Context: an optimization exercise on an open-source flow, tuned for small area, a short achievable clock period and few clock cycles per item. The choices shown serve that exercise and are no tape-out recipe. RTL that was checked went through simulation tests only; none was proved equivalent to the original. The series may have gaps, and a smaller design here may also do less where the tests do not look. Only the layout flow was run in runs 2 to 5 and 7; the RTL was not checked for function there. The clock cells of run 11 come from the design's own scripts or RTL, not from TritonCTS. The clock input has no modelled driver; a real chip could not lean on it and would need a root buffer or a full tree. Power figures rest on the tool's default switching activity, not on a simulated workload.

Fig. 1: run 1, power grid
Pins as bars on the die edge. Tap cells in gray.
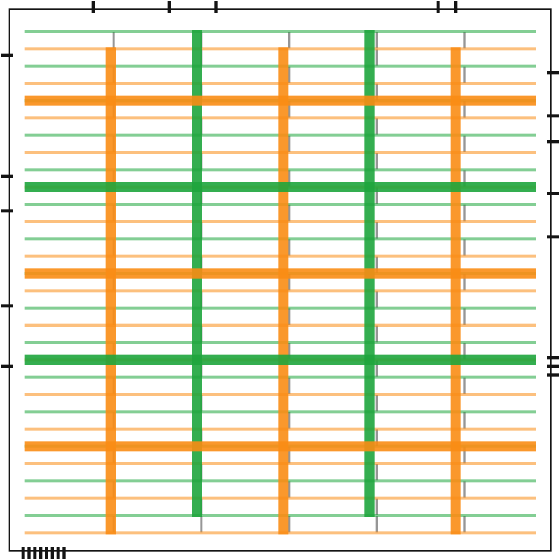
Fig. 2: run 1, placed cells, one color a class
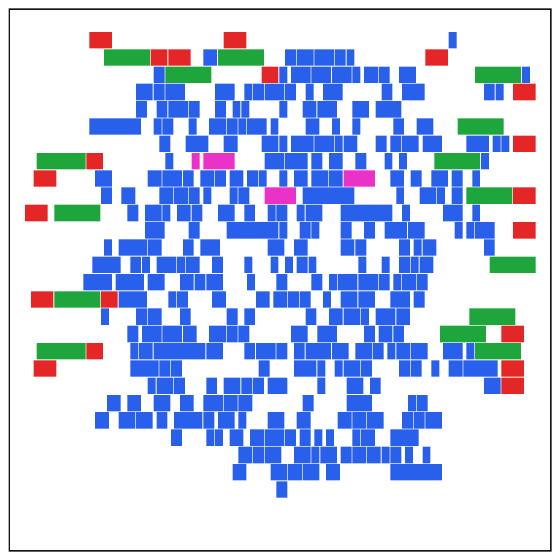
Fig. 3: run 1, routed clock nets over the placement
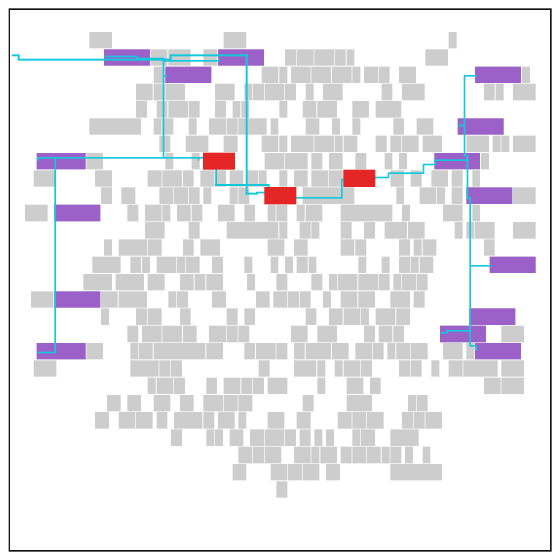
Fig. 4: run 1, signal wires by layer
Bar = 20 µm. Only two layers are drawn.
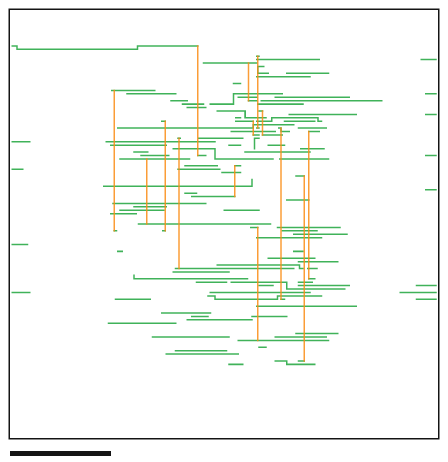
## flow/config.mk

```make
export PLATFORM = sky130hd
export DESIGN_NAME = cpu
export DESIGN_NICKNAME = cpu
export VERILOG_FILES = /design/flow/design.v
export SDC_FILE = /design/flow/constraint.sdc
export NUM_CORES = 4
export LEC_CHECK = 0
export CAP_MARGIN = 20
export CORE_MARGIN = 2
export CORE_UTILIZATION = 40
export SLEW_MARGIN = 20
```

## flow/constraint.sdc

```tcl
create_clock -name core_clock -period 8.0 [get_ports {clk}]
set_input_delay 1.6000 -clock core_clock [delete_from_list [all_inputs] [get_ports {clk}]]
set_output_delay 1.6000 -clock core_clock [all_outputs]
set_load 0.01 [all_outputs]
```

## flow/design.v

```verilog
module cpu (
    input clk,
    input rst,
    input [15:0] sw,
    output [7:0] led
);
    reg [7:0] n;
    reg rst_d;
    reg [5:0] res;
    function automatic [5:0] steps(input [7:0] v);
        case (v)
            8'd0: steps = 6'd0;
            8'd1: steps = 6'd3;
            8'd2: steps = 6'd1;
            8'd3: steps = 6'd7;
            8'd4: steps = 6'd2;
            8'd5: steps = 6'd5;
            8'd6: steps = 6'd8;
            8'd7: steps = 6'd16;
            8'd8: steps = 6'd3;
            8'd9: steps = 6'd19;
            8'd10: steps = 6'd6;
            8'd11: steps = 6'd14;
            8'd12: steps = 6'd9;
            8'd13: steps = 6'd9;
            8'd14: steps = 6'd17;
            8'd15: steps = 6'd17;
            8'd16: steps = 6'd4;
            8'd17: steps = 6'd12;
            8'd18: steps = 6'd20;
            8'd19: steps = 6'd20;
            8'd20: steps = 6'd7;
            8'd21: steps = 6'd7;
            8'd22: steps = 6'd15;
            8'd23: steps = 6'd15;
            8'd24: steps = 6'd10;
            8'd25: steps = 6'd23;
            8'd26: steps = 6'd10;
            8'd27: steps = 6'd39;
            8'd28: steps = 6'd18;
            8'd29: steps = 6'd18;
            8'd30: steps = 6'd18;
            8'd31: steps = 6'd34;
            8'd32: steps = 6'd5;
            8'd33: steps = 6'd26;
            8'd34: steps = 6'd13;
            8'd35: steps = 6'd13;
            8'd36: steps = 6'd21;
            8'd37: steps = 6'd21;
            8'd38: steps = 6'd21;
            8'd39: steps = 6'd14;
            8'd40: steps = 6'd8;
            8'd41: steps = 6'd37;
            8'd42: steps = 6'd8;
            8'd43: steps = 6'd29;
            8'd44: steps = 6'd16;
            8'd45: steps = 6'd16;
            8'd46: steps = 6'd16;
            8'd47: steps = 6'd32;
            8'd48: steps = 6'd11;
            8'd49: steps = 6'd24;
            8'd50: steps = 6'd24;
            8'd51: steps = 6'd24;
            8'd52: steps = 6'd11;
            8'd53: steps = 6'd11;
            8'd54: steps = 6'd40;
            8'd55: steps = 6'd25;
            8'd56: steps = 6'd19;
            8'd57: steps = 6'd32;
            8'd58: steps = 6'd19;
            8'd59: steps = 6'd12;
            8'd60: steps = 6'd19;
            8'd61: steps = 6'd19;
            8'd62: steps = 6'd35;
            8'd63: steps = 6'd21;
            8'd64: steps = 6'd6;
            8'd65: steps = 6'd27;
            8'd66: steps = 6'd27;
            8'd67: steps = 6'd14;
            8'd68: steps = 6'd14;
            8'd69: steps = 6'd14;
            8'd70: steps = 6'd14;
            8'd71: steps = 6'd30;
            8'd72: steps = 6'd22;
            8'd73: steps = 6'd28;
            8'd74: steps = 6'd22;
            8'd75: steps = 6'd12;
            8'd76: steps = 6'd22;
            8'd77: steps = 6'd22;
            8'd78: steps = 6'd15;
            8'd79: steps = 6'd28;
            8'd80: steps = 6'd9;
            8'd81: steps = 6'd22;
            8'd82: steps = 6'd38;
            8'd83: steps = 6'd23;
            8'd84: steps = 6'd9;
            8'd85: steps = 6'd0;
            8'd86: steps = 6'd30;
            8'd87: steps = 6'd9;
            8'd88: steps = 6'd17;
            8'd89: steps = 6'd10;
            8'd90: steps = 6'd17;
            8'd91: steps = 6'd21;
            8'd92: steps = 6'd17;
            8'd93: steps = 6'd11;
            8'd94: steps = 6'd33;
            8'd95: steps = 6'd19;
            8'd96: steps = 6'd12;
            8'd97: steps = 6'd22;
            8'd98: steps = 6'd25;
            8'd99: steps = 6'd9;
            8'd100: steps = 6'd25;
            8'd101: steps = 6'd12;
            8'd102: steps = 6'd25;
            8'd103: steps = 6'd41;
            8'd104: steps = 6'd12;
            8'd105: steps = 6'd20;
            8'd106: steps = 6'd12;
            8'd107: steps = 6'd28;
            8'd108: steps = 6'd41;
            8'd109: steps = 6'd23;
            8'd110: steps = 6'd26;
            8'd111: steps = 6'd16;
            8'd112: steps = 6'd20;
            8'd113: steps = 6'd10;
            8'd114: steps = 6'd33;
            8'd115: steps = 6'd18;
            8'd116: steps = 6'd20;
            8'd117: steps = 6'd13;
            8'd118: steps = 6'd13;
            8'd119: steps = 6'd26;
            8'd120: steps = 6'd20;
            8'd121: steps = 6'd42;
            8'd122: steps = 6'd20;
            8'd123: steps = 6'd34;
            8'd124: steps = 6'd36;
            8'd125: steps = 6'd21;
            8'd126: steps = 6'd22;
            8'd127: steps = 6'd23;
            8'd128: steps = 6'd7;
            8'd129: steps = 6'd29;
            8'd130: steps = 6'd28;
            8'd131: steps = 6'd16;
            8'd132: steps = 6'd28;
            8'd133: steps = 6'd24;
            8'd134: steps = 6'd15;
            8'd135: steps = 6'd14;
            8'd136: steps = 6'd15;
            8'd137: steps = 6'd17;
            8'd138: steps = 6'd15;
            8'd139: steps = 6'd24;
            8'd140: steps = 6'd15;
            8'd141: steps = 6'd11;
            8'd142: steps = 6'd31;
            8'd143: steps = 6'd11;
            8'd144: steps = 6'd23;
            8'd145: steps = 6'd19;
            8'd146: steps = 6'd29;
            8'd147: steps = 6'd13;
            8'd148: steps = 6'd23;
            8'd149: steps = 6'd14;
            8'd150: steps = 6'd13;
            8'd151: steps = 6'd11;
            8'd152: steps = 6'd23;
            8'd153: steps = 6'd27;
            8'd154: steps = 6'd23;
            8'd155: steps = 6'd22;
            8'd156: steps = 6'd16;
            8'd157: steps = 6'd43;
            8'd158: steps = 6'd29;
            8'd159: steps = 6'd18;
            8'd160: steps = 6'd10;
            8'd161: steps = 6'd35;
            8'd162: steps = 6'd23;
            8'd163: steps = 6'd15;
            8'd164: steps = 6'd39;
            8'd165: steps = 6'd22;
            8'd166: steps = 6'd24;
            8'd167: steps = 6'd36;
            8'd168: steps = 6'd10;
            8'd169: steps = 6'd24;
            8'd170: steps = 6'd0;
            8'd171: steps = 6'd2;
            8'd172: steps = 6'd31;
            8'd173: steps = 6'd4;
            8'd174: steps = 6'd10;
            8'd175: steps = 6'd18;
            8'd176: steps = 6'd18;
            8'd177: steps = 6'd8;
            8'd178: steps = 6'd11;
            8'd179: steps = 6'd11;
            8'd180: steps = 6'd18;
            8'd181: steps = 6'd6;
            8'd182: steps = 6'd22;
            8'd183: steps = 6'd22;
            8'd184: steps = 6'd18;
            8'd185: steps = 6'd17;
            8'd186: steps = 6'd12;
            8'd187: steps = 6'd25;
            8'd188: steps = 6'd34;
            8'd189: steps = 6'd20;
            8'd190: steps = 6'd20;
            8'd191: steps = 6'd36;
            8'd192: steps = 6'd13;
            8'd193: steps = 6'd15;
            8'd194: steps = 6'd23;
            8'd195: steps = 6'd23;
            8'd196: steps = 6'd26;
            8'd197: steps = 6'd10;
            8'd198: steps = 6'd10;
            8'd199: steps = 6'd31;
            8'd200: steps = 6'd26;
            8'd201: steps = 6'd18;
            8'd202: steps = 6'd13;
            8'd203: steps = 6'd26;
            8'd204: steps = 6'd26;
            8'd205: steps = 6'd13;
            8'd206: steps = 6'd42;
            8'd207: steps = 6'd27;
            8'd208: steps = 6'd13;
            8'd209: steps = 6'd21;
            8'd210: steps = 6'd21;
            8'd211: steps = 6'd21;
            8'd212: steps = 6'd13;
            8'd213: steps = 6'd8;
            8'd214: steps = 6'd29;
            8'd215: steps = 6'd16;
            8'd216: steps = 6'd42;
            8'd217: steps = 6'd16;
            8'd218: steps = 6'd24;
            8'd219: steps = 6'd30;
            8'd220: steps = 6'd27;
            8'd221: steps = 6'd24;
            8'd222: steps = 6'd17;
            8'd223: steps = 6'd30;
            8'd224: steps = 6'd21;
            8'd225: steps = 6'd40;
            8'd226: steps = 6'd11;
            8'd227: steps = 6'd0;
            8'd228: steps = 6'd34;
            8'd229: steps = 6'd19;
            8'd230: steps = 6'd19;
            8'd231: steps = 6'd23;
            8'd232: steps = 6'd21;
            8'd233: steps = 6'd35;
            8'd234: steps = 6'd14;
            8'd235: steps = 6'd24;
            8'd236: steps = 6'd14;
            8'd237: steps = 6'd27;
            8'd238: steps = 6'd27;
            8'd239: steps = 6'd43;
            8'd240: steps = 6'd21;
            8'd241: steps = 6'd14;
            8'd242: steps = 6'd43;
            8'd243: steps = 6'd25;
            8'd244: steps = 6'd21;
            8'd245: steps = 6'd22;
            8'd246: steps = 6'd35;
            8'd247: steps = 6'd20;
            8'd248: steps = 6'd37;
            8'd249: steps = 6'd15;
            8'd250: steps = 6'd22;
            8'd251: steps = 6'd44;
            8'd252: steps = 6'd23;
            8'd253: steps = 6'd38;
            8'd254: steps = 6'd24;
            8'd255: steps = 6'd25;
            default: steps = 6'd0;
        endcase
    endfunction
    always @(posedge clk) begin
        n <= sw[7:0];
        rst_d <= rst;
        if (rst)
            res <= 6'd0;
        else if (rst_d)
            res <= steps(n);
    end
    assign led = {2'b00, res};
endmodule
```

## flow/run.sh

```bash
#!/bin/bash
# synth_recipe.tcl (not shown) runs the flow's synth.tcl, then flattens the netlist and writes it again
# the make line also repeats each setting of config.mk as NAME=value (left out here)
make -C /OpenROAD-flow-scripts/flow DESIGN_CONFIG=/design/flow/config.mk WORK_HOME=/design/flow/orfs CLKGATE_MAP_FILE= SYNTH_SCRIPT=/design/flow/synth_recipe.tcl finish
```

==> reports/metrics.yaml, run 1 <==
status: "complete, no violations"
finalSetupViolations: 0
p_leak_uw: 0.000921
synthDistinctLibCells: 57
wl_per_cell_um: 20.1
place.gp.congestion: 0.961
postCtsSetupRepairBufs: 0
rsz0062_at_grt: "no"
dp_cells: 439
crit_buf_inv: 1
dp_hpwl_mm: 5.78
ys.flop_type: "dfxtp_1"
vias: 3086
fin_crit_ns: 3.57
syn2layout_area_growth_pct: 2.91
cap_violations: 0
die_w_um: 85.0
cts.htree.levels: 1
cp.arrival_ns: 3.72
synth-edff-count: 0
ys_seq_area_frac: 0.114
post-route-period-util: 0.447
worst_path_max_delay_cell: "dfxtp_1"
cts_root_buf: "clkbuf_8"
wl_mm: 8.91
Testbench counts for the RTL of run 1, summed over its fixed seeds: cycles 10,080, jobs 2,016.
Back to the opening pictures, Fig. 1:
VDD -> green
VSS -> orange
met5 straps = 5
met1 rails = 30
signal pins = 26
met4 straps = 5
IR drop worst, VDD: 0.0000766 V
Core ar.: 0.00635 mm²

Back to the opening pictures, Fig. 2:
clock drivers and dummy loads -> magenta  # cells 4, share of their area 1.7%
flip-flops -> green  # cells 15, share of their area 12%
all other logic -> blue  # cells 327, share of their area 79%
other buffers and delay cells -> red  # cells 20, share of their area 7.2%

Back to the opening pictures, Fig. 3:
flip-flops -> purple  # count 15
cells driving clock nets -> red  # count 3
clock wires -> cyan  # length 268 µm
routed clock nets = 4
clock latency on the worst-skew pair: 0.25 ns
clk_skew: 0.00355 ns
clock power share: 0.216
Clock Power: 62.7 µW

Back to the opening pictures, Fig. 4:
met3 -> green  # wire length 989 µm
met4 -> orange  # wire length 268 µm

## run 1: routing by layer
layer  share of wire  track usage  vias to the layer above  routed length, µm
met4           0.030       0.0823                        0                267
met3            0.11       0.0409                       30                988
li1                -            -                     1415                  -
met5               0            0                        -                  0
met1            0.42        0.350                     1419               3740
met2            0.44        0.373                      222               3920
## run 1: registers in the layout (all words and copies together), names as in the netlist
signal  cells
rst_d       1
res         6
n           8
## run 1: synthesized netlist by cell type, types with 7 or more instances
| cell | n | area [µm²] |
|---|---|---|
| buf_4 | 7 | 52.6 |
| nor2_1 | 30 | 113 |
| buf_2 | 15 | 75.1 |
| a21oi_1 | 37 | 185 |
| nand2b_1 | 21 | 131 |
| ha_1 | 8 | 100 |
| nor3_1 | 9 | 45.0 |
| clkbuf_1 | 17 | 63.8 |
| a211oi_1 | 13 | 97.6 |
| nor2b_1 | 11 | 68.8 |
| nand2_1 | 36 | 135 |
| a311oi_1 | 7 | 61.3 |
| inv_1 | 9 | 33.8 |
| nand3_1 | 12 | 60.1 |
| o21ai_0 | 34 | 170 |
| dfxtp_1 | 15 | 300 |
| a31oi_1 | 8 | 50.1 |
## run 1: stage by stage
| step | hold slack [ns] | cell area (µm²) |
|---|---|---|
| floorplan | 0.494 | 2630 |
| global placement | 0.467 | 2660 |
| detailed placement | 0.464 | 2660 |
| CTS | 0.476 | 2700 |
| global route | 0.510 | 2700 |
| finish | 0.475 | 2700 |
## run 1: where the power goes
part	internal (µW)	switching (µW)	leakage (µW)
Sequential	80.0	7.48	0.000126
Combinational	54.9	85.4	0.000772
Clock	35.3	27.4	0.0000228
## run 1: tightest hold or removal path, stage by stage (launching register included)
cell and delay [ns]:
dfxtp_1 0.31, nor2_1 0.08, nor3_1 0.04
## run 1: path summary, 6_finish.rpt
| check | cells after the start | endpoint | slack [ns] | start |
|---|---|---|---|---|
| setup / recovery | 8 | res[4]$_SDFFE_PP0P_ | 4.43 | n[1]$_DFF_P_ |
| hold / removal | 2 | res[5]$_SDFFE_PP0P_ | 0.48 | res[5]$_SDFFE_PP0P_ |
| setup reg to reg | 8 | res[4]$_SDFFE_PP0P_ | 4.43 | n[1]$_DFF_P_ |
| hold reg to reg | 2 | res[5]$_SDFFE_PP0P_ | 0.48 | res[5]$_SDFFE_PP0P_ |
## run 1: kinds of logic (layout without fill, tap and decap cells)
logic type	count (synthesis)	in the layout
AOI/OAI and AO/OA	163	163
DFF	15	15
adders and majority gates	8	8
muxes	6	6
buffers and inverters	60	35
and+or+nand+nor	137	137
other	1	2
## run 1: area by class of cell
type / count / area [µm²]
Multi-Input combinational cell: 316 / 2030
Fill cell: 676 / 3650
Inverter: 11 / 42.5
Timing Repair Buffer: 20 / 188
Clock buffer: 4 / 45.0
Sequential cell: 15 / 303
Tap cell: 77 / 96.3
Fig. 5: run 1, full-chip view from the flow's report step
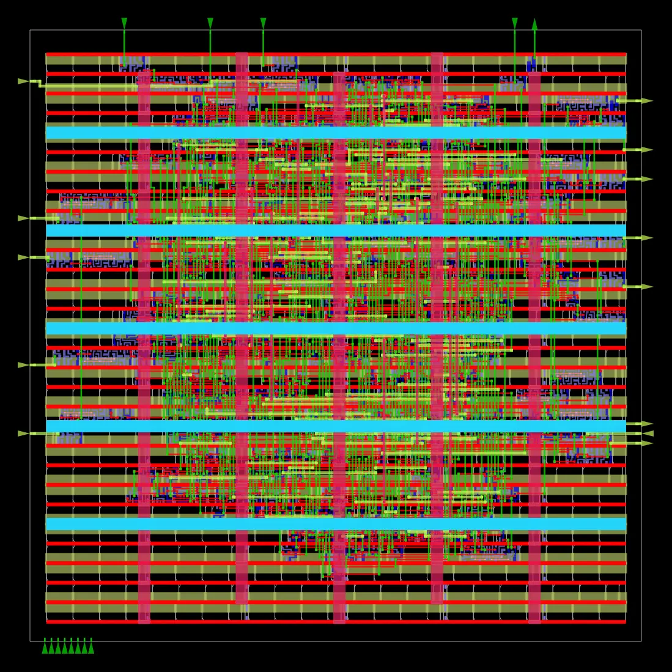

--- run 2 (changed files replaced; the others as in run 1) ---
removed: flow/run.sh
==> flow/design.v <==
module cpu (
    input clk,
    input rst,
    input [15:0] sw,
    output [7:0] led
);
    wire [7:0] n = sw[7:0];
    wire [6:0] k = n[7:1];
    wire [6:0] m_next = n[0] ? (k + {k[5:0], 1'b0} + 7'd2) : k;
    reg [6:0] m;
    reg inc1, inc2;
    reg [5:0] L;
    reg [5:0] res;
    wire [5:0] L_next;
    collatz_lut7 u_lut (.m(m), .L(L_next));
    always @(posedge clk) begin
        m <= m_next;
        inc1 <= n[0] & (n != 8'd85) & (n != 8'd227);
        L <= L_next;
        inc2 <= inc1;
        if (rst)
            res <= 6'd0;
        else if (res == 6'd0)
            res <= L + {5'd0, inc2};
    end
    assign led = {2'b00, res};
endmodule
module collatz_lut7 (
    input [6:0] m,
    output [5:0] L
);
    wire x0 = m[6];
    wire x1 = m[5];
    wire x2 = m[4];
    wire x3 = m[3];
    wire x4 = m[2];
    wire x5 = m[1];
    wire x6 = m[0];
    wire new_n100;
    wire new_n101;
    wire new_n103;
    wire new_n104;
    wire new_n105;
    wire new_n106;
    wire new_n107;
    wire new_n108;
    wire new_n109;
    wire new_n110;
    wire new_n111;
    wire new_n112;
    wire new_n113;
    wire new_n114;
    wire new_n115;
    wire new_n116;
    wire new_n117;
    wire new_n118;
    wire new_n119;
    wire new_n120;
    wire new_n121;
    wire new_n122;
    wire new_n123;
    wire new_n124;
    wire new_n125;
    wire new_n126;
    wire new_n127;
    wire new_n128;
    wire new_n129;
    wire new_n130;
    wire new_n131;
    wire new_n132;
    wire new_n133;
    wire new_n134;
    wire new_n135;
    wire new_n136;
    wire new_n137;
    wire new_n138;
    wire new_n139;
    wire new_n14;
    wire new_n140;
    wire new_n141;
    wire new_n142;
    wire new_n143;
    wire new_n144;
    wire new_n145;
    wire new_n146;
    wire new_n147;
    wire new_n148;
    wire new_n149;
    wire new_n15;
    wire new_n150;
    wire new_n151;
    wire new_n152;
    wire new_n154;
    wire new_n155;
    wire new_n156;
    wire new_n157;
    wire new_n158;
    wire new_n159;
    wire new_n16;
    wire new_n160;
    wire new_n161;
    wire new_n162;
    wire new_n163;
    wire new_n164;
    wire new_n165;
    wire new_n166;
    wire new_n167;
    wire new_n168;
    wire new_n169;
    wire new_n17;
    wire new_n170;
    wire new_n171;
    wire new_n172;
    wire new_n173;
    wire new_n174;
    wire new_n175;
    wire new_n176;
    wire new_n177;
    wire new_n178;
    wire new_n18;
    wire new_n180;
    wire new_n181;
    wire new_n182;
    wire new_n183;
    wire new_n184;
    wire new_n185;
    wire new_n186;
    wire new_n187;
    wire new_n188;
    wire new_n189;
    wire new_n19;
    wire new_n190;
    wire new_n191;
    wire new_n192;
    wire new_n193;
    wire new_n194;
    wire new_n195;
    wire new_n196;
    wire new_n197;
    wire new_n198;
    wire new_n199;
    wire new_n20;
    wire new_n200;
    wire new_n201;
    wire new_n202;
    wire new_n203;
    wire new_n205;
    wire new_n206;
    wire new_n207;
    wire new_n208;
    wire new_n209;
    wire new_n21;
    wire new_n210;
    wire new_n211;
    wire new_n212;
    wire new_n213;
    wire new_n214;
    wire new_n215;
    wire new_n216;
    wire new_n217;
    wire new_n218;
    wire new_n22;
    wire new_n23;
    wire new_n24;
    wire new_n25;
    wire new_n26;
    wire new_n27;
    wire new_n28;
    wire new_n29;
    wire new_n30;
    wire new_n31;
    wire new_n32;
    wire new_n33;
    wire new_n34;
    wire new_n35;
    wire new_n36;
    wire new_n37;
    wire new_n38;
    wire new_n39;
    wire new_n40;
    wire new_n41;
    wire new_n42;
    wire new_n43;
    wire new_n44;
    wire new_n45;
    wire new_n46;
    wire new_n47;
    wire new_n48;
    wire new_n49;
    wire new_n50;
    wire new_n51;
    wire new_n52;
    wire new_n53;
    wire new_n54;
    wire new_n55;
    wire new_n56;
    wire new_n57;
    wire new_n58;
    wire new_n59;
    wire new_n60;
    wire new_n61;
    wire new_n62;
    wire new_n63;
    wire new_n64;
    wire new_n65;
    wire new_n66;
    wire new_n67;
    wire new_n69;
    wire new_n70;
    wire new_n71;
    wire new_n72;
    wire new_n73;
    wire new_n74;
    wire new_n75;
    wire new_n76;
    wire new_n77;
    wire new_n78;
    wire new_n79;
    wire new_n80;
    wire new_n81;
    wire new_n82;
    wire new_n83;
    wire new_n84;
    wire new_n85;
    wire new_n86;
    wire new_n87;
    wire new_n88;
    wire new_n89;
    wire new_n90;
    wire new_n91;
    wire new_n92;
    wire new_n93;
    wire new_n94;
    wire new_n95;
    wire new_n96;
    wire new_n97;
    wire new_n98;
    wire new_n99;
    wire z0;
    wire z1;
    wire z2;
    wire z3;
    wire z4;
    wire z5;
    assign new_n14 = (~x0 & x6);
    assign new_n15 = (x0 & ~x6);
    assign new_n16 = (x4 & new_n15);
    assign new_n17 = (~new_n14 & ~new_n16);
    assign new_n18 = (x2 & x5);
    assign new_n19 = (new_n17 & new_n18);
    assign new_n20 = (x3 & ~new_n17);
    assign new_n21 = (~x3 & x5);
    assign new_n22 = (~x2 & x3);
    assign new_n23 = (~x0 & ~x6);
    assign new_n24 = (~new_n22 & new_n23);
    assign new_n25 = (~new_n21 & new_n24);
    assign new_n26 = (~x2 & x4);
    assign new_n27 = (~x3 & new_n26);
    assign new_n28 = (x2 & x3);
    assign new_n29 = (x5 & ~new_n28);
    assign new_n30 = (x4 & x6);
    assign new_n31 = (~new_n29 & new_n30);
    assign new_n32 = (~new_n27 & new_n31);
    assign new_n33 = (~new_n25 & ~new_n32);
    assign new_n34 = (new_n20 & new_n33);
    assign new_n35 = (~new_n19 & ~new_n34);
    assign new_n36 = (~x0 & x4);
    assign new_n37 = (x5 & ~new_n36);
    assign new_n38 = (~new_n35 & ~new_n37);
    assign new_n39 = (x1 & ~new_n38);
    assign new_n40 = (new_n18 & new_n20);
    assign new_n41 = (~x1 & ~new_n40);
    assign new_n42 = (~new_n39 & ~new_n41);
    assign new_n43 = (x3 & x5);
    assign new_n44 = (x0 & ~new_n43);
    assign new_n45 = (~x5 & ~new_n15);
    assign new_n46 = (new_n15 & new_n21);
    assign new_n47 = (~new_n45 & ~new_n46);
    assign new_n48 = (x0 & x2);
    assign new_n49 = (~new_n47 & new_n48);
    assign new_n50 = (~new_n32 & new_n49);
    assign new_n51 = (~x2 & x6);
    assign new_n52 = (~new_n21 & new_n51);
    assign new_n53 = (~x2 & ~x4);
    assign new_n54 = (~new_n21 & new_n53);
    assign new_n55 = (~new_n51 & ~new_n54);
    assign new_n56 = (~new_n52 & ~new_n55);
    assign new_n57 = (~x4 & x6);
    assign new_n58 = (new_n28 & new_n57);
    assign new_n59 = (~new_n56 & ~new_n58);
    assign new_n60 = (~new_n50 & new_n59);
    assign new_n61 = (new_n44 & ~new_n60);
    assign new_n62 = (x1 & new_n26);
    assign new_n63 = (new_n35 & ~new_n62);
    assign new_n64 = (new_n61 & ~new_n63);
    assign new_n65 = (x1 & new_n58);
    assign new_n66 = (~new_n40 & new_n65);
    assign new_n67 = (~new_n64 & ~new_n66);
    assign z0 = ~((~new_n42 & new_n67));
    assign new_n69 = (new_n39 & new_n60);
    assign new_n70 = (~x6 & new_n27);
    assign new_n71 = (~x2 & x5);
    assign new_n72 = (new_n57 & new_n71);
    assign new_n73 = (~x3 & ~x5);
    assign new_n74 = (~x1 & ~new_n73);
    assign new_n75 = (~new_n72 & new_n74);
    assign new_n76 = (~new_n70 & new_n75);
    assign new_n77 = (~z0 & new_n76);
    assign new_n78 = (x0 & x6);
    assign new_n79 = (~x1 & ~x5);
    assign new_n80 = (new_n78 & new_n79);
    assign new_n81 = (~new_n77 & ~new_n80);
    assign new_n82 = (~x0 & ~x2);
    assign new_n83 = (x2 & new_n78);
    assign new_n84 = (~new_n82 & ~new_n83);
    assign new_n85 = (x2 & ~x3);
    assign new_n86 = (~x4 & new_n85);
    assign new_n87 = (new_n44 & ~new_n86);
    assign new_n88 = (~new_n84 & new_n87);
    assign new_n89 = (~x5 & new_n26);
    assign new_n90 = (~x0 & new_n89);
    assign new_n91 = (~x4 & new_n23);
    assign new_n92 = (x3 & new_n91);
    assign new_n93 = (~new_n90 & ~new_n92);
    assign new_n94 = (~new_n88 & new_n93);
    assign new_n95 = (~new_n81 & new_n94);
    assign new_n96 = (~new_n69 & ~new_n95);
    assign new_n97 = (~new_n15 & ~new_n57);
    assign new_n98 = (new_n73 & ~new_n82);
    assign new_n99 = (new_n97 & new_n98);
    assign new_n100 = (~x2 & new_n91);
    assign new_n101 = (~new_n99 & ~new_n100);
    assign z1 = (~new_n96 & new_n101);
    assign new_n103 = (x0 & x1);
    assign new_n104 = (~x4 & ~new_n103);
    assign new_n105 = (x1 & ~x5);
    assign new_n106 = (x2 & new_n105);
    assign new_n107 = (x1 & ~x6);
    assign new_n108 = (new_n28 & new_n107);
    assign new_n109 = (new_n51 & new_n73);
    assign new_n110 = (~new_n108 & ~new_n109);
    assign new_n111 = (~new_n106 & new_n110);
    assign new_n112 = (x4 & new_n103);
    assign new_n113 = (new_n111 & new_n112);
    assign new_n114 = (~new_n104 & ~new_n113);
    assign new_n115 = (z1 & new_n114);
    assign new_n116 = (x0 & new_n21);
    assign new_n117 = (x1 & new_n51);
    assign new_n118 = (~new_n21 & ~new_n117);
    assign new_n119 = (~new_n116 & ~new_n118);
    assign new_n120 = (x4 & ~new_n119);
    assign new_n121 = (~x0 & x1);
    assign new_n122 = (~x3 & new_n121);
    assign new_n123 = (~new_n120 & ~new_n122);
    assign new_n124 = (new_n14 & new_n26);
    assign new_n125 = (x1 & ~new_n124);
    assign new_n126 = (~new_n109 & ~new_n125);
    assign new_n127 = (~new_n101 & new_n126);
    assign new_n128 = (~new_n123 & ~new_n127);
    assign new_n129 = (~x1 & x2);
    assign new_n130 = (~new_n78 & ~new_n107);
    assign new_n131 = (~new_n129 & new_n130);
    assign new_n132 = (~x5 & ~new_n131);
    assign new_n133 = (~new_n128 & ~new_n132);
    assign new_n134 = (x3 & ~new_n15);
    assign new_n135 = (~x1 & ~new_n134);
    assign new_n136 = (~new_n24 & ~new_n135);
    assign new_n137 = (~new_n84 & ~new_n136);
    assign new_n138 = (~new_n133 & ~new_n137);
    assign new_n139 = (~new_n115 & new_n138);
    assign new_n140 = (~new_n81 & new_n116);
    assign new_n141 = (~x0 & ~new_n28);
    assign new_n142 = (~new_n81 & new_n141);
    assign new_n143 = (x5 & ~new_n48);
    assign new_n144 = (~new_n142 & new_n143);
    assign new_n145 = (~new_n140 & ~new_n144);
    assign new_n146 = (~new_n62 & ~new_n145);
    assign new_n147 = (~new_n139 & ~new_n146);
    assign new_n148 = (~x3 & ~new_n91);
    assign new_n149 = (new_n135 & ~new_n148);
    assign new_n150 = (new_n28 & new_n36);
    assign new_n151 = (~new_n108 & ~new_n150);
    assign new_n152 = (~new_n149 & new_n151);
    assign z2 = (~new_n147 & new_n152);
    assign new_n154 = (~x0 & new_n73);
    assign new_n155 = (new_n54 & ~new_n154);
    assign new_n156 = (x2 & new_n21);
    assign new_n157 = (~new_n52 & new_n121);
    assign new_n158 = (~new_n156 & new_n157);
    assign new_n159 = (~new_n155 & ~new_n158);
    assign new_n160 = (new_n86 & ~new_n145);
    assign new_n161 = (new_n107 & new_n134);
    assign new_n162 = (~new_n78 & new_n106);
    assign new_n163 = (~new_n161 & ~new_n162);
    assign new_n164 = (~new_n160 & new_n163);
    assign new_n165 = (~new_n159 & new_n164);
    assign new_n166 = (~new_n57 & ~new_n111);
    assign new_n167 = (x4 & new_n85);
    assign new_n168 = (x1 & ~new_n167);
    assign new_n169 = (new_n78 & ~new_n85);
    assign new_n170 = (~new_n50 & new_n169);
    assign new_n171 = (x0 & new_n89);
    assign new_n172 = (~new_n46 & ~new_n171);
    assign new_n173 = (x0 & ~new_n45);
    assign new_n174 = (new_n86 & ~new_n173);
    assign new_n175 = (new_n172 & ~new_n174);
    assign new_n176 = (~new_n170 & new_n175);
    assign new_n177 = (~new_n168 & ~new_n176);
    assign new_n178 = (~new_n166 & ~new_n177);
    assign z3 = ~((~new_n165 & new_n178));
    assign new_n180 = (new_n23 & new_n85);
    assign new_n181 = (~x1 & new_n71);
    assign new_n182 = (x2 & x6);
    assign new_n183 = (~new_n105 & new_n182);
    assign new_n184 = (~new_n181 & ~new_n183);
    assign new_n185 = (x0 & x3);
    assign new_n186 = (~new_n184 & new_n185);
    assign new_n187 = (new_n128 & ~new_n186);
    assign new_n188 = (new_n57 & new_n154);
    assign new_n189 = (x2 & new_n91);
    assign new_n190 = (~x1 & ~new_n150);
    assign new_n191 = (~new_n189 & new_n190);
    assign new_n192 = (~new_n188 & new_n191);
    assign new_n193 = (~new_n61 & new_n192);
    assign new_n194 = (~new_n47 & new_n193);
    assign new_n195 = (~new_n21 & new_n107);
    assign new_n196 = (~x4 & ~new_n195);
    assign new_n197 = (new_n14 & ~new_n22);
    assign new_n198 = (new_n22 & new_n78);
    assign new_n199 = (~new_n197 & ~new_n198);
    assign new_n200 = (new_n196 & new_n199);
    assign new_n201 = (~new_n194 & new_n200);
    assign new_n202 = (~new_n187 & ~new_n201);
    assign new_n203 = (~new_n180 & ~new_n202);
    assign z4 = (new_n164 & new_n203);
    assign new_n205 = (~x6 & ~new_n172);
    assign new_n206 = (~x3 & new_n71);
    assign new_n207 = (~x4 & ~new_n22);
    assign new_n208 = (new_n14 & ~new_n207);
    assign new_n209 = (~new_n206 & ~new_n208);
    assign new_n210 = (new_n33 & new_n209);
    assign new_n211 = (~new_n205 & new_n210);
    assign new_n212 = (~new_n126 & ~new_n211);
    assign new_n213 = (~new_n17 & new_n177);
    assign new_n214 = (new_n43 & new_n53);
    assign new_n215 = (~new_n27 & ~new_n198);
    assign new_n216 = (~new_n214 & new_n215);
    assign new_n217 = (new_n193 & new_n216);
    assign new_n218 = (~new_n213 & new_n217);
    assign z5 = (~new_n212 & ~new_n218);
    assign L[5] = z0;
    assign L[4] = z1;
    assign L[3] = z2;
    assign L[2] = z3;
    assign L[1] = z4;
    assign L[0] = z5;
endmodule
==> flow/flow/run.sh <==
#!/bin/bash
# The standard layout (standard.sh), with one change to synthesis: ABC maps
# the logic with this flow's abc.script (area mapping) instead of the ORFS
# script, and Yosys's adder extraction is skipped so ABC sees all the logic.
# Registers, flattening and renaming are those of the standard synthesis.
set -euo pipefail
here=$(pwd)
{ head -n 1 synth_recipe.tcl; cat flow/abc_override.tcl; tail -n +2 synth_recipe.tcl; } > my_synth.tcl
extra="ADDER_MAP_FILE= MY_ABC_SCRIPT=$here/flow/abc.script"
if [[ -f flow/make_args ]]; then extra="$extra $(cat flow/make_args)"; fi
sed -e "s#SYNTH_SCRIPT=[^ ]*#SYNTH_SCRIPT=$here/my_synth.tcl $extra#" standard.sh > my_standard.sh
bash my_standard.sh > flow.log 2>&1
==> flow/flow/abc.script <==
strash
dch
amap
topo
==> flow/flow/abc_override.tcl <==
# Run ABC with this flow's own script in place of the ORFS one (the rest of
# the standard synthesis is unchanged).
proc abc {args} {
  set i [lsearch -exact $args -script]
  if {$i >= 0} { set args [lreplace $args $i [expr {$i + 1}] -script $::env(MY_ABC_SCRIPT)] }
  yosys abc {*}$args
}
==> flow/standard.sh <==
#!/bin/bash
# synth_recipe.tcl (not shown) runs the flow's synth.tcl, then flattens the netlist and writes it again
# the make line also repeats each setting of config.mk as NAME=value (left out here)
make -C /OpenROAD-flow-scripts/flow DESIGN_CONFIG=/design/flow/config.mk WORK_HOME=/design/flow/orfs CLKGATE_MAP_FILE= SYNTH_SCRIPT=/design/flow/synth_recipe.tcl "${@:-finish}"
Fig. 6: run 2, full-chip view from the flow's report step
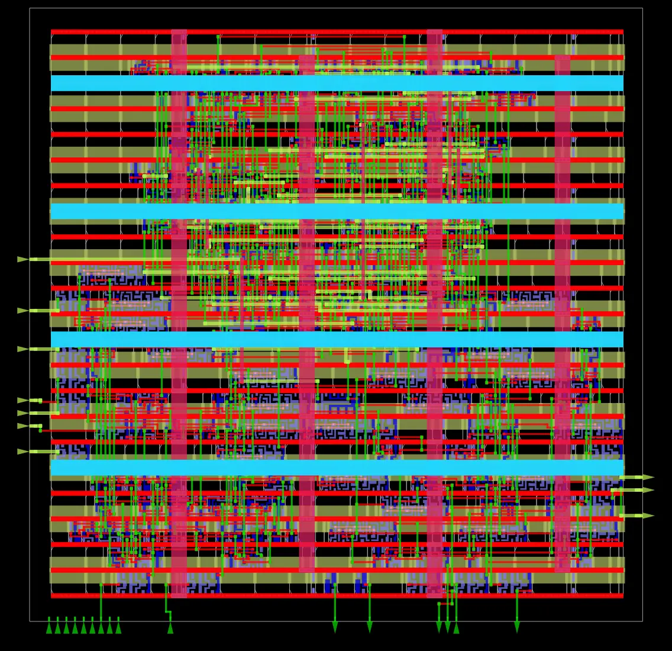
DIE WIDTH: 65.1 µm
WL final: 4.28 mm
row count: 22
die area: 0.00424 mm²

Fig. 7: run 2, signal wires by layer
Bar = 20 µm. Only two layers are drawn.
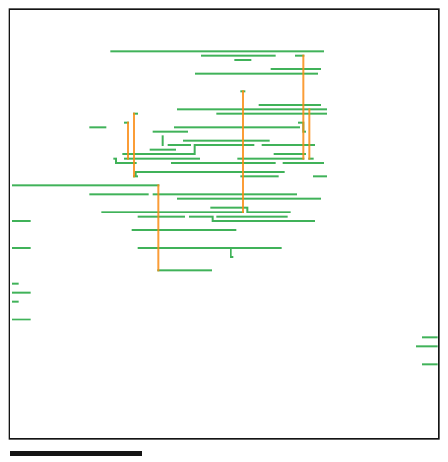
met4 -> orange  # wire length 69.4 µm
met3 -> green  # wire length 493 µm

==> reports/metrics.yaml, run 2 <==
status: "complete, no violations"
top_register: "m"
critPathLaunch: "m[6]$_DFF_P_"
synthTopCellsByCount: "nor2_1, clkinv_1, nand2_1"
post-synth-top-count-cell: "nor2_1"
p_switching_uw: 146
finClkSkew_ns: 0.00532
finalSetupViolations: 0
vdd_drop_max_v: 0.000105
place_area_mm2: 0.00169
cp.arrival_ns: 4.66
vias: 1762
p_leak_uw: 0.000629
ys_seq_area_frac: 0.282
n_fill_cell: 396
cts_root_buf: "clkbuf_8"
synth.largest_area_cell: "dfxtp_1"
regArea_um2: 420
post-route-period-util: 0.567
core_mm2: 0.00363
syn2layout_area_growth_pct: 16.4
power_frac_seq: 0.403
fin_crit_ns: 4.54
cts.htree.levels: 1
yosys-top-cells-area: "dfxtp_1, nor2_1, clkinv_1"
internal_power_uw: 232
synthDistinctLibCells: 34
dp_hpwl_mm: 3.26
place.gp.congestion: 0.941
stdcell_area_mm2: 0.00174
swShare: 0.385
r2r-start: "m[6]$_DFF_P_"
synth-edff-count: 0
antenna_cells: 0
largest_reg_flops: 7
multi_input_area_um2: 945
antenna_found_initial: 0
yosysTopAreaCellShare: 0.282
comb_power_share: 0.423
rsz0062_at_grt: "no"
worst_path_max_delay_cell: "dfxtp_1"
postCtsSetupRepairBufs: 0
wl_per_cell_um: 13.9
hp-start: "inc1$_DFF_P_"
clk_latency_ns: 0.25
cap_violations: 0
Fig. 8: run 2, routed clock nets over the placement
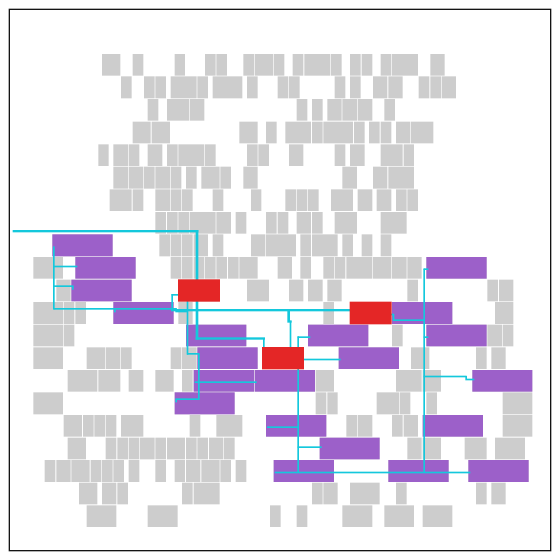
cells driving clock nets -> red  # count 3
flip-flops -> purple  # count 21
clock wires -> cyan  # length 222 µm
routed clock nets = 4

## run 2: changes by cell type after synthesis, sizes merged, moves of 12 or more
cell / previous run / this run
nor2: 30 / 58
a211oi: 13 / 0
nand2b: 21 / 1
clkinv: 2 / 31
buf: 32 / 2
clkbuf: 17 / 0
o21ai: 34 / 22
a21oi: 37 / 12
## run 2: metrics by stage
stage               hold slack [ns]  worst slack [ns]  cells
finish                        0.328              3.46    307
global route                  0.339              2.93    307
CTS                           0.328              3.51    307
detailed placement            0.312              3.55    303
global placement              0.314              3.49    303
floorplan                     0.310              4.61    242
## run 2: routing by layer
metal	share of wire	GRT usage	up-vias
met5	0	0	-
met4	0.016	0.0729	0
met3	0.11	0.0417	12
met2	0.43	0.327	101
met1	0.44	0.316	758
li1	-	-	891
## run 2: cell type report
| cell class | count | area share |
|---|---|---|
| multi-input cells | 188 | 0.544 |
| flip-flops and latches | 21 | 0.242 |
| well taps | 48 | 0.0346 |
| clock inverters | 1 | 0.00288 |
| clock buffers | 3 | 0.0238 |
| inverters | 31 | 0.0670 |
| repair buffers | 15 | 0.0864 |
## run 2: kinds of logic (layout without fill, tap and decap cells)
logic type	count (synthesis)	in the layout	share of synthesized area
buffers and inverters	33	50	0.0880
other	1	2	0.00251
DFF	21	21	0.282
and+or+nand+nor	115	115	0.323
AOI/OAI and AO/OA	71	71	0.305
## run 2: critical path: cells and delay by family, from the launching register on
family,cells,cell delay (ns)
and+or+nand+nor,4,0.70
DFF,1,0.61
buffers and inverters,4,0.85
AOI/OAI and AO/OA,11,2.24
## run 2: final timing paths
kind | to | slack, ns | cells after the start
max reg2reg | L[3]$_DFF_P_ | 3.46 | 19
min reg2reg | inc2$_DFF_P_ | 0.33 | 0
min | inc2$_DFF_P_ | 0.33 | 0
max | L[3]$_DFF_P_ | 3.46 | 19
## run 2: power by group through the flow
stage	Sequential (µW)	Combinational [µW]	Clock, µW
6_report	152	160	65.7
5_1_grt	156	181	74.5
4_1_cts	152	158	68.2
3_5_place_dp	154	158	0
3_3_place_gp	155	159	0
2_1_floorplan	154	100	0
Fig. 9: run 2, placed cells, one color a class
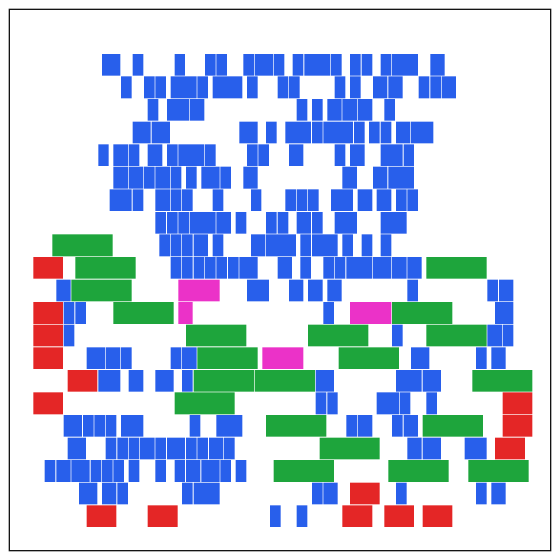

--- run 3 (diff from run 2) ---
--- a/flow/config.mk
+++ b/flow/config.mk
@@ -8,4 +8,5 @@
 export CAP_MARGIN = 20
 export CORE_MARGIN = 2
 export CORE_UTILIZATION = 40
+export SETUP_SLACK_MARGIN = 5
 export SLEW_MARGIN = 20
Fig. 10: run 3, placed cells, one color a class
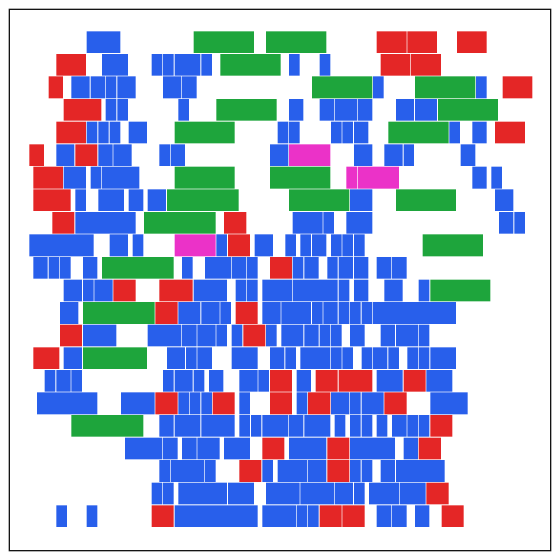
flip-flops -> green  # cells 21, share of their area 20%
clock drivers and dummy loads -> magenta  # cells 4, share of their area 2.0%
all other logic -> blue  # cells 219, share of their area 61%
other buffers and delay cells -> red  # cells 46, share of their area 17%
Core ar.: 0.00363 mm²
Final Core Density: 0.627
sequential cell area share: 0.193
Final Cell Area: 0.00228 mm²

Fig. 11: run 3, signal wires by layer
Bar = 20 µm. Only two layers are drawn.
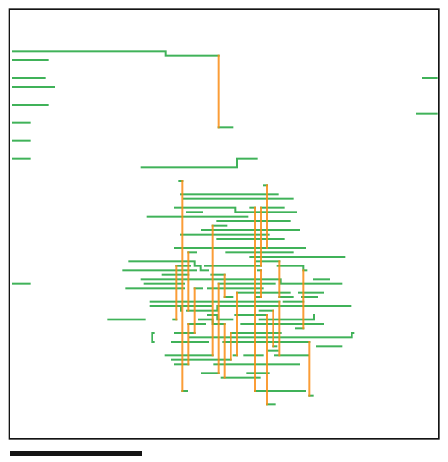
met3 -> green  # wire length 618 µm
met4 -> orange  # wire length 231 µm
GRT Total Usage: 0.247
WL final: 5.43 mm

==> reports/metrics.yaml, run 3 <==
worst_path_max_delay_cell: "dfxtp_4"
status: "complete, no violations"
post-synth-top-count-cell: "nor2_1"
slew_headroom: 0.570
yosysTopAreaCellShare: 0.282
finalSetupViolations: 0
synth-edff-count: 0
crit_family: "compound AO/OA/AOI/OAI gates"
fin_crit_ns: 3.23
regToRegSetupSlack_ns: 4.77
cts_root_buf: "clkbuf_8"
synth.largest_area_cell: "dfxtp_1"
biggestRegsByFlops: "m: 7 flops, L: 6 flops, res: 6 flops"
cts_made_buffers: 3
yosys-top-cells-area: "dfxtp_1, nor2_1, clkinv_1"
ys_seq_area_frac: 0.282
setup_tns_ns: 0
cts.htree.levels: 1
finClkSkew_ns: 0.00120
syn2layout_area_growth_pct: 52.6
synthTopCellsByCount: "nor2_1, clkinv_1, nand2_1"
synthDistinctLibCells: 34
vias: 2057
grt-ovfl-total: 0
rsz0062_at_grt: "yes"
dp_hpwl_mm: 3.29
wl_per_cell_um: 16.1
ys.flop_type: "dfxtp_1"
cp.arrival_ns: 3.41
place_area_mm2: 0.00176
num_rows: 22
antenna_found_initial: 0
crit_buf_inv: 2
die_area_mm2: 0.00424
die_w_um: 65.1
whs_ns: 0.328
netlist_area_mm2: 0.00149
top_register: "m"
cap_violations: 0
antenna_cells: 0
post-route-period-util: 0.403
largest_reg_flops: 7
portBuffers: 15
clk_latency_ns: 0.25
vdd_drop_max_v: 0.0000918
Fig. 12: run 3, full-chip view from the flow's report step
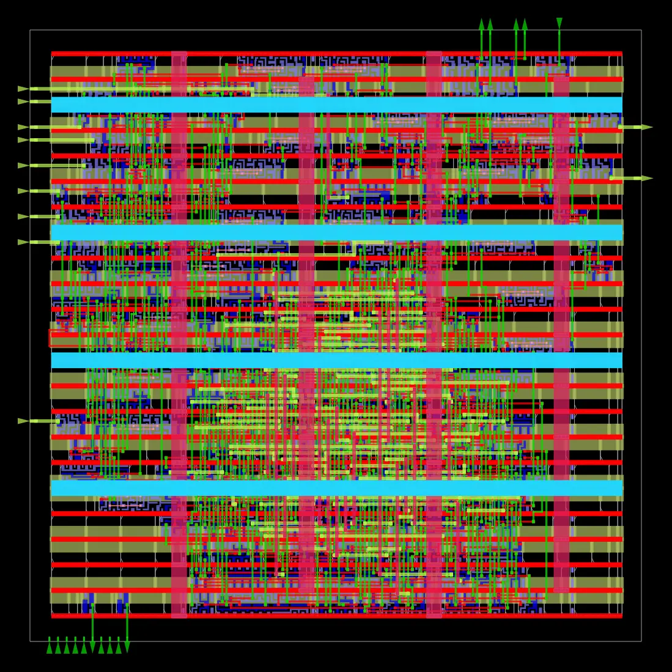
Die Span Y: 65.1 µm
IO Pins: 26

run 3: metrics by stage:
stage	setup WS [ns]	std cells
final	4.77	338
after global routing	4.63	338
after CTS	4.80	325
after detailed placement	4.06	303
after global placement	4.00	303
after floorplan	5.01	242
run 3: kinds of logic (layout without fill, tap and decap cells):
| family | Yosys count | after routing | share of synthesized area |
|---|---|---|---|
| and+or+nand+nor | 115 | 115 | 0.323 |
| other | 1 | 2 | 0.00251 |
| AOI/OAI and AO/OA | 71 | 71 | 0.305 |
| buffers and inverters | 33 | 81 | 0.0880 |
| DFF | 21 | 21 | 0.282 |
run 3: layout make-up:
type | instances | area, µm²
flip-flops and latches | 21 | 440
repair buffers | 46 | 384
clock buffers | 4 | 45.0
multi-input cells | 188 | 1170
fillers | 323 | 1360
inverters | 31 | 175
well taps | 48 | 60.1
run 3: routing by layer:
metal / up-vias / share of wire / wire (µm) / track usage
met5: - / 0 / 0 / 0
met4: 0 / 0.043 / 231 / 0.0885
met3: 46 / 0.11 / 618 / 0.0747
met2: 141 / 0.46 / 2520 / 0.399
met1: 912 / 0.38 / 2060 / 0.310
li1: 958 / - / - / -
run 3: worst paths after layout:
check / startpoint / endpoint / cells after the start
max: m[3]$_DFF_P_ / L[2]$_DFF_P_ / 16
min: inc1$_DFF_P_ / inc2$_DFF_P_ / 0
max reg2reg: m[3]$_DFF_P_ / L[2]$_DFF_P_ / 16
min reg2reg: inc1$_DFF_P_ / inc2$_DFF_P_ / 0
run 3: what timing repair did:
action / in CTS / in global routing
buffers inserted: 18 / 13
resized for setup: 46 / 36
endpoints found under the setup margin: 7 / 6
cloned: 0 / 0
pin swaps: 19 / 17
run 3: where the power goes:
group / internal (µW) / switching (µW)
clock network: 35.4 / 31.4
logic: 104 / 123
registers: 129 / 22.5
Fig. 13: run 3, power grid
Pins as bars on the die edge. Tap cells in gray.
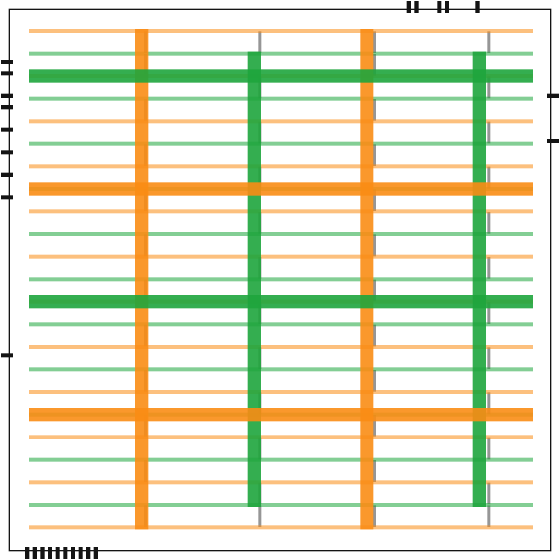

--- run 4 (diff from run 3) ---
==> flow/flow/make_args (new file) <==
SETUP_SLACK_MARGIN=5.6
--- a/flow/config.mk
+++ b/flow/config.mk
@@ -8,5 +8,4 @@
 export CAP_MARGIN = 20
 export CORE_MARGIN = 2
 export CORE_UTILIZATION = 40
-export SETUP_SLACK_MARGIN = 5
 export SLEW_MARGIN = 20
Fig. 14: run 4, power grid
Pins as bars on the die edge. Tap cells in gray.
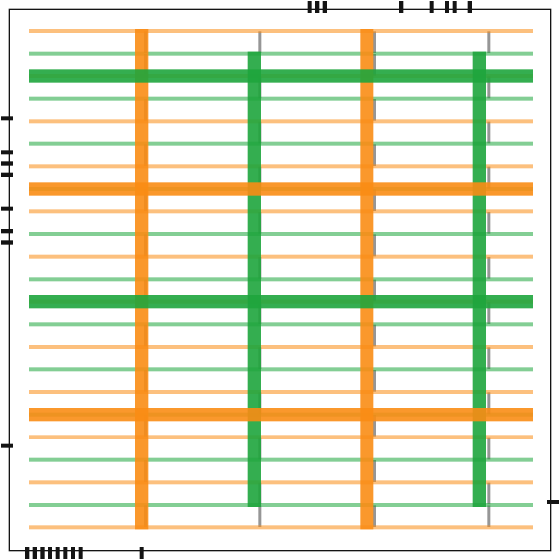
VDD -> green
VSS -> orange
met4 straps = 4
met1 rails = 23
rows = 22
IR drop worst, VDD: 0.000113 V

Fig. 15: run 4, placed cells, one color a class
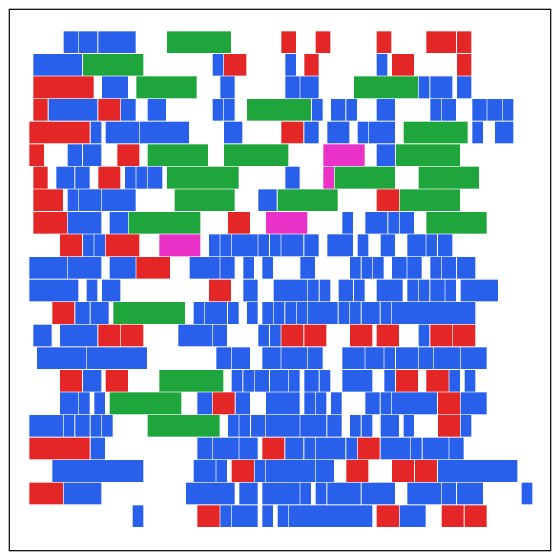
other buffers and delay cells -> red  # cells 54, share of their area 19%
clock drivers and dummy loads -> magenta  # cells 4, share of their area 1.9%
flip-flops -> green  # cells 21, share of their area 19%
all other logic -> blue  # cells 219, share of their area 61%
sequential cell area share: 0.184
Final Cell Area: 0.00244 mm²

==> reports/metrics.yaml, run 4 <==
largest_reg_flops: 7
wl_mm: 5.58
worst_path_max_delay_cell: "dfxtp_4"
finalSetupViolations: 0
muxShareOfSynthArea: 0
yosys-top-cells-area: "dfxtp_1, nor2_1, clkinv_1"
ys.flop_type: "dfxtp_1"
regArea_um2: 448
dp_hpwl_mm: 3.35
top_register: "m"
die_w_um: 65.1
rsz0062_at_grt: "yes"
yosysTopAreaCellShare: 0.282
status: "complete, no violations"
clk_latency_ns: 0.25
cap_violations: 0
synth_xor_area_frac: 0
post-route-period-util: 0.397
synthTopCellsByCount: "nor2_1, clkinv_1, nand2_1"
antenna_found_initial: 0
core_mm2: 0.00363
wl_per_cell_um: 16.1
cts_made_buffers: 3
netlist_area_mm2: 0.00149
place.gp.congestion: 0.951
cts.htree.levels: 1
antenna_cells: 0
portBuffers: 15
ys_seq_area_frac: 0.282
synth_compound_area_frac: 0.305
fin_util: 0.671
cts_root_buf: "clkbuf_8"
Fig. 16: run 4, routed clock nets over the placement
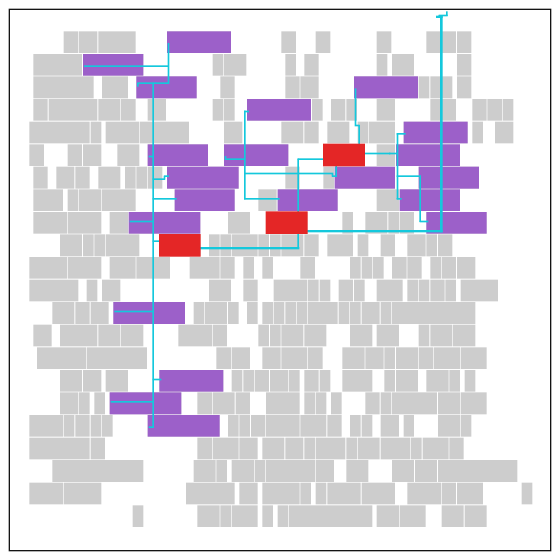
cells driving clock nets -> red  # count 3
flip-flops -> purple  # count 21
clock wires -> cyan  # length 231 µm
routed clock nets = 4
clock power share: 0.145
clk_skew: 0.00218 ns
Clock Power: 65.4 µW

-- run 4: cell counts after synthesis --
Identical to the previous run, type by type.
-- run 4: cell families (layout without fill, tap and decap cells) --
kind of cell | count (synthesis) | count (layout)
AO/OA/AOI/OAI | 71 | 71
other | 1 | 2
buffers and inverters | 33 | 89
AND/OR/NAND/NOR | 115 | 115
flip-flops | 21 | 21
-- run 4: worst paths after layout --
check / startpoint / to / slack, ns / cells past startpoint
setup / recovery: m[4]$_DFF_P_ / L[3]$_DFF_P_ / 4.83 / 19
hold / removal: inc1$_DFF_P_ / inc2$_DFF_P_ / 0.33 / 0
setup reg to reg: m[4]$_DFF_P_ / L[3]$_DFF_P_ / 4.83 / 19
hold reg to reg: inc1$_DFF_P_ / inc2$_DFF_P_ / 0.33 / 0
-- run 4: repair_timing --
action | in CTS | in global routing
setup endpoints to repair | 18 | 10
resized for setup | 103 | 37
endpoints found under the hold margin | 0 | 0
pin swaps | 23 | 20
buffers inserted | 29 | 10
-- run 4: stage by stage --
step	hold WS (ns)	std cells	total power, µW	setup slack, ns	area, µm²
floorplan	0.310	242	263	5.05	1640
global placement	0.311	303	325	4.18	1830
detailed placement	0.314	303	322	4.26	1830
CTS	0.332	336	428	4.89	2260
global route	0.337	346	483	4.69	2440
finish	0.334	346	452	4.83	2440
-- run 4: critical path, delay by kind of cell, from the launching register on --
| kind | cells | cell delay [ns] |
|---|---|---|
| AO/OA/AOI/OAI | 12 | 1.98 |
| buffers and inverters | 6 | 0.54 |
| flip-flops | 1 | 0.40 |
| AND/OR/NAND/NOR | 1 | 0.14 |
-- run 4: layout make-up --
type	instances	area share
repair buffers	54	0.181
clock buffers	4	0.0185
well taps	48	0.0246
multi-input cells	188	0.500
inverters	31	0.0929
flip-flops and latches	21	0.184
-- run 4: layer usage --
metal	routed length [µm]	vias up	share of wire	global-route usage
met5	0	-	0	0
met4	263	0	0.047	0.104
met3	423	37	0.076	0.0590
met2	2700	127	0.48	0.461
met1	2200	945	0.39	0.316
li1	-	973	-	-
-- run 4: power by group --
group	leakage (µW)	switching [µW]	internal, µW
Clock	0.0000228	30.1	35.3
Sequential	0.000180	20.7	132
Combinational	0.000760	129	105
Total	0.000962	180	272
Fig. 17: run 4, full-chip view from the flow's report step
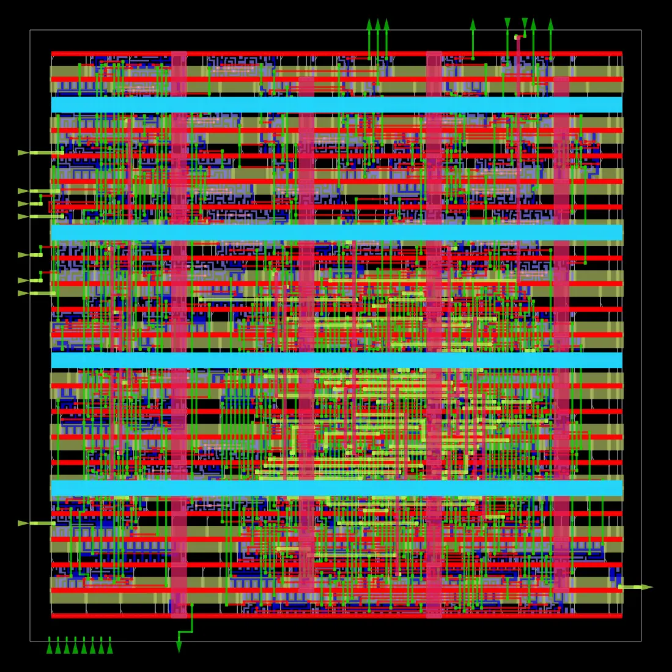

--- run 5 (diff from run 4) ---
==> flow/flow/abc.script (replaced) <==
strash
dch
map
topo
Fig. 18: run 5, full-chip view from the flow's report step
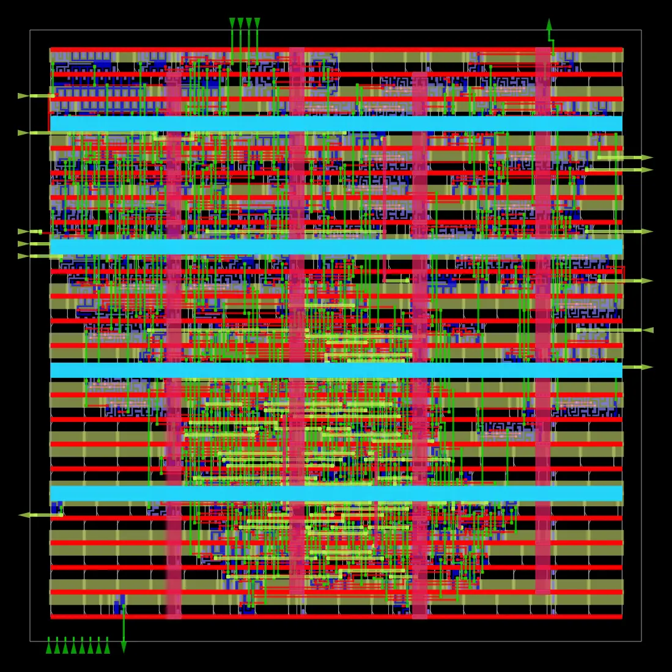
row count: 23
WL final: 4.73 mm
Final Core Density: 0.547

Fig. 19: run 5, power grid
Pins as bars on the die edge. Tap cells in gray.
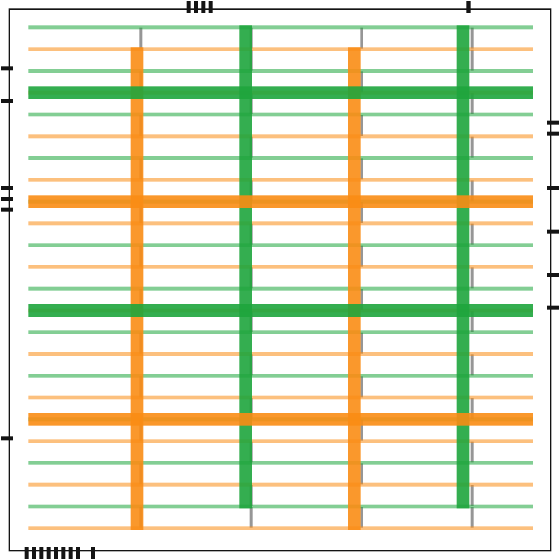
VSS -> orange
VDD -> green
met5 straps = 4
signal pins = 26
rows = 23
met1 rails = 24
Die Span Y: 67.5 µm
IR drop worst, VDD: 0.0000966 V
DIE WIDTH: 67.5 µm
Core ar.: 0.00394 mm²

Fig. 20: run 5, placed cells, one color a class
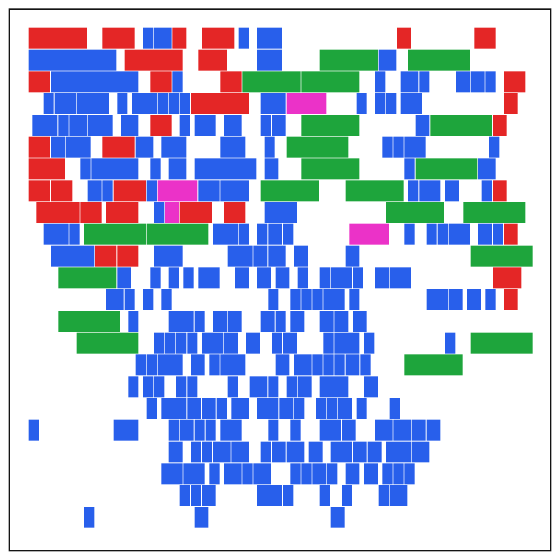
clock drivers and dummy loads -> magenta  # cells 4, share of their area 2.2%
all other logic -> blue  # cells 235, share of their area 62%
flip-flops -> green  # cells 21, share of their area 21%
other buffers and delay cells -> red  # cells 33, share of their area 15%
Final Cell Area: 0.00216 mm²
sequential cell area share: 0.201

==> reports/metrics.yaml, run 5 <==
status: "complete, no violations"
cts.htree.levels: 1
internal_power_uw: 250
dp_hpwl_mm: 3.27
final_cell_count_no_fill: 343
clk_latency_ns: 0.26
synthDistinctLibCells: 34
p_switching_uw: 170
rsz0062_at_grt: "yes"
cp.arrival_ns: 2.77
setup_tns_ns: 0
regToRegSetupSlack_ns: 5.62
cts_made_buffers: 3
ys_seq_area_frac: 0.261
antenna_found_initial: 0
post-route-period-util: 0.327
largest_reg_flops: 7
post-synth-top-count-cell: "nand2_1"
crit_buf_inv: 2
cp.depth: 10
p_leak_uw: 0.000898
critPathLaunch: "sw[4]"
pwr-share-clk: 0.164
synthTopCellsByCount: "nand2_1, clkinv_1, nor2_1"
portBuffers: 15
comb_power_share: 0.464
power.total_uw: 420
## run 5: changes by cell type after synthesis, moves of 3 or more
cell | previous run | this run
nand2_1 | 31 | 59
nand3_1 | 4 | 19
nand3b_1 | 0 | 6
nand4_1 | 2 | 5
nor2_1 | 58 | 31
nor3_1 | 11 | 5
nor4_1 | 3 | 0
o211ai_1 | 0 | 6
o21ai_0 | 22 | 14
or2_2 | 0 | 3
xnor2_1 | 0 | 3
xor2_1 | 0 | 5
## run 5: worst min path at each step
stage / cells past startpoint / startpoint / to
after CTS: 0 / inc1$_DFF_P_ / inc2$_DFF_P_
after detailed placement: 0 / inc1$_DFF_P_ / inc2$_DFF_P_
final: 0 / inc1$_DFF_P_ / inc2$_DFF_P_
after global placement: 0 / inc1$_DFF_P_ / inc2$_DFF_P_
after floorplan: 0 / inc1$_DFF_P_ / inc2$_DFF_P_
after global routing: 0 / inc1$_DFF_P_ / inc2$_DFF_P_
## run 5: logic make-up (layout without fill, tap and decap cells)
kind of cell	after synthesis	in the layout	synth area share
AO/OA/AOI/OAI	63	63	0.252
XOR/XNOR	8	8	0.0435
buffers and inverters	33	68	0.0816
flip-flops	21	21	0.261
multiplexers	1	1	0.00622
other	1	2	0.00233
AND/OR/NAND/NOR	130	130	0.354
## run 5: final cells by class
class                           instances  area, µm²  share of cell area
Clock buffer                            3       41.3              0.0191
Timing Repair Buffer                   33        308               0.143
Multi-Input combinational cell        204       1120               0.521
Inverter                               31        183              0.0847
Tap cell                               50       62.6              0.0290
Sequential cell                        21        434               0.201
Clock inverter                          1       5.00             0.00232
## run 5: metrics by stage
stage	hold slack (ns)	setup WS [ns]
floorplan	0.310	5.31
global placement	0.311	4.34
detailed placement	0.320	4.34
CTS	0.328	5.44
global route	0.333	5.35
finish	0.328	5.38
## run 5: layer usage
layer  track usage  vias to the layer above  wire (µm)
met5             0                        -          0
met4        0.0408                        0         40
met3        0.0567                       11        460
met2         0.359                      119       2250
li1              -                      970          -
met1         0.311                      859       1980
## run 5: what timing repair did
action,CTS,global route
buffers inserted,15,3
setup endpoints to repair,18,11
pin swaps,14,8
resized for setup,86,15
## run 5: worst reg2reg max path, cell delays in order, from the launching register on
cell	delay (ns)
dfxtp_2	0.50
clkinv_2	0.24
nor2_1	0.21
o22ai_1	0.13
nand3_1	0.12
nand3_1	0.14
a2111oi_1	0.53
a21oi_1	0.15
o2111a_1	0.26
## run 5: power groups by stage
stage                     registers (µW)  logic, µW  clock network (µW)
after floorplan                      155        119                   0
after global placement               156        179                   0
after detailed placement             156        177                   0
after CTS                            155        187                71.6
after global routing                 160        216                77.4
final                                156        195                68.8
Fig. 21: run 5, routed clock nets over the placement
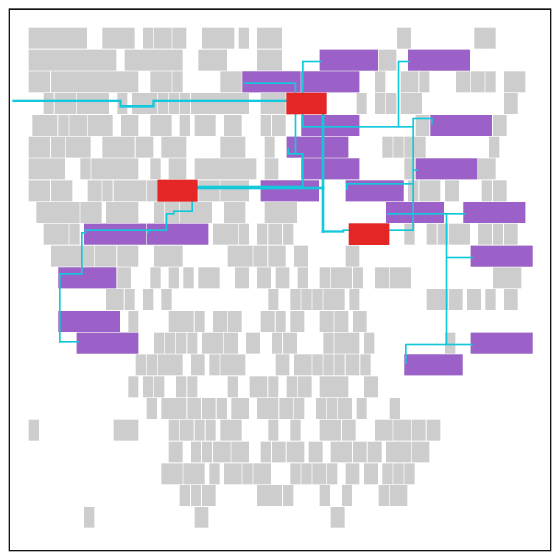

--- run 6 (diff from run 5) ---
--- a/flow/design.v
+++ b/flow/design.v
@@ -4,7 +4,7 @@
     input [15:0] sw,
     output [7:0] led
 );
-    wire [7:0] n = sw[7:0];
+    reg [7:0] n;
     wire [6:0] k = n[7:1];
     wire [6:0] m_next = n[0] ? (k + {k[5:0], 1'b0} + 7'd2) : k;
     reg [6:0] m;
@@ -14,6 +14,7 @@
     wire [5:0] L_next;
     collatz_lut7 u_lut (.m(m), .L(L_next));
     always @(posedge clk) begin
+        n <= sw[7:0];
         m <= m_next;
         inc1 <= n[0] & (n != 8'd85) & (n != 8'd227);
         L <= L_next;
==> flow/flow/make_args (replaced) <==
SETUP_SLACK_MARGIN=5.65
Fig. 22: run 6, routed clock nets over the placement
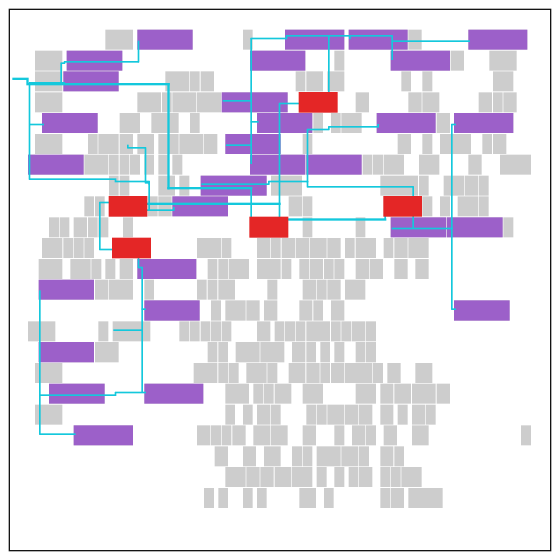
clock wires -> cyan  # length 394 µm
cells driving clock nets -> red  # count 5
flip-flops -> purple  # count 29
routed clock nets = 6
clock power share: 0.243
clk_skew: 0.00518 ns
clock latency on the worst-skew pair: 0.27 ns
Clock Power: 130 µW

Fig. 23: run 6, full-chip view from the flow's report step
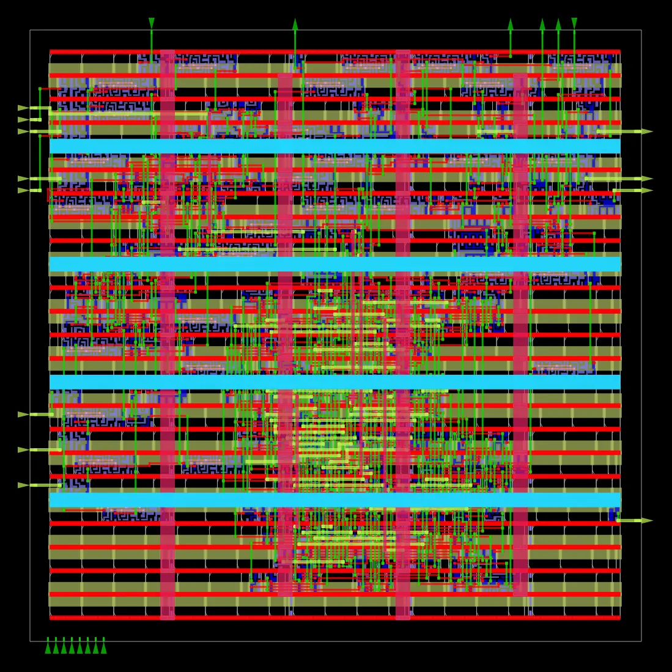
WL final: 4.52 mm
Final Cell Area: 0.00210 mm²

==> reports/metrics.yaml, run 6 <==
status: "complete, no violations"
synth.largest_area_cell: "dfxtp_1"
wl_met2_mm: 2.12
core_mm2: 0.00429
synth_top_family_by_area: "simple AND/OR/NAND/NOR gates"
grt-ovfl-total: 0
syn2layout_area_growth_pct: 18.7
power.total_uw: 534
r2r-start: "m[0]$_DFF_P_"
cap_violations: 0
crit_family: "flip-flops"
p_leak_uw: 0.000835
synth-edff-count: 0
ys_seq_area_frac: 0.328
yosys-top-cells-area: "dfxtp_1, nand2_1, clkinv_1"
regToRegEndpoint: "L[1]$_DFF_P_"
cp.depth: 1
muxShareOfSynthArea: 0.00565
setup_tns_ns: 0
die_w_um: 70.5
cts.htree.levels: 2
highest-signal-layer: "met4"
ys.flop_type: "dfxtp_1"
regArea_um2: 599
wl_met1_mm: 1.87
netlist_area_mm2: 0.00177
place_area_mm2: 0.00197
multi_input_area_mm2: 0.00107
min_path_cells: 0
crit_buf_inv: 1
top_register: "n"
Testbench counts for the RTL of run 6, summed over its fixed seeds: cycles 10,080, jobs 2,016.
Fig. 24: run 6, power grid
Pins as bars on the die edge. Tap cells in gray.
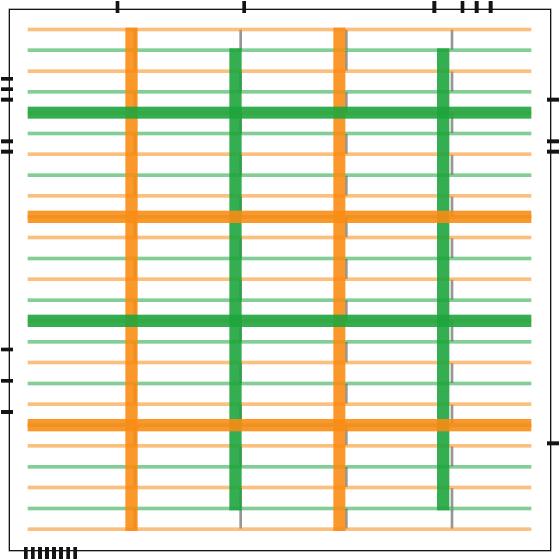
VSS -> orange
VDD -> green
met1 rails = 25
signal pins = 26
met5 straps = 4
tap cells = 52
rows = 24

[run 6: through the flow]
| step | hold WS, ns | utilization | instances | setup WS (ns) |
|---|---|---|---|---|
| 6_report | 0.346 | 0.490 | 340 | 5.67 |
| 5_1_grt | 0.359 | 0.490 | 340 | 5.63 |
| 4_1_cts | 0.353 | 0.482 | 340 | 5.64 |
| 3_5_place_dp | 0.344 | 0.460 | 331 | 5.27 |
| 3_3_place_gp | 0.311 | 0.460 | 331 | 5.11 |
| 2_1_floorplan | 0.310 | - | 266 | 5.88 |
[run 6: power by group]
part           switching [µW]  internal (µW)  total [µW]
Combinational             110           81.8         192
Clock                    52.4           77.6         130
Sequential               32.1            180         212
[run 6: how the worst min path moves through the flow]
stage                    to
4_1_cts        inc2$_DFF_P_
3_3_place_gp   inc2$_DFF_P_
5_1_grt        inc2$_DFF_P_
3_5_place_dp   inc2$_DFF_P_
6_report       inc2$_DFF_P_
2_1_floorplan  inc2$_DFF_P_
[run 6: cells by family (layout without fill, tap and decap cells)]
group / Yosys count / after routing
DFF: 29 / 29
AOI/OAI and AO/OA: 64 / 64
other: 1 / 2
muxes: 1 / 1
and+or+nand+nor: 129 / 129
buffers and inverters: 33 / 55
xor gates and xnor gates: 8 / 8
[run 6: layout make-up]
| class | count | area share |
|---|---|---|
| inverters | 31 | 0.0589 |
| well taps | 52 | 0.0310 |
| clock inverters | 1 | 0.00238 |
| multi-input cells | 204 | 0.510 |
| flip-flops and latches | 29 | 0.285 |
| repair buffers | 16 | 0.0667 |
| clock buffers | 7 | 0.0458 |
[run 6: timing repair]
action | 4_1_cts | 5_1_grt
buffers inserted | 1 | 0
resized for setup | 36 | 10
endpoints found under the setup margin | 11 | 8
[run 6: layer usage]
metal  up-vias  GRT usage
met2       121      0.290
met1       857      0.246
met3        11     0.0499
met4         0     0.0776
met5         -          0
li1        970          -
Fig. 25: run 6, signal wires by layer
Bar = 20 µm. Only two layers are drawn.
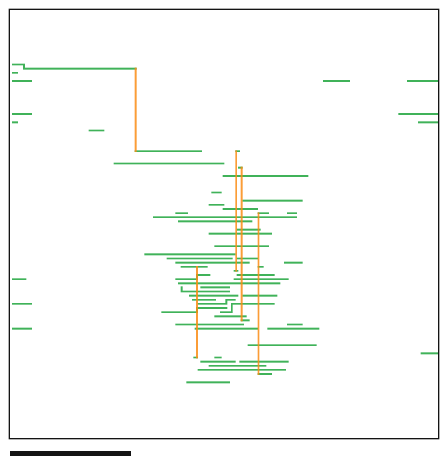

--- run 7 (diff from run 6) ---
--- a/flow/design.v
+++ b/flow/design.v
@@ -4,7 +4,7 @@
     input [15:0] sw,
     output [7:0] led
 );
-    reg [7:0] n;
+    wire [7:0] n = sw[7:0];
     wire [6:0] k = n[7:1];
     wire [6:0] m_next = n[0] ? (k + {k[5:0], 1'b0} + 7'd2) : k;
     reg [6:0] m;
@@ -14,7 +14,6 @@
     wire [5:0] L_next;
     collatz_lut7 u_lut (.m(m), .L(L_next));
     always @(posedge clk) begin
-        n <= sw[7:0];
         m <= m_next;
         inc1 <= n[0] & (n != 8'd85) & (n != 8'd227);
         L <= L_next;
--- a/flow/flow/run.sh
+++ b/flow/flow/run.sh
@@ -6,7 +6,7 @@
 set -euo pipefail
 here=$(pwd)
 { head -n 1 synth_recipe.tcl; cat flow/abc_override.tcl; tail -n +2 synth_recipe.tcl; } > my_synth.tcl
-extra="ADDER_MAP_FILE= MY_ABC_SCRIPT=$here/flow/abc.script"
+extra="ADDER_MAP_FILE= MY_ABC_SCRIPT=$here/flow/abc.script MY_ABC_FAST=$here/flow/abc_fast.script"
 if [[ -f flow/make_args ]]; then extra="$extra $(cat flow/make_args)"; fi
 sed -e "s#SYNTH_SCRIPT=[^ ]*#SYNTH_SCRIPT=$here/my_synth.tcl $extra#" standard.sh > my_standard.sh
 bash my_standard.sh > flow.log 2>&1
==> flow/flow/abc_fast.script (new file) <==
strash
dch
map -D 100
topo
==> flow/flow/abc_override.tcl (replaced) <==
# Run ABC with this flow's own scripts in place of the ORFS one (the rest of
# the standard synthesis is unchanged).  The logic fed by the input ports
# (up to the first flip-flops) is mapped first, for delay, with abc_fast.script,
# since the inputs arrive late in the cycle; the rest with abc.script.
proc abc {args} {
  set i [lsearch -exact $args -script]
  if {$i >= 0} { set args [lreplace $args $i [expr {$i + 1}]] }
  set i [lsearch -exact $args -D]
  if {$i >= 0} { set args [lreplace $args $i [expr {$i + 1}]] }
  yosys select -set my_incone i:* %co*:-sky130_fd_sc_hd__dfxtp_1
  yosys abc {*}$args -script $::env(MY_ABC_FAST) @my_incone
  yosys abc {*}$args -script $::env(MY_ABC_SCRIPT)
}
Fig. 26: run 7, signal wires by layer
Bar = 20 µm. Only two layers are drawn.
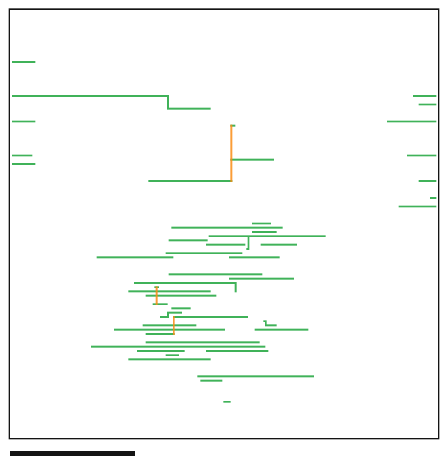
met3 -> green  # wire length 415 µm
met4 -> orange  # wire length 14.3 µm
total number of vias: 2,004
GRT Total Usage: 0.208
WL final: 4.73 mm
drt wl/cell: 13.7 µm

Fig. 27: run 7, full-chip view from the flow's report step
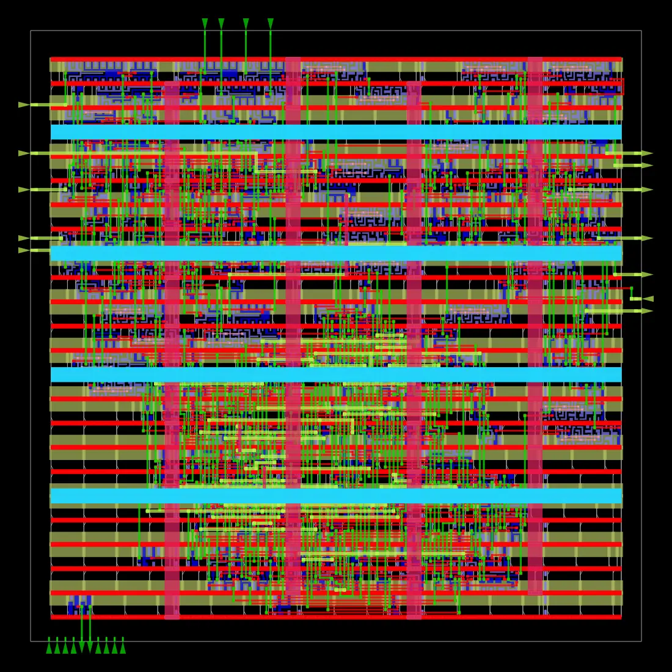
non-filler cells in the finished layout: 344
Die Span Y: 68.5 µm
DIE WIDTH: 68.5 µm

==> reports/metrics.yaml, run 7 <==
slew_headroom: 0.543
rsz0062_at_grt: "yes"
grt_pass1_vias: 1667
synthArstFlopShare: 0
p_leak_uw: 0.000835
ys.flop_type: "dfxtp_1"
place.gp.congestion: 0.934
antenna_cells: 0
rr_worst_depth: 9
num_rows: 23
fin_util: 0.530
crit_path_start_kind: "input port"
yosys-top-cells-area: "dfxtp_1, nand2_1, clkinv_1"
crit_fanout: 4
cts.sinks: 21
io_pins: 26
critPathCapture: "m[6]$_DFF_P_"
portBuffers: 15
grt-ovfl-total: 0
finClkSkew_ns: 0.00746
cap_violations: 0
p_per_area_mw_per_mm2: 217
synthTopCellsByCount: "nand2_1, clkinv_1, nor2_1"
synthDistinctLibCells: 33
cts.htree.levels: 1
fin_crit_ns: 2.34
dp_hpwl_mm: 3.53
layout_commonest_cell: "nand2_1"
cts_root_buf: "clkbuf_8"
syn2layout_area_growth_pct: 27.4
post-synth-top-count-cell: "nand2_1"
dr.pass1.iters: 5
antenna_found_initial: 0
top_register: "m"
cp.arrival_ns: 2.53
regToRegSetupSlack_ns: 5.79
setup_tns_ns: 0
netlist_area_mm2: 0.00166
finalSetupViolations: 0
final_layout_size_suffix_gt1_frac: 0.231
die_area_mm2: 0.00469
post-route-period-util: 0.293
status: "complete, no violations"
regToRegEndpoint: "L[1]$_DFF_P_"
yosysTopAreaCellShare: 0.253
ys_seq_area_frac: 0.253
synth-edff-count: 0
Fig. 28: run 7, power grid
Pins as bars on the die edge. Tap cells in gray.
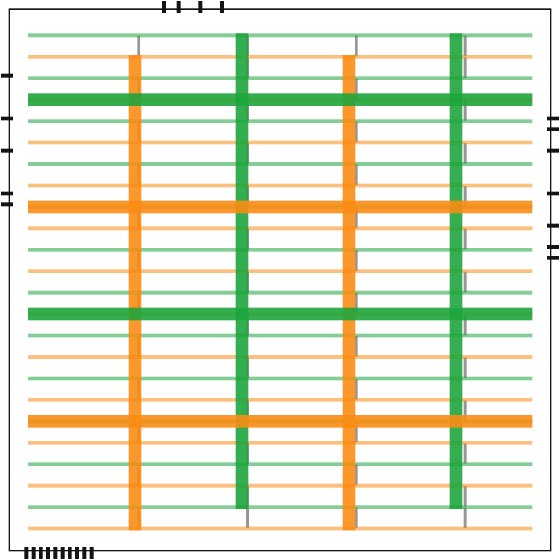
VSS -> orange
VDD -> green
met5 straps = 4
signal pins = 26
met4 straps = 4
met1 rails = 24
tap cells = 50
IR drop worst, VDD: 0.0000846 V
Core ar.: 0.00400 mm²

==> run 7: cell type report <==
cell class,instances,area (µm²)
inverters,40,174
clock buffers,3,41.3
flip-flops and latches,21,443
multi-input cells,208,1190
fillers,429,1880
clock inverters,1,5.00
repair buffers,21,204
well taps,50,62.6
==> run 7: worst min path at each step <==
stage | start | endpoint | cells past startpoint
2_1_floorplan | inc1$_DFF_P_ | inc2$_DFF_P_ | 0
3_3_place_gp | inc1$_DFF_P_ | inc2$_DFF_P_ | 0
3_5_place_dp | inc1$_DFF_P_ | inc2$_DFF_P_ | 0
4_1_cts | inc1$_DFF_P_ | inc2$_DFF_P_ | 0
5_1_grt | inc1$_DFF_P_ | inc2$_DFF_P_ | 0
6_report | inc1$_DFF_P_ | inc2$_DFF_P_ | 0
==> run 7: logic make-up after synthesis <==
family,synth area share
xor gates and xnor gates,0.0263
buffers and inverters,0.0992
other,0.00225
and+or+nand+nor,0.356
AOI/OAI and AO/OA,0.263
DFF,0.253
==> run 7: layer usage <==
layer / vias up / wire (µm) / share of wire / GRT usage
li1: 1001 / - / - / -
met1: 902 / 2030 / 0.43 / 0.288
met2: 94 / 2270 / 0.48 / 0.335
met3: 7 / 415 / 0.088 / 0.0471
met4: 0 / 14 / 0.0030 / 0.0300
met5: - / 0 / 0 / 0
==> run 7: power breakdown <==
| part | internal, µW | total [µW] | switching (µW) |
|---|---|---|---|
| logic | 100 | 228 | 128 |
| registers | 136 | 164 | 28.1 |
| clock network | 34.7 | 68.4 | 33.7 |
| total | 271 | 460 | 189 |
==> run 7: critical path, cell delays in order <==
cell	delay [ns]
buf_8	0.10
or2b_4	0.26
nand3_2	0.07
nand4_1	0.13
o22ai_1	0.15
nand2_1	0.07
a31oi_1	0.15
==> run 7: what timing repair did <==
item,CTS,global route
pin swaps,8,13
resized for setup,72,34
hold buffers,0,0
setup buffers,5,1
hold endpoints to repair,0,0
endpoints found under the setup margin,18,14
==> run 7: stage by stage <==
stage,power [µW],setup slack [ns],area [µm²],cells,hold slack [ns]
finish,460,5.66,2120,344,0.331
global route,501,5.61,2120,344,0.343
CTS,446,5.65,2000,343,0.334
detailed placement,375,4.75,1930,334,0.314
global placement,376,4.76,1930,334,0.311
floorplan,304,5.60,1740,271,0.310
Fig. 29: run 7, placed cells, one color a class
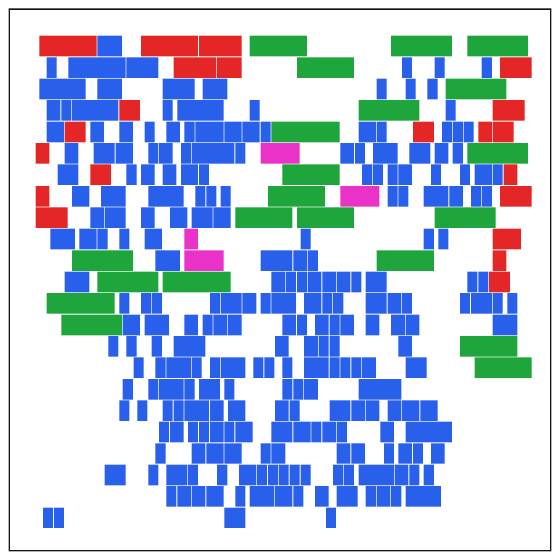

--- run 8 (diff from run 7) ---
--- a/flow/design.v
+++ b/flow/design.v
@@ -4,7 +4,7 @@
     input [15:0] sw,
     output [7:0] led
 );
-    wire [7:0] n = sw[7:0];
+    reg [7:0] n;
     wire [6:0] k = n[7:1];
     wire [6:0] m_next = n[0] ? (k + {k[5:0], 1'b0} + 7'd2) : k;
     reg [6:0] m;
@@ -14,6 +14,7 @@
     wire [5:0] L_next;
     collatz_lut7 u_lut (.m(m), .L(L_next));
     always @(posedge clk) begin
+        n <= sw[7:0];
         m <= m_next;
         inc1 <= n[0] & (n != 8'd85) & (n != 8'd227);
         L <= L_next;
==> flow/flow/run.sh (replaced) <==
#!/bin/bash
# The standard layout (standard.sh), with these changes:
# - synthesis: ABC maps the logic with this flow's abc.script instead of the
#   ORFS script, and Yosys's adder extraction is skipped so ABC sees all the
#   logic. Registers, flattening and renaming are those of the standard
#   synthesis (synth_recipe.tcl with abc_override.tcl inserted).
# - flow/env.sh may set further ORFS variables (timing-repair target, port
#   buffer cell).
set -euo pipefail
here=$(pwd)
{ head -n 1 synth_recipe.tcl; cat flow/abc_override.tcl; tail -n +2 synth_recipe.tcl; } > my_synth.tcl
export MY_ABC_SCRIPT=$here/flow/abc.script
if [[ -f flow/abc_fast.script ]]; then export MY_ABC_FAST=$here/flow/abc_fast.script; fi
if [[ -f flow/env.sh ]]; then source flow/env.sh; fi
sed -e "s#SYNTH_SCRIPT=[^ ]*#SYNTH_SCRIPT=$here/my_synth.tcl ADDER_MAP_FILE=#" standard.sh > my_standard.sh
bash my_standard.sh > flow.log 2>&1
==> flow/flow/abc_override.tcl (replaced) <==
# Run ABC with this flow's own script in place of the ORFS one (the rest of
# the standard synthesis is unchanged).
proc abc {args} {
  set i [lsearch -exact $args -script]
  if {$i >= 0} { set args [lreplace $args $i [expr {$i + 1}] -script $::env(MY_ABC_SCRIPT)] }
  yosys abc {*}$args
}
==> flow/flow/env.sh (new file) <==
export SETUP_SLACK_MARGIN=5.65
export BUFFER_PORTS_ARGS="-buffer_cell sky130_fd_sc_hd__buf_1"
--- a/flow/config.mk
+++ b/flow/config.mk
@@ -8,4 +8,7 @@
 export CAP_MARGIN = 20
 export CORE_MARGIN = 2
 export CORE_UTILIZATION = 40
+export CTS_BUF_LIST = sky130_fd_sc_hd__clkbuf_4
+export CTS_CLUSTER_DIAMETER = 200
+export CTS_CLUSTER_SIZE = 32
 export SLEW_MARGIN = 20
removed: flow/flow/abc_fast.script
removed: flow/flow/make_args
Fig. 30: run 8, placed cells, one color a class
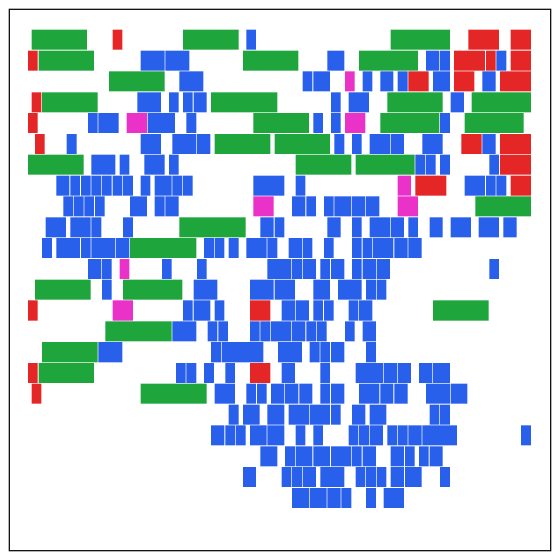
flip-flops -> green  # cells 29, share of their area 30%
clock drivers and dummy loads -> magenta  # cells 8, share of their area 2.5%
other buffers and delay cells -> red  # cells 23, share of their area 8.0%
all other logic -> blue  # cells 235, share of their area 60%
Core ar.: 0.00429 mm²
row count: 24
Final Core Density: 0.488
sequential cell area share: 0.290

Fig. 31: run 8, signal wires by layer
Bar = 20 µm. Only two layers are drawn.
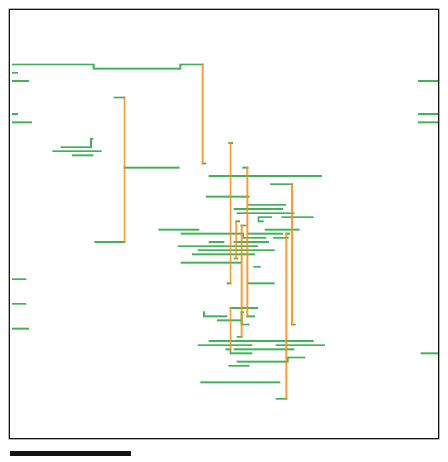
met3 -> green  # wire length 341 µm
met4 -> orange  # wire length 169 µm
drt wl/cell: 13.5 µm
total number of vias: 1,991
WL final: 4.68 mm
GRT Total Usage: 0.196

==> reports/metrics.yaml, run 8 <==
power.total_uw: 517
crit_fanout: 2
synthTopCellsByCount: "nand2_1, clkinv_1, nor2_1"
p_per_area_mw_per_mm2: 247
place.gp.congestion: 0.946
multi_input_area_mm2: 0.00108
synth-edff-count: 0
cts_root_buf: "clkbuf_4"
antenna_cells: 0
yosysTopAreaCellShare: 0.328
grt_pass1_vias: 1819
vdd_drop_max_v: 0.000103
cts.htree.levels: 2
synthArstFlopShare: 0
worst_path_max_delay_cell: "dfxtp_2"
post-synth-top-count-cell: "nand2_1"
cpPeakStageDelay_ns: 0.35
die_area_mm2: 0.00497
yosys-top-cells-area: "dfxtp_1, nand2_1, clkinv_1"
cap_violations: 0
biggestRegsByFlops: "n: 8 flops, m: 7 flops"
crit_family: "flip-flops"
path_cells: "buf_6"
layout_commonest_cell: "nand2_1"
syn2layout_area_growth_pct: 18.3
die_h_um: 70.5
crit_path_start_kind: "flip-flop"
dp_hpwl_mm: 3.36
antenna_found_initial: 0
n_fill_cell: 455
status: "complete, no violations"
min_path_cells: 0
ys_seq_area_frac: 0.328
die_w_um: 70.5
portBuffers: 15
finalSetupViolations: 0
synth.largest_area_cell: "dfxtp_1"
final_layout_size_suffix_gt1_frac: 0.156
slew_headroom: 0.572
clk_latency_ns: 0.33
ys.flop_type: "dfxtp_1"
largest_reg_flops: 8
whs_ns: 0.344
crit_buf_inv: 1
post-route-period-util: 0.298
Testbench counts for the RTL of run 8, summed over its fixed seeds: cycles 10,080, jobs 2,016.
Fig. 32: run 8, routed clock nets over the placement
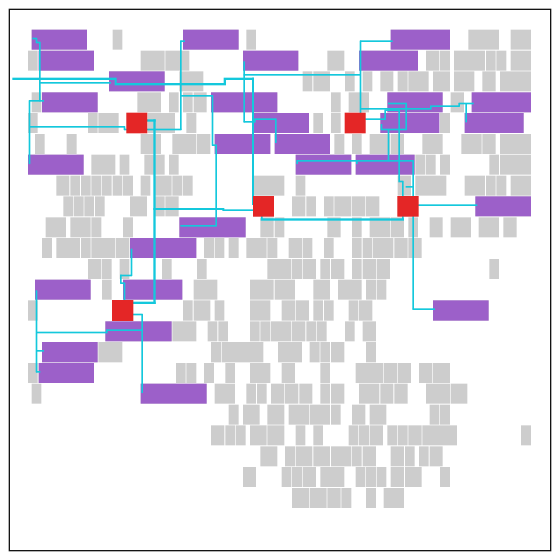
cells driving clock nets -> red  # count 5
flip-flops -> purple  # count 29
clock wires -> cyan  # length 397 µm
routed clock nets = 6

run 8: what timing repair did:
| action | CTS | global route |
|---|---|---|
| setup buffers | 4 | 4 |
| pin swaps | 0 | 1 |
| endpoints found under the hold margin | 0 | 0 |
| gates resized for setup | 24 | 15 |
| setup endpoints to repair | 11 | 11 |
run 8: cells by family after synthesis:
| family | count (synthesis) | share of synthesized area |
|---|---|---|
| AOI/OAI and AO/OA | 64 | 0.233 |
| muxes | 1 | 0.00565 |
| DFF | 29 | 0.328 |
| and+or+nand+nor | 129 | 0.317 |
| other | 1 | 0.00212 |
| buffers and inverters | 33 | 0.0742 |
| xor gates and xnor gates | 8 | 0.0396 |
run 8: final timing paths:
path | to | slack [ns] | start
max reg2reg | L[1]$_DFF_P_ | 5.79 | m[6]$_DFF_P_
min | inc2$_DFF_P_ | 0.34 | inc1$_DFF_P_
max | led[1] | 5.62 | res[1]$_SDFFE_PP0N_
min reg2reg | inc2$_DFF_P_ | 0.34 | inc1$_DFF_P_
run 8: routing by layer:
metal,routed length [µm],track usage,share of wire
met5,0,0,0
met4,169,0.0943,0.036
met3,341,0.0413,0.073
met2,2270,0.332,0.49
met1,1900,0.239,0.41
run 8: area by class of cell:
type / count / area share
multi-input cells: 204 / 0.517
flip-flops and latches: 29 / 0.290
repair buffers: 23 / 0.0771
inverters: 31 / 0.0603
well taps: 52 / 0.0311
clock buffers: 5 / 0.0179
clock inverters: 3 / 0.00597
run 8: stage by stage:
stage / std cells / instance area (µm²) / util / setup WS [ns]
after detailed placement: 331 / 1880 / 0.438 / 5.22
after floorplan: 266 / 1770 / - / 5.88
after CTS: 343 / 2020 / 0.471 / 5.61
after global routing: 347 / 2090 / 0.488 / 5.58
final: 347 / 2090 / 0.488 / 5.62
after global placement: 331 / 1880 / 0.438 / 5.13
run 8: report_power, final:
group          switching, µW  leakage, µW  total (µW)  internal [µW]
Clock                   50.4    0.0000300        82.0           31.7
Combinational            118     0.000550         221            103
Sequential              33.8     0.000247         214            180
Total                    202     0.000827         517            315
Fig. 33: run 8, full-chip view from the flow's report step
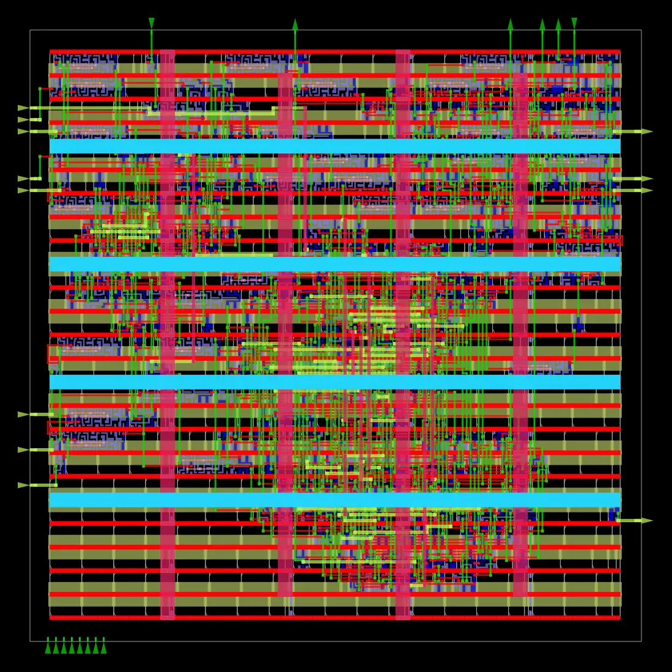

--- run 9 (diff from run 8) ---
--- a/flow/config.mk
+++ b/flow/config.mk
@@ -8,7 +8,7 @@
 export CAP_MARGIN = 20
 export CORE_MARGIN = 2
 export CORE_UTILIZATION = 40
-export CTS_BUF_LIST = sky130_fd_sc_hd__clkbuf_4
+export CTS_BUF_LIST = sky130_fd_sc_hd__clkbuf_16
 export CTS_CLUSTER_DIAMETER = 200
 export CTS_CLUSTER_SIZE = 32
 export SLEW_MARGIN = 20
Fig. 34: run 9, full-chip view from the flow's report step
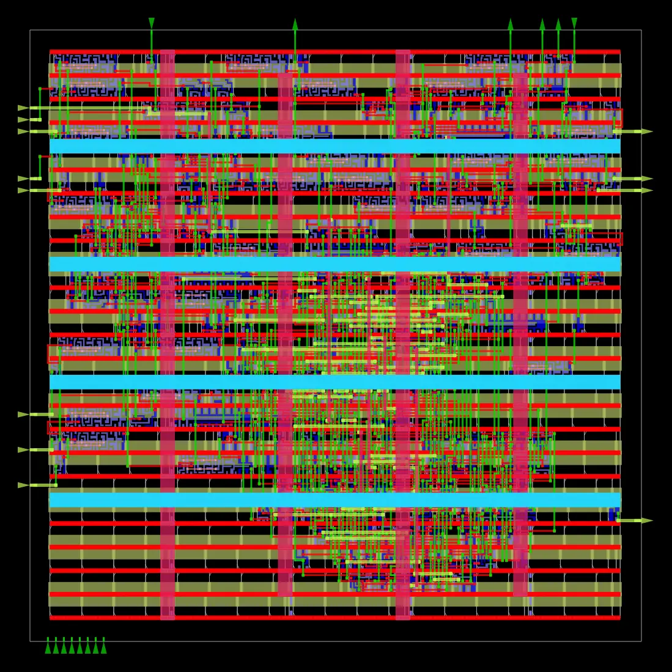
WL final: 4.62 mm
DIE WIDTH: 70.5 µm

Fig. 35: run 9, placed cells, one color a class
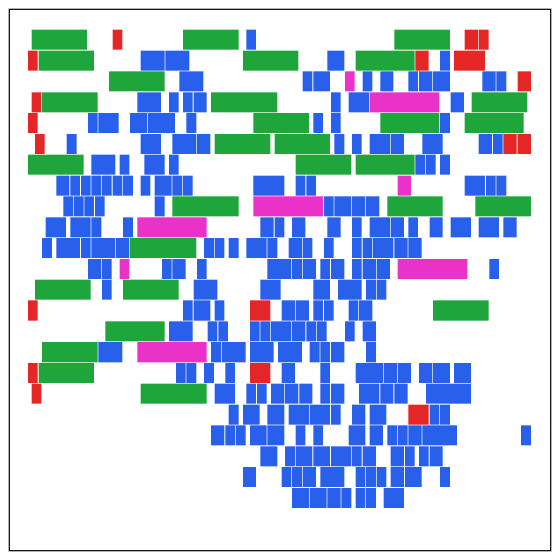
clock drivers and dummy loads -> magenta  # cells 8, share of their area 6.7%
flip-flops -> green  # cells 29, share of their area 29%
all other logic -> blue  # cells 235, share of their area 59%
other buffers and delay cells -> red  # cells 18, share of their area 4.5%

Fig. 36: run 9, signal wires by layer
Bar = 20 µm. Only two layers are drawn.
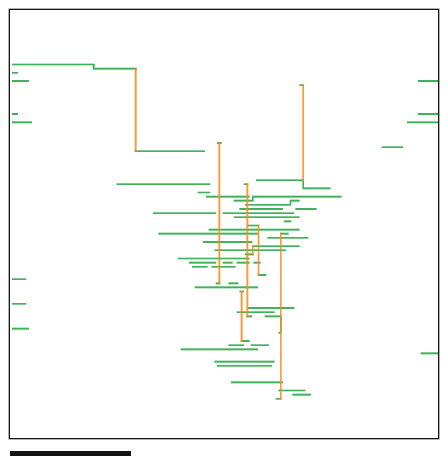
met3 -> green  # wire length 350 µm
met4 -> orange  # wire length 119 µm
drt wl/cell: 13.5 µm
total number of vias: 1,953
GRT Total Usage: 0.192

==> reports/metrics.yaml, run 9 <==
status: "complete, no violations"
worst_path_max_delay_cell: "dfxtp_2"
dp_hpwl_mm: 3.36
core_mm2: 0.00429
p_per_area_mw_per_mm2: 271
clk_latency_ns: 0.27
final_cell_count_no_fill: 342
synthArstFlopShare: 0
rr_worst_depth: 8
crit_buf_inv: 1
fin_crit_ns: 2.32
cts.sinks: 29
n_fill_cell: 454
cp.depth: 1
netlist_area_mm2: 0.00177
path_cells: "buf_2"
p_leak_uw: 0.000830
vdd_drop_max_v: 0.000135
finClkSkew_ns: 0.00282
ys.flop_type: "dfxtp_1"
synthDistinctLibCells: 34
portBuffers: 15
grt_pass1_vias: 1782
yosysTopAreaCellShare: 0.328
cts_made_buffers: 5
fin_util: 0.492
grt-ovfl-total: 0
largest_reg_flops: 8
synth.largest_area_cell: "dfxtp_1"
fin_ws_ns: 5.68
power.total_uw: 571
cpPeakStageDelay_ns: 0.33
crit_fanout: 3
dr.pass1.iters: 5
synth-edff-count: 0
biggestRegsByFlops: "n: 8 flops, m: 7 flops"
io_pins: 26
setup_tns_ns: 0
r2r-start: "m[1]$_DFF_P_"
crit_family: "flip-flops"
cts_root_buf: "clkbuf_16"
rsz0062_at_grt: "yes"
num_rows: 24
critPathLaunch: "res[5]$_SDFFE_PP0N_"
syn2layout_area_growth_pct: 19.2
antenna_cells: 0
regToRegEndpoint: "L[1]$_DFF_P_"
[run 9: how the worst min path moves through the flow]
stage	startpoint	end	slack [ns]
after floorplan	inc1$_DFF_P_	inc2$_DFF_P_	0.31
after global routing	inc1$_DFF_P_	inc2$_DFF_P_	0.33
after CTS	inc1$_DFF_P_	inc2$_DFF_P_	0.33
after global placement	inc1$_DFF_P_	inc2$_DFF_P_	0.31
final	inc1$_DFF_P_	inc2$_DFF_P_	0.33
after detailed placement	inc1$_DFF_P_	inc2$_DFF_P_	0.32
[run 9: metrics by stage]
step                      instance area (µm²)  hold WS [ns]
after global routing                     2110         0.330
after floorplan                          1770         0.310
after CTS                                2030         0.332
after global placement                   1880         0.311
final                                    2110         0.327
after detailed placement                 1880         0.318
[run 9: routing by layer]
layer | wire [µm] | vias up | GRT usage
met5 | 0 | - | 0
met4 | 119 | 0 | 0.0943
met3 | 350 | 16 | 0.0413
met2 | 2180 | 107 | 0.314
met1 | 1980 | 853 | 0.240
li1 | - | 977 | -
[run 9: timing repair]
| item | 4_1_cts | 5_1_grt |
|---|---|---|
| setup buffers | 0 | 3 |
| pin swaps | 0 | 1 |
| gates resized for setup | 13 | 19 |
| hold endpoints to repair | 0 | 0 |
| setup endpoints to repair | 10 | 8 |
| hold buffers | 0 | 0 |
[run 9: power by group]
part	leakage [µW]	internal, µW	switching [µW]
combinational	0.000515	77.5	113
clock	0.0000687	112	57.8
sequential	0.000246	179	32.3
[run 9: logic make-up (layout without fill, tap and decap cells)]
group           count (synthesis)  after routing  share of synthesized area
other cells                     1              2                    0.00212
buf+inv                        33             57                     0.0742
compound gates                 64             64                      0.233
xor+xnor                        8              8                     0.0396
simple gates                  129            129                      0.317
mux                             1              1                    0.00565
flops                          29             29                      0.328
[run 9: cell type report]
class | instances | area [µm²] | area share
Clock inverter | 3 | 12.5 | 0.00593
Sequential cell | 29 | 602 | 0.285
Inverter | 31 | 126 | 0.0599
Timing Repair Buffer | 18 | 92.6 | 0.0439
Clock buffer | 5 | 125 | 0.0593
Tap cell | 52 | 65.1 | 0.0308
Multi-Input combinational cell | 204 | 1090 | 0.515
Fig. 37: run 9, routed clock nets over the placement
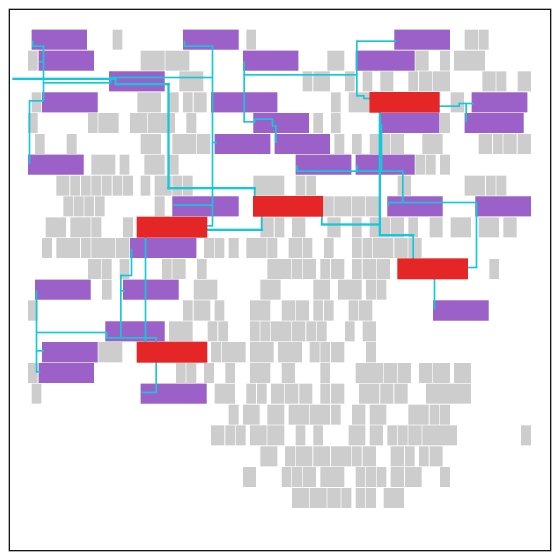

--- run 10 (diff from run 9) ---
--- a/flow/config.mk
+++ b/flow/config.mk
@@ -8,7 +8,4 @@
 export CAP_MARGIN = 20
 export CORE_MARGIN = 2
 export CORE_UTILIZATION = 40
-export CTS_BUF_LIST = sky130_fd_sc_hd__clkbuf_16
-export CTS_CLUSTER_DIAMETER = 200
-export CTS_CLUSTER_SIZE = 32
 export SLEW_MARGIN = 20
Fig. 38: run 10, routed clock nets over the placement
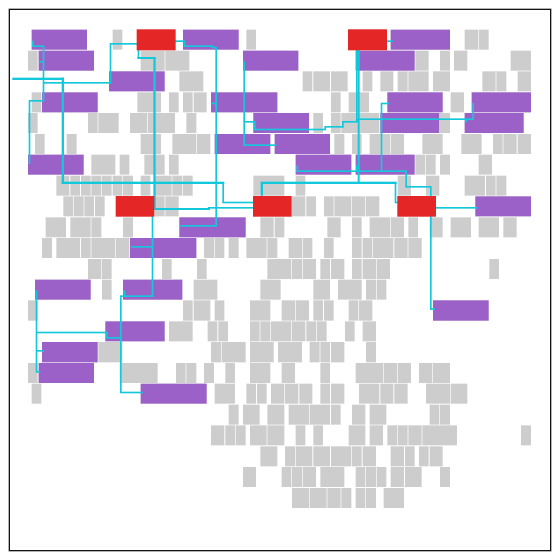
flip-flops -> purple  # count 29
cells driving clock nets -> red  # count 5
clock wires -> cyan  # length 392 µm
routed clock nets = 6

Fig. 39: run 10, full-chip view from the flow's report step
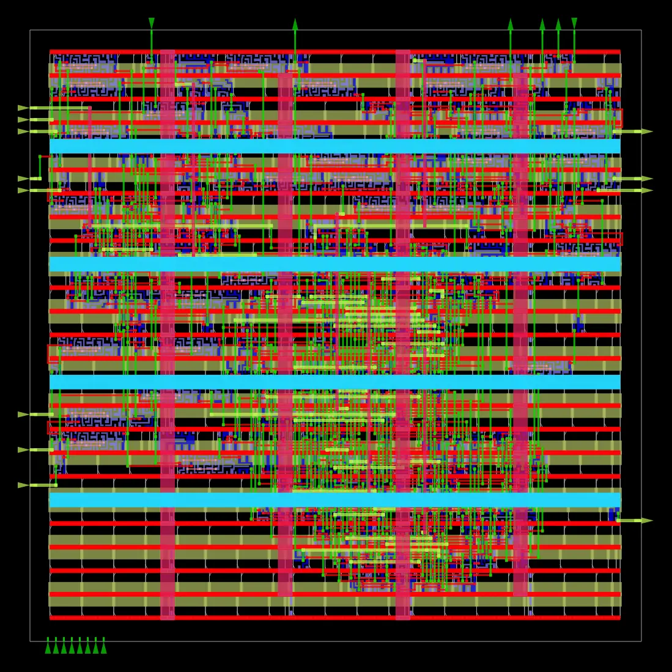
die area: 0.00497 mm²
Final Core Density: 0.484
WL final: 4.56 mm
Die Span Y: 70.5 µm

Fig. 40: run 10, signal wires by layer
Bar = 20 µm. Only two layers are drawn.
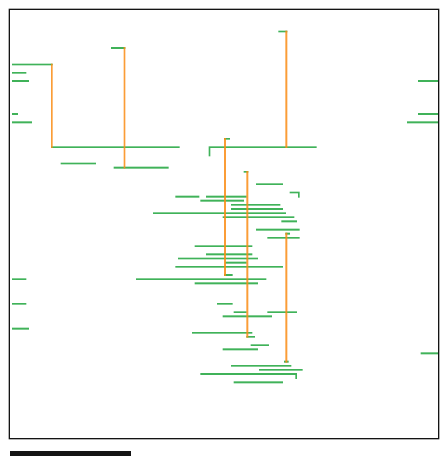
met3 -> green  # wire length 339 µm
met4 -> orange  # wire length 123 µm
total number of vias: 1,936
GRT Total Usage: 0.193

==> reports/metrics.yaml, run 10 <==
ys_seq_area_frac: 0.328
p_per_area_mw_per_mm2: 258
finClkSkew_ns: 0.00288
p_leak_uw: 0.000826
power.total_uw: 537
place.gp.congestion: 0.946
fin_nets: 309
cts.sinks: 29
cp.depth: 1
post-route-period-util: 0.290
hold_viol: 0
final_cell_count_no_fill: 344
cp.arrival_ns: 0.72
core_mm2: 0.00429
grt-ovfl-total: 0
path_cells: "buf_2"
synthTopCellsByCount: "nand2_1, clkinv_1, nor2_1"
antenna_found_initial: 0
synthDistinctLibCells: 34
crit_path_start_kind: "flip-flop"
cts_made_buffers: 5
cts_root_buf: "clkbuf_8"
synth-edff-count: 0
num_rows: 24
netlist_area_mm2: 0.00177
largest_reg_flops: 8
io_pins: 26
synth.largest_area_cell: "dfxtp_1"
crit_buf_inv: 1
dp_cells: 331
yosys-top-cells-area: "dfxtp_1, nand2_1, clkinv_1"
dr.pass1.iters: 5
rsz0062_at_grt: "yes"
vdd_drop_max_v: 0.000137
fin_crit_ns: 2.32
status: "complete, no violations"
dp_hpwl_mm: 3.36
whs_ns: 0.328
cap_violations: 0
crit_family: "flip-flops"
die_w_um: 70.5
rr_worst_depth: 8
grt_pass1_vias: 1771
dp_slack_ns: 5.22
top_register: "n"
yosysTopAreaCellShare: 0.328
post-synth-top-count-cell: "nand2_1"
clk_latency_ns: 0.28
n_fill_cell: 462
syn2layout_area_growth_pct: 17.5
biggestRegsByFlops: "n: 8 flops, m: 7 flops"
synthArstFlopShare: 0
slew_headroom: 0.566
finalSetupViolations: 0
ys.flop_type: "dfxtp_1"
portBuffers: 15
worst_path_max_delay_cell: "dfxtp_2"
-- run 10: cell types whose count changed in the layout (fill, tap and decap cells not counted), moves of 2 or more --
cell,before,now
dfxtp_2,5,8
dfxtp_1,20,17
buf_4,3,5
clkbuf_8,0,7
clkinv_1,29,27
clkbuf_16,5,0
-- run 10: repair_timing --
item | in CTS | in global routing
setup endpoints to repair | 11 | 9
pin swaps | 0 | 1
hold endpoints to repair | 0 | 0
buffers inserted | 2 | 3
gates resized for setup | 15 | 17
-- run 10: power by group --
part	internal (µW)	switching (µW)	leakage [µW]	total [µW]
logic	81.2	115	0.000524	196
clock network	77.5	53.1	0.0000542	131
registers	180	29.9	0.000247	210
total	339	198	0.000826	537
-- run 10: cells by family (layout without fill, tap and decap cells) --
| logic type | after synthesis | count (layout) | share of synthesized area |
|---|---|---|---|
| xor+xnor | 8 | 8 | 0.0396 |
| mux | 1 | 1 | 0.00565 |
| compound gates | 64 | 64 | 0.233 |
| other cells | 1 | 2 | 0.00212 |
| flops | 29 | 29 | 0.328 |
| simple gates | 129 | 129 | 0.317 |
| buf+inv | 33 | 59 | 0.0742 |
-- run 10: path summary, 6_finish.rpt --
| kind | from | end | slack, ns |
|---|---|---|---|
| worst max-delay path | res[4]$_SDFFE_PP0N_ | led[4] | 5.68 |
| worst min register to register | inc1$_DFF_P_ | inc2$_DFF_P_ | 0.33 |
| worst max register to register | m[1]$_DFF_P_ | L[1]$_DFF_P_ | 5.80 |
| worst min-delay path | inc1$_DFF_P_ | inc2$_DFF_P_ | 0.33 |
-- run 10: cell type report --
class	instances	area, µm²	area share
tap	52	65.1	0.0313
timing repair buffer	20	101	0.0487
inverter	31	126	0.0608
sequential	29	606	0.291
clock inverter	1	5.00	0.00241
clock buffer	7	96.3	0.0463
multi-input combinational	204	1080	0.519
-- run 10: metal layers --
layer  part of all wire  GRT usage  wire [µm]
met3              0.074     0.0413        338
met4              0.027     0.0943        123
met2               0.48      0.318       2170
met1               0.42      0.241       1930
met5                  0          0          0
-- run 10: through the flow --
stage	util	instance area, µm²
floorplan	-	1770
global placement	0.438	1880
detailed placement	0.438	1880
CTS	0.469	2020
global route	0.484	2080
finish	0.484	2080
Fig. 41: run 10, placed cells, one color a class
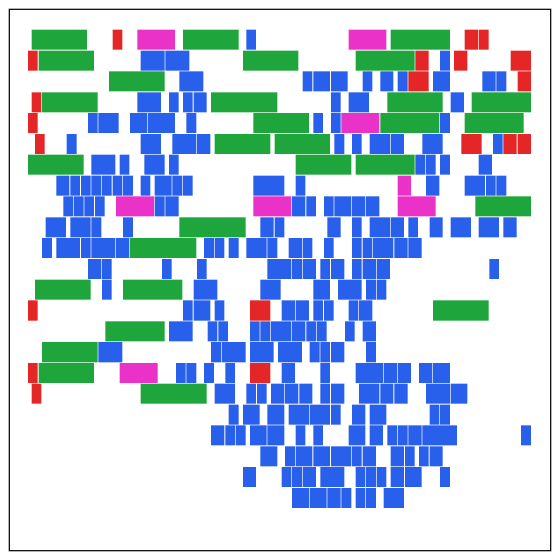

--- run 11 (diff from run 10) ---
==> flow/flow/env.sh (replaced) <==
export SETUP_SLACK_MARGIN=5.8
export BUFFER_PORTS_ARGS="-buffer_cell sky130_fd_sc_hd__buf_1"
export PRE_CTS_TCL=$here/flow/one_buf.tcl
==> flow/flow/one_buf.tcl (new file) <==
# Clock tree of one buffer: the clock port drives a single clkbuf_16 placed at
# the centre of the registers, which drives every register's clock pin.
# Replaces clock_tree_synthesis for this small design (cts.tcl's repair and
# legalisation still run after it).
proc clock_tree_synthesis {args} {
  set block [ord::get_db_block]
  set clk_port [lindex [get_ports clk] 0]
  set net [$block findNet clk]
  set xs 0; set ys 0; set n 0
  foreach it [$net getITerms] {
    set inst [$it getInst]
    set box [$inst getBBox]
    set xs [expr {$xs + ([$box xMin] + [$box xMax]) / 2}]
    set ys [expr {$ys + ([$box yMin] + [$box yMax]) / 2}]
    incr n
  }
  set dbu [$block getDbUnitsPerMicron]
  set x [expr {double($xs) / $n / $dbu}]
  set y [expr {double($ys) / $n / $dbu}]
  puts "one_buf: $n clock sinks, buffer at $x $y"
  insert_buffer -buffer_cell sky130_fd_sc_hd__clkbuf_16 -net clk -location [list $x $y] -buffer_name clkbuf_root -net_name clknet_root
  set_propagated_clock [all_clocks]
}
Fig. 42: run 11, placed cells, one color a class
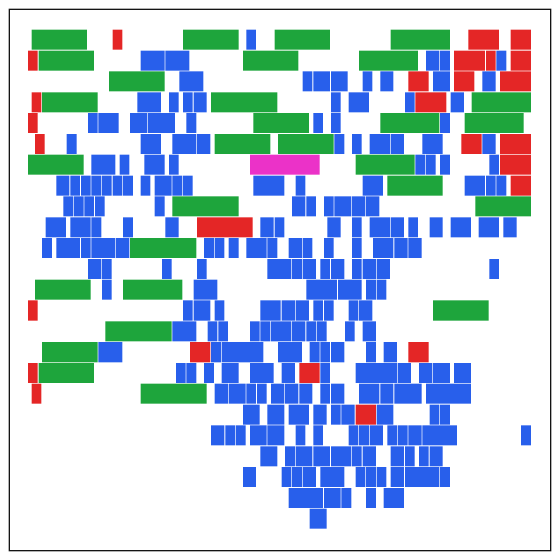
other buffers and delay cells -> red  # cells 26, share of their area 9.4%
cells driving clock nets -> magenta  # cells 1, share of their area 1.2%
all other logic -> blue  # cells 235, share of their area 60%
flip-flops -> green  # cells 29, share of their area 29%

Fig. 43: run 11, full-chip view from the flow's report step
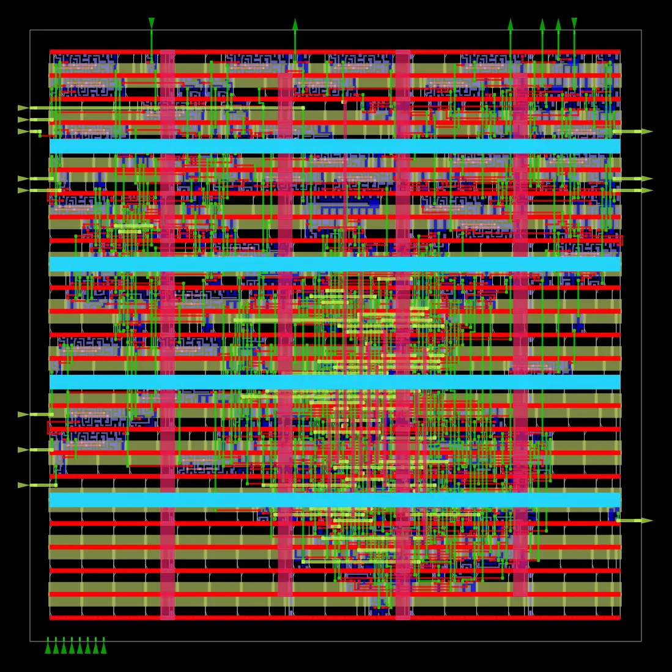
non-filler cells in the finished layout: 343
Final Core Density: 0.499

Fig. 44: run 11, signal wires by layer
Bar = 20 µm. Only two layers are drawn.
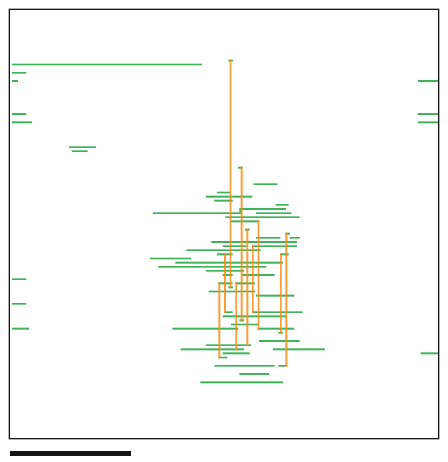
met4 -> orange  # wire length 178 µm
met3 -> green  # wire length 350 µm
GRT Total Usage: 0.179
drt wl/cell: 13.4 µm
total number of vias: 1,959
WL final: 4.60 mm

==> reports/metrics.yaml, run 11 <==
status: "complete, no violations"
power_frac_seq: 0.422
wl_met3_um: 349
n_fill_cell: 438
vdd_drop_max_v: 0.000108
post-synth-top-count-cell: "nand2_1"
fin_nets: 311
syn2layout_area_growth_pct: 21.1
cp.arrival_ns: 0.62
synthTopCellsByCount: "nand2_1, clkinv_1, nor2_1"
num_rows: 24
comb_power_share: 0.462
cap_violations: 0
hold_viol: 0
p_leak_uw: 0.000841
highest-signal-layer: "met4"
internal_power_uw: 312
yosysTopAreaCellShare: 0.328
crit_buf_inv: 1
synthDistinctLibCells: 34
grt_pass1_vias: 1746
finalSetupViolations: 0
antenna_found_initial: 0
rsz0062_at_grt: "yes"
finClkSkew_ns: 0.00340
p_per_area_mw_per_mm2: 234
crit_family: "flip-flops"
top_register: "n"
antenna_cells: 0
cts_hold_buf: 0
cpPeakStageDelay_ns: 0.34
worst_path_max_delay_cell: "dfxtp_2"
core_mm2: 0.00429
largest_reg_flops: 8
ys.flop_type: "dfxtp_1"
wl_met1_mm: 1.89
die_w_um: 70.5
final_layout_size_suffix_gt1_frac: 0.179
pwr-share-clk: 0.116
path_cells: "buf_6"
-- run 11: cell counts after synthesis --
Identical to the previous run, type by type.
-- run 11: worst register-to-register path, cell delays in order (launching register included) --
cell and delay (ns):
dfxtp_4 0.40, or2b_2 0.35, o211ai_1 0.17, nand4_1 0.18
nand2_1 0.13, a31oi_2 0.11, a41oi_2 0.25, o22ai_2 0.13
nand2_1 0.13, o2111a_1 0.18
-- run 11: routing by layer --
| metal | up-vias | GRT usage |
|---|---|---|
| met3 | 20 | 0.00855 |
| met4 | 0 | 0.0482 |
| met2 | 110 | 0.316 |
| met5 | - | 0 |
| met1 | 854 | 0.241 |
| li1 | 975 | - |
-- run 11: kinds of logic (layout without fill, tap and decap cells) --
family | count (synthesis) | in the layout | share of synthesized area
AOI/OAI and AO/OA | 64 | 64 | 0.233
xor gates and xnor gates | 8 | 8 | 0.0396
buffers and inverters | 33 | 58 | 0.0742
DFF | 29 | 29 | 0.328
muxes | 1 | 1 | 0.00565
other | 1 | 2 | 0.00212
and+or+nand+nor | 129 | 129 | 0.317
-- run 11: timing repair --
action,in CTS,in global routing
gates resized for setup,29,20
pin swaps,0,3
setup endpoints to repair,11,10
buffers inserted,4,7
-- run 11: stage by stage --
step	worst slack, ns	hold slack [ns]	instances	instance area, µm²	power (µW)
after detailed placement	5.22	0.318	331	1880	385
after floorplan	5.88	0.310	266	1770	336
after global placement	5.13	0.311	331	1880	385
after global routing	5.76	0.346	343	2140	538
after CTS	5.77	0.344	336	2000	483
final	5.78	0.341	343	2140	501
-- run 11: final timing paths --
check,startpoint,to,slack [ns],cells after the start
setup / recovery,res[2]$_SDFFE_PP0N_,led[2],5.78,1
setup reg to reg,m[3]$_DFF_P_,L[1]$_DFF_P_,5.92,9
hold / removal,inc1$_DFF_P_,inc2$_DFF_P_,0.34,0
hold reg to reg,inc1$_DFF_P_,inc2$_DFF_P_,0.34,0
-- run 11: power by group through the flow --
| stage | Combinational (µW) | Clock, µW | Sequential (µW) |
|---|---|---|---|
| 6_report | 232 | 57.9 | 212 |
| 5_1_grt | 256 | 65.1 | 216 |
| 4_1_cts | 209 | 62.2 | 212 |
| 3_5_place_dp | 175 | 0 | 210 |
| 3_3_place_gp | 175 | 0 | 209 |
| 2_1_floorplan | 127 | 0 | 209 |
-- run 11: layout make-up, clock buffers not listed --
| cell class | instances | area, µm² | area share |
|---|---|---|---|
| inverters | 31 | 126 | 0.0589 |
| multi-input cells | 204 | 1120 | 0.524 |
| flip-flops and latches | 29 | 608 | 0.284 |
| well taps | 52 | 65.1 | 0.0303 |
| repair buffers | 26 | 196 | 0.0916 |

## Gallery

Routed clock nets over the placement.
image #1
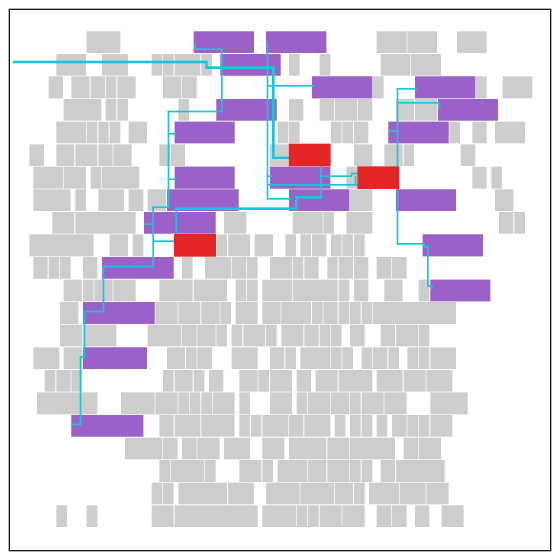
image #2
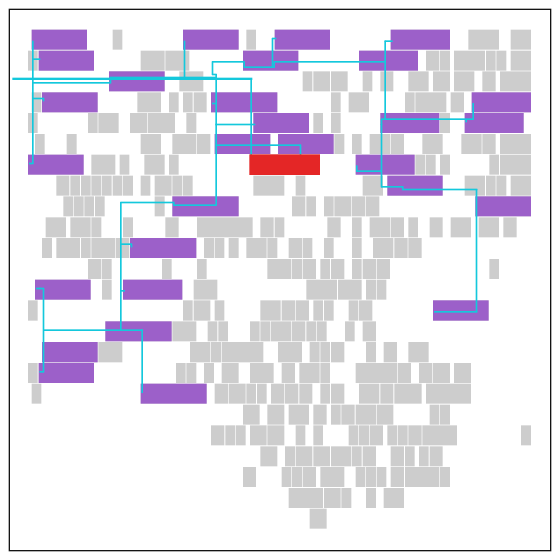
image #3
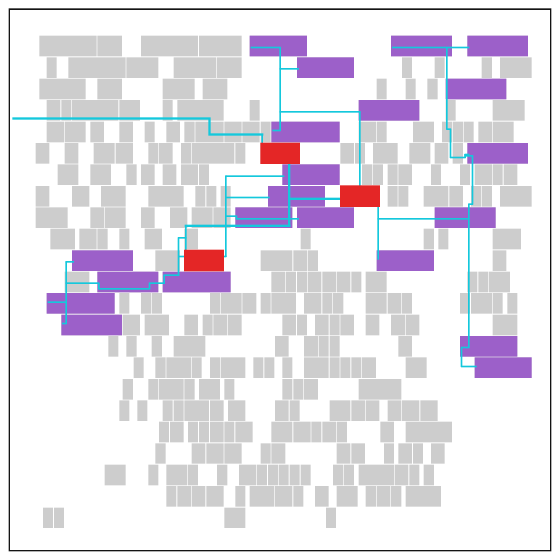
- most sequential cells: image #2
- run 11 = image #2
- run 3 = image #1
- run 7 = image #3

Key to image #3:
flip-flops -> purple  # count 21
clock wires -> cyan  # length 260 µm
cells driving clock nets -> red  # count 3
routed clock nets = 4

[re-timing with driven ports]
The flow's constraints put no driver on any port. The routed layouts listed below were extracted and timed again, unchanged, in two steps. Step 1, drivers: a clkbuf_16 drives clk and a buf_2 each remaining input, both assumed. Step 2 adds t to the input delays and takes it off the output delays; t is the mean of the earliest and latest rising clock arrival at the registers after step 1. Input paths then give back, and output paths get back, about the clock's delay inside the block. a / b / c = ideal ports / drivers / drivers and shift; a / b = the first two.
| run | t, ns | setup WS [ns] | worst hold slack (ns) | worst setup path after step 2 | slew at the worst register clock pin (ns) |
|---|---|---|---|---|---|
| run 1 | 0.275 | 4.427 / 4.427 / 4.427 | 0.475 / 0.475 / 0.475 | register to register | 0.06 / 0.06 |
| run 2 | 0.276 | 3.463 / 3.463 / 3.463 | 0.328 / 0.328 / 0.328 | register to register | 0.07 / 0.07 |
| run 3 | 0.277 | 4.773 / 4.773 / 4.773 | 0.328 / 0.328 / 0.328 | register to register | 0.07 / 0.07 |
| run 4 | 0.276 | 4.827 / 4.827 / 4.827 | 0.334 / 0.334 / 0.334 | register to register | 0.07 / 0.07 |
| run 5 | 0.281 | 5.381 / 5.340 / 5.059 | 0.328 / 0.328 / 0.328 | input to register | 0.08 / 0.08 |
| run 6 | 0.294 | 5.672 / 5.648 / 5.590 | 0.346 / 0.346 / 0.346 | input to register | 0.06 / 0.06 |
| run 7 | 0.280 | 5.658 / 5.634 / 5.354 | 0.331 / 0.331 / 0.331 | input to register | 0.08 / 0.08 |
| run 8 | 0.347 | 5.618 / 5.596 / 5.786 | 0.344 / 0.344 / 0.344 | register to register | 0.10 / 0.10 |
| run 9 | 0.296 | 5.677 / 5.648 / 5.782 | 0.327 / 0.327 / 0.327 | register to register | 0.05 / 0.05 |
| run 10 | 0.301 | 5.678 / 5.654 / 5.795 | 0.328 / 0.328 / 0.328 | register to register | 0.06 / 0.06 |
| run 11 | 0.189 | 5.782 / 5.755 / 5.919 | 0.341 / 0.341 / 0.341 | register to register | 0.10 / 0.10 |
After both steps every run listed still meets setup and hold. For run 5, which loses most, drivers alone change the setup slack by -0.041 ns; drivers and shift together by -0.322 ns.
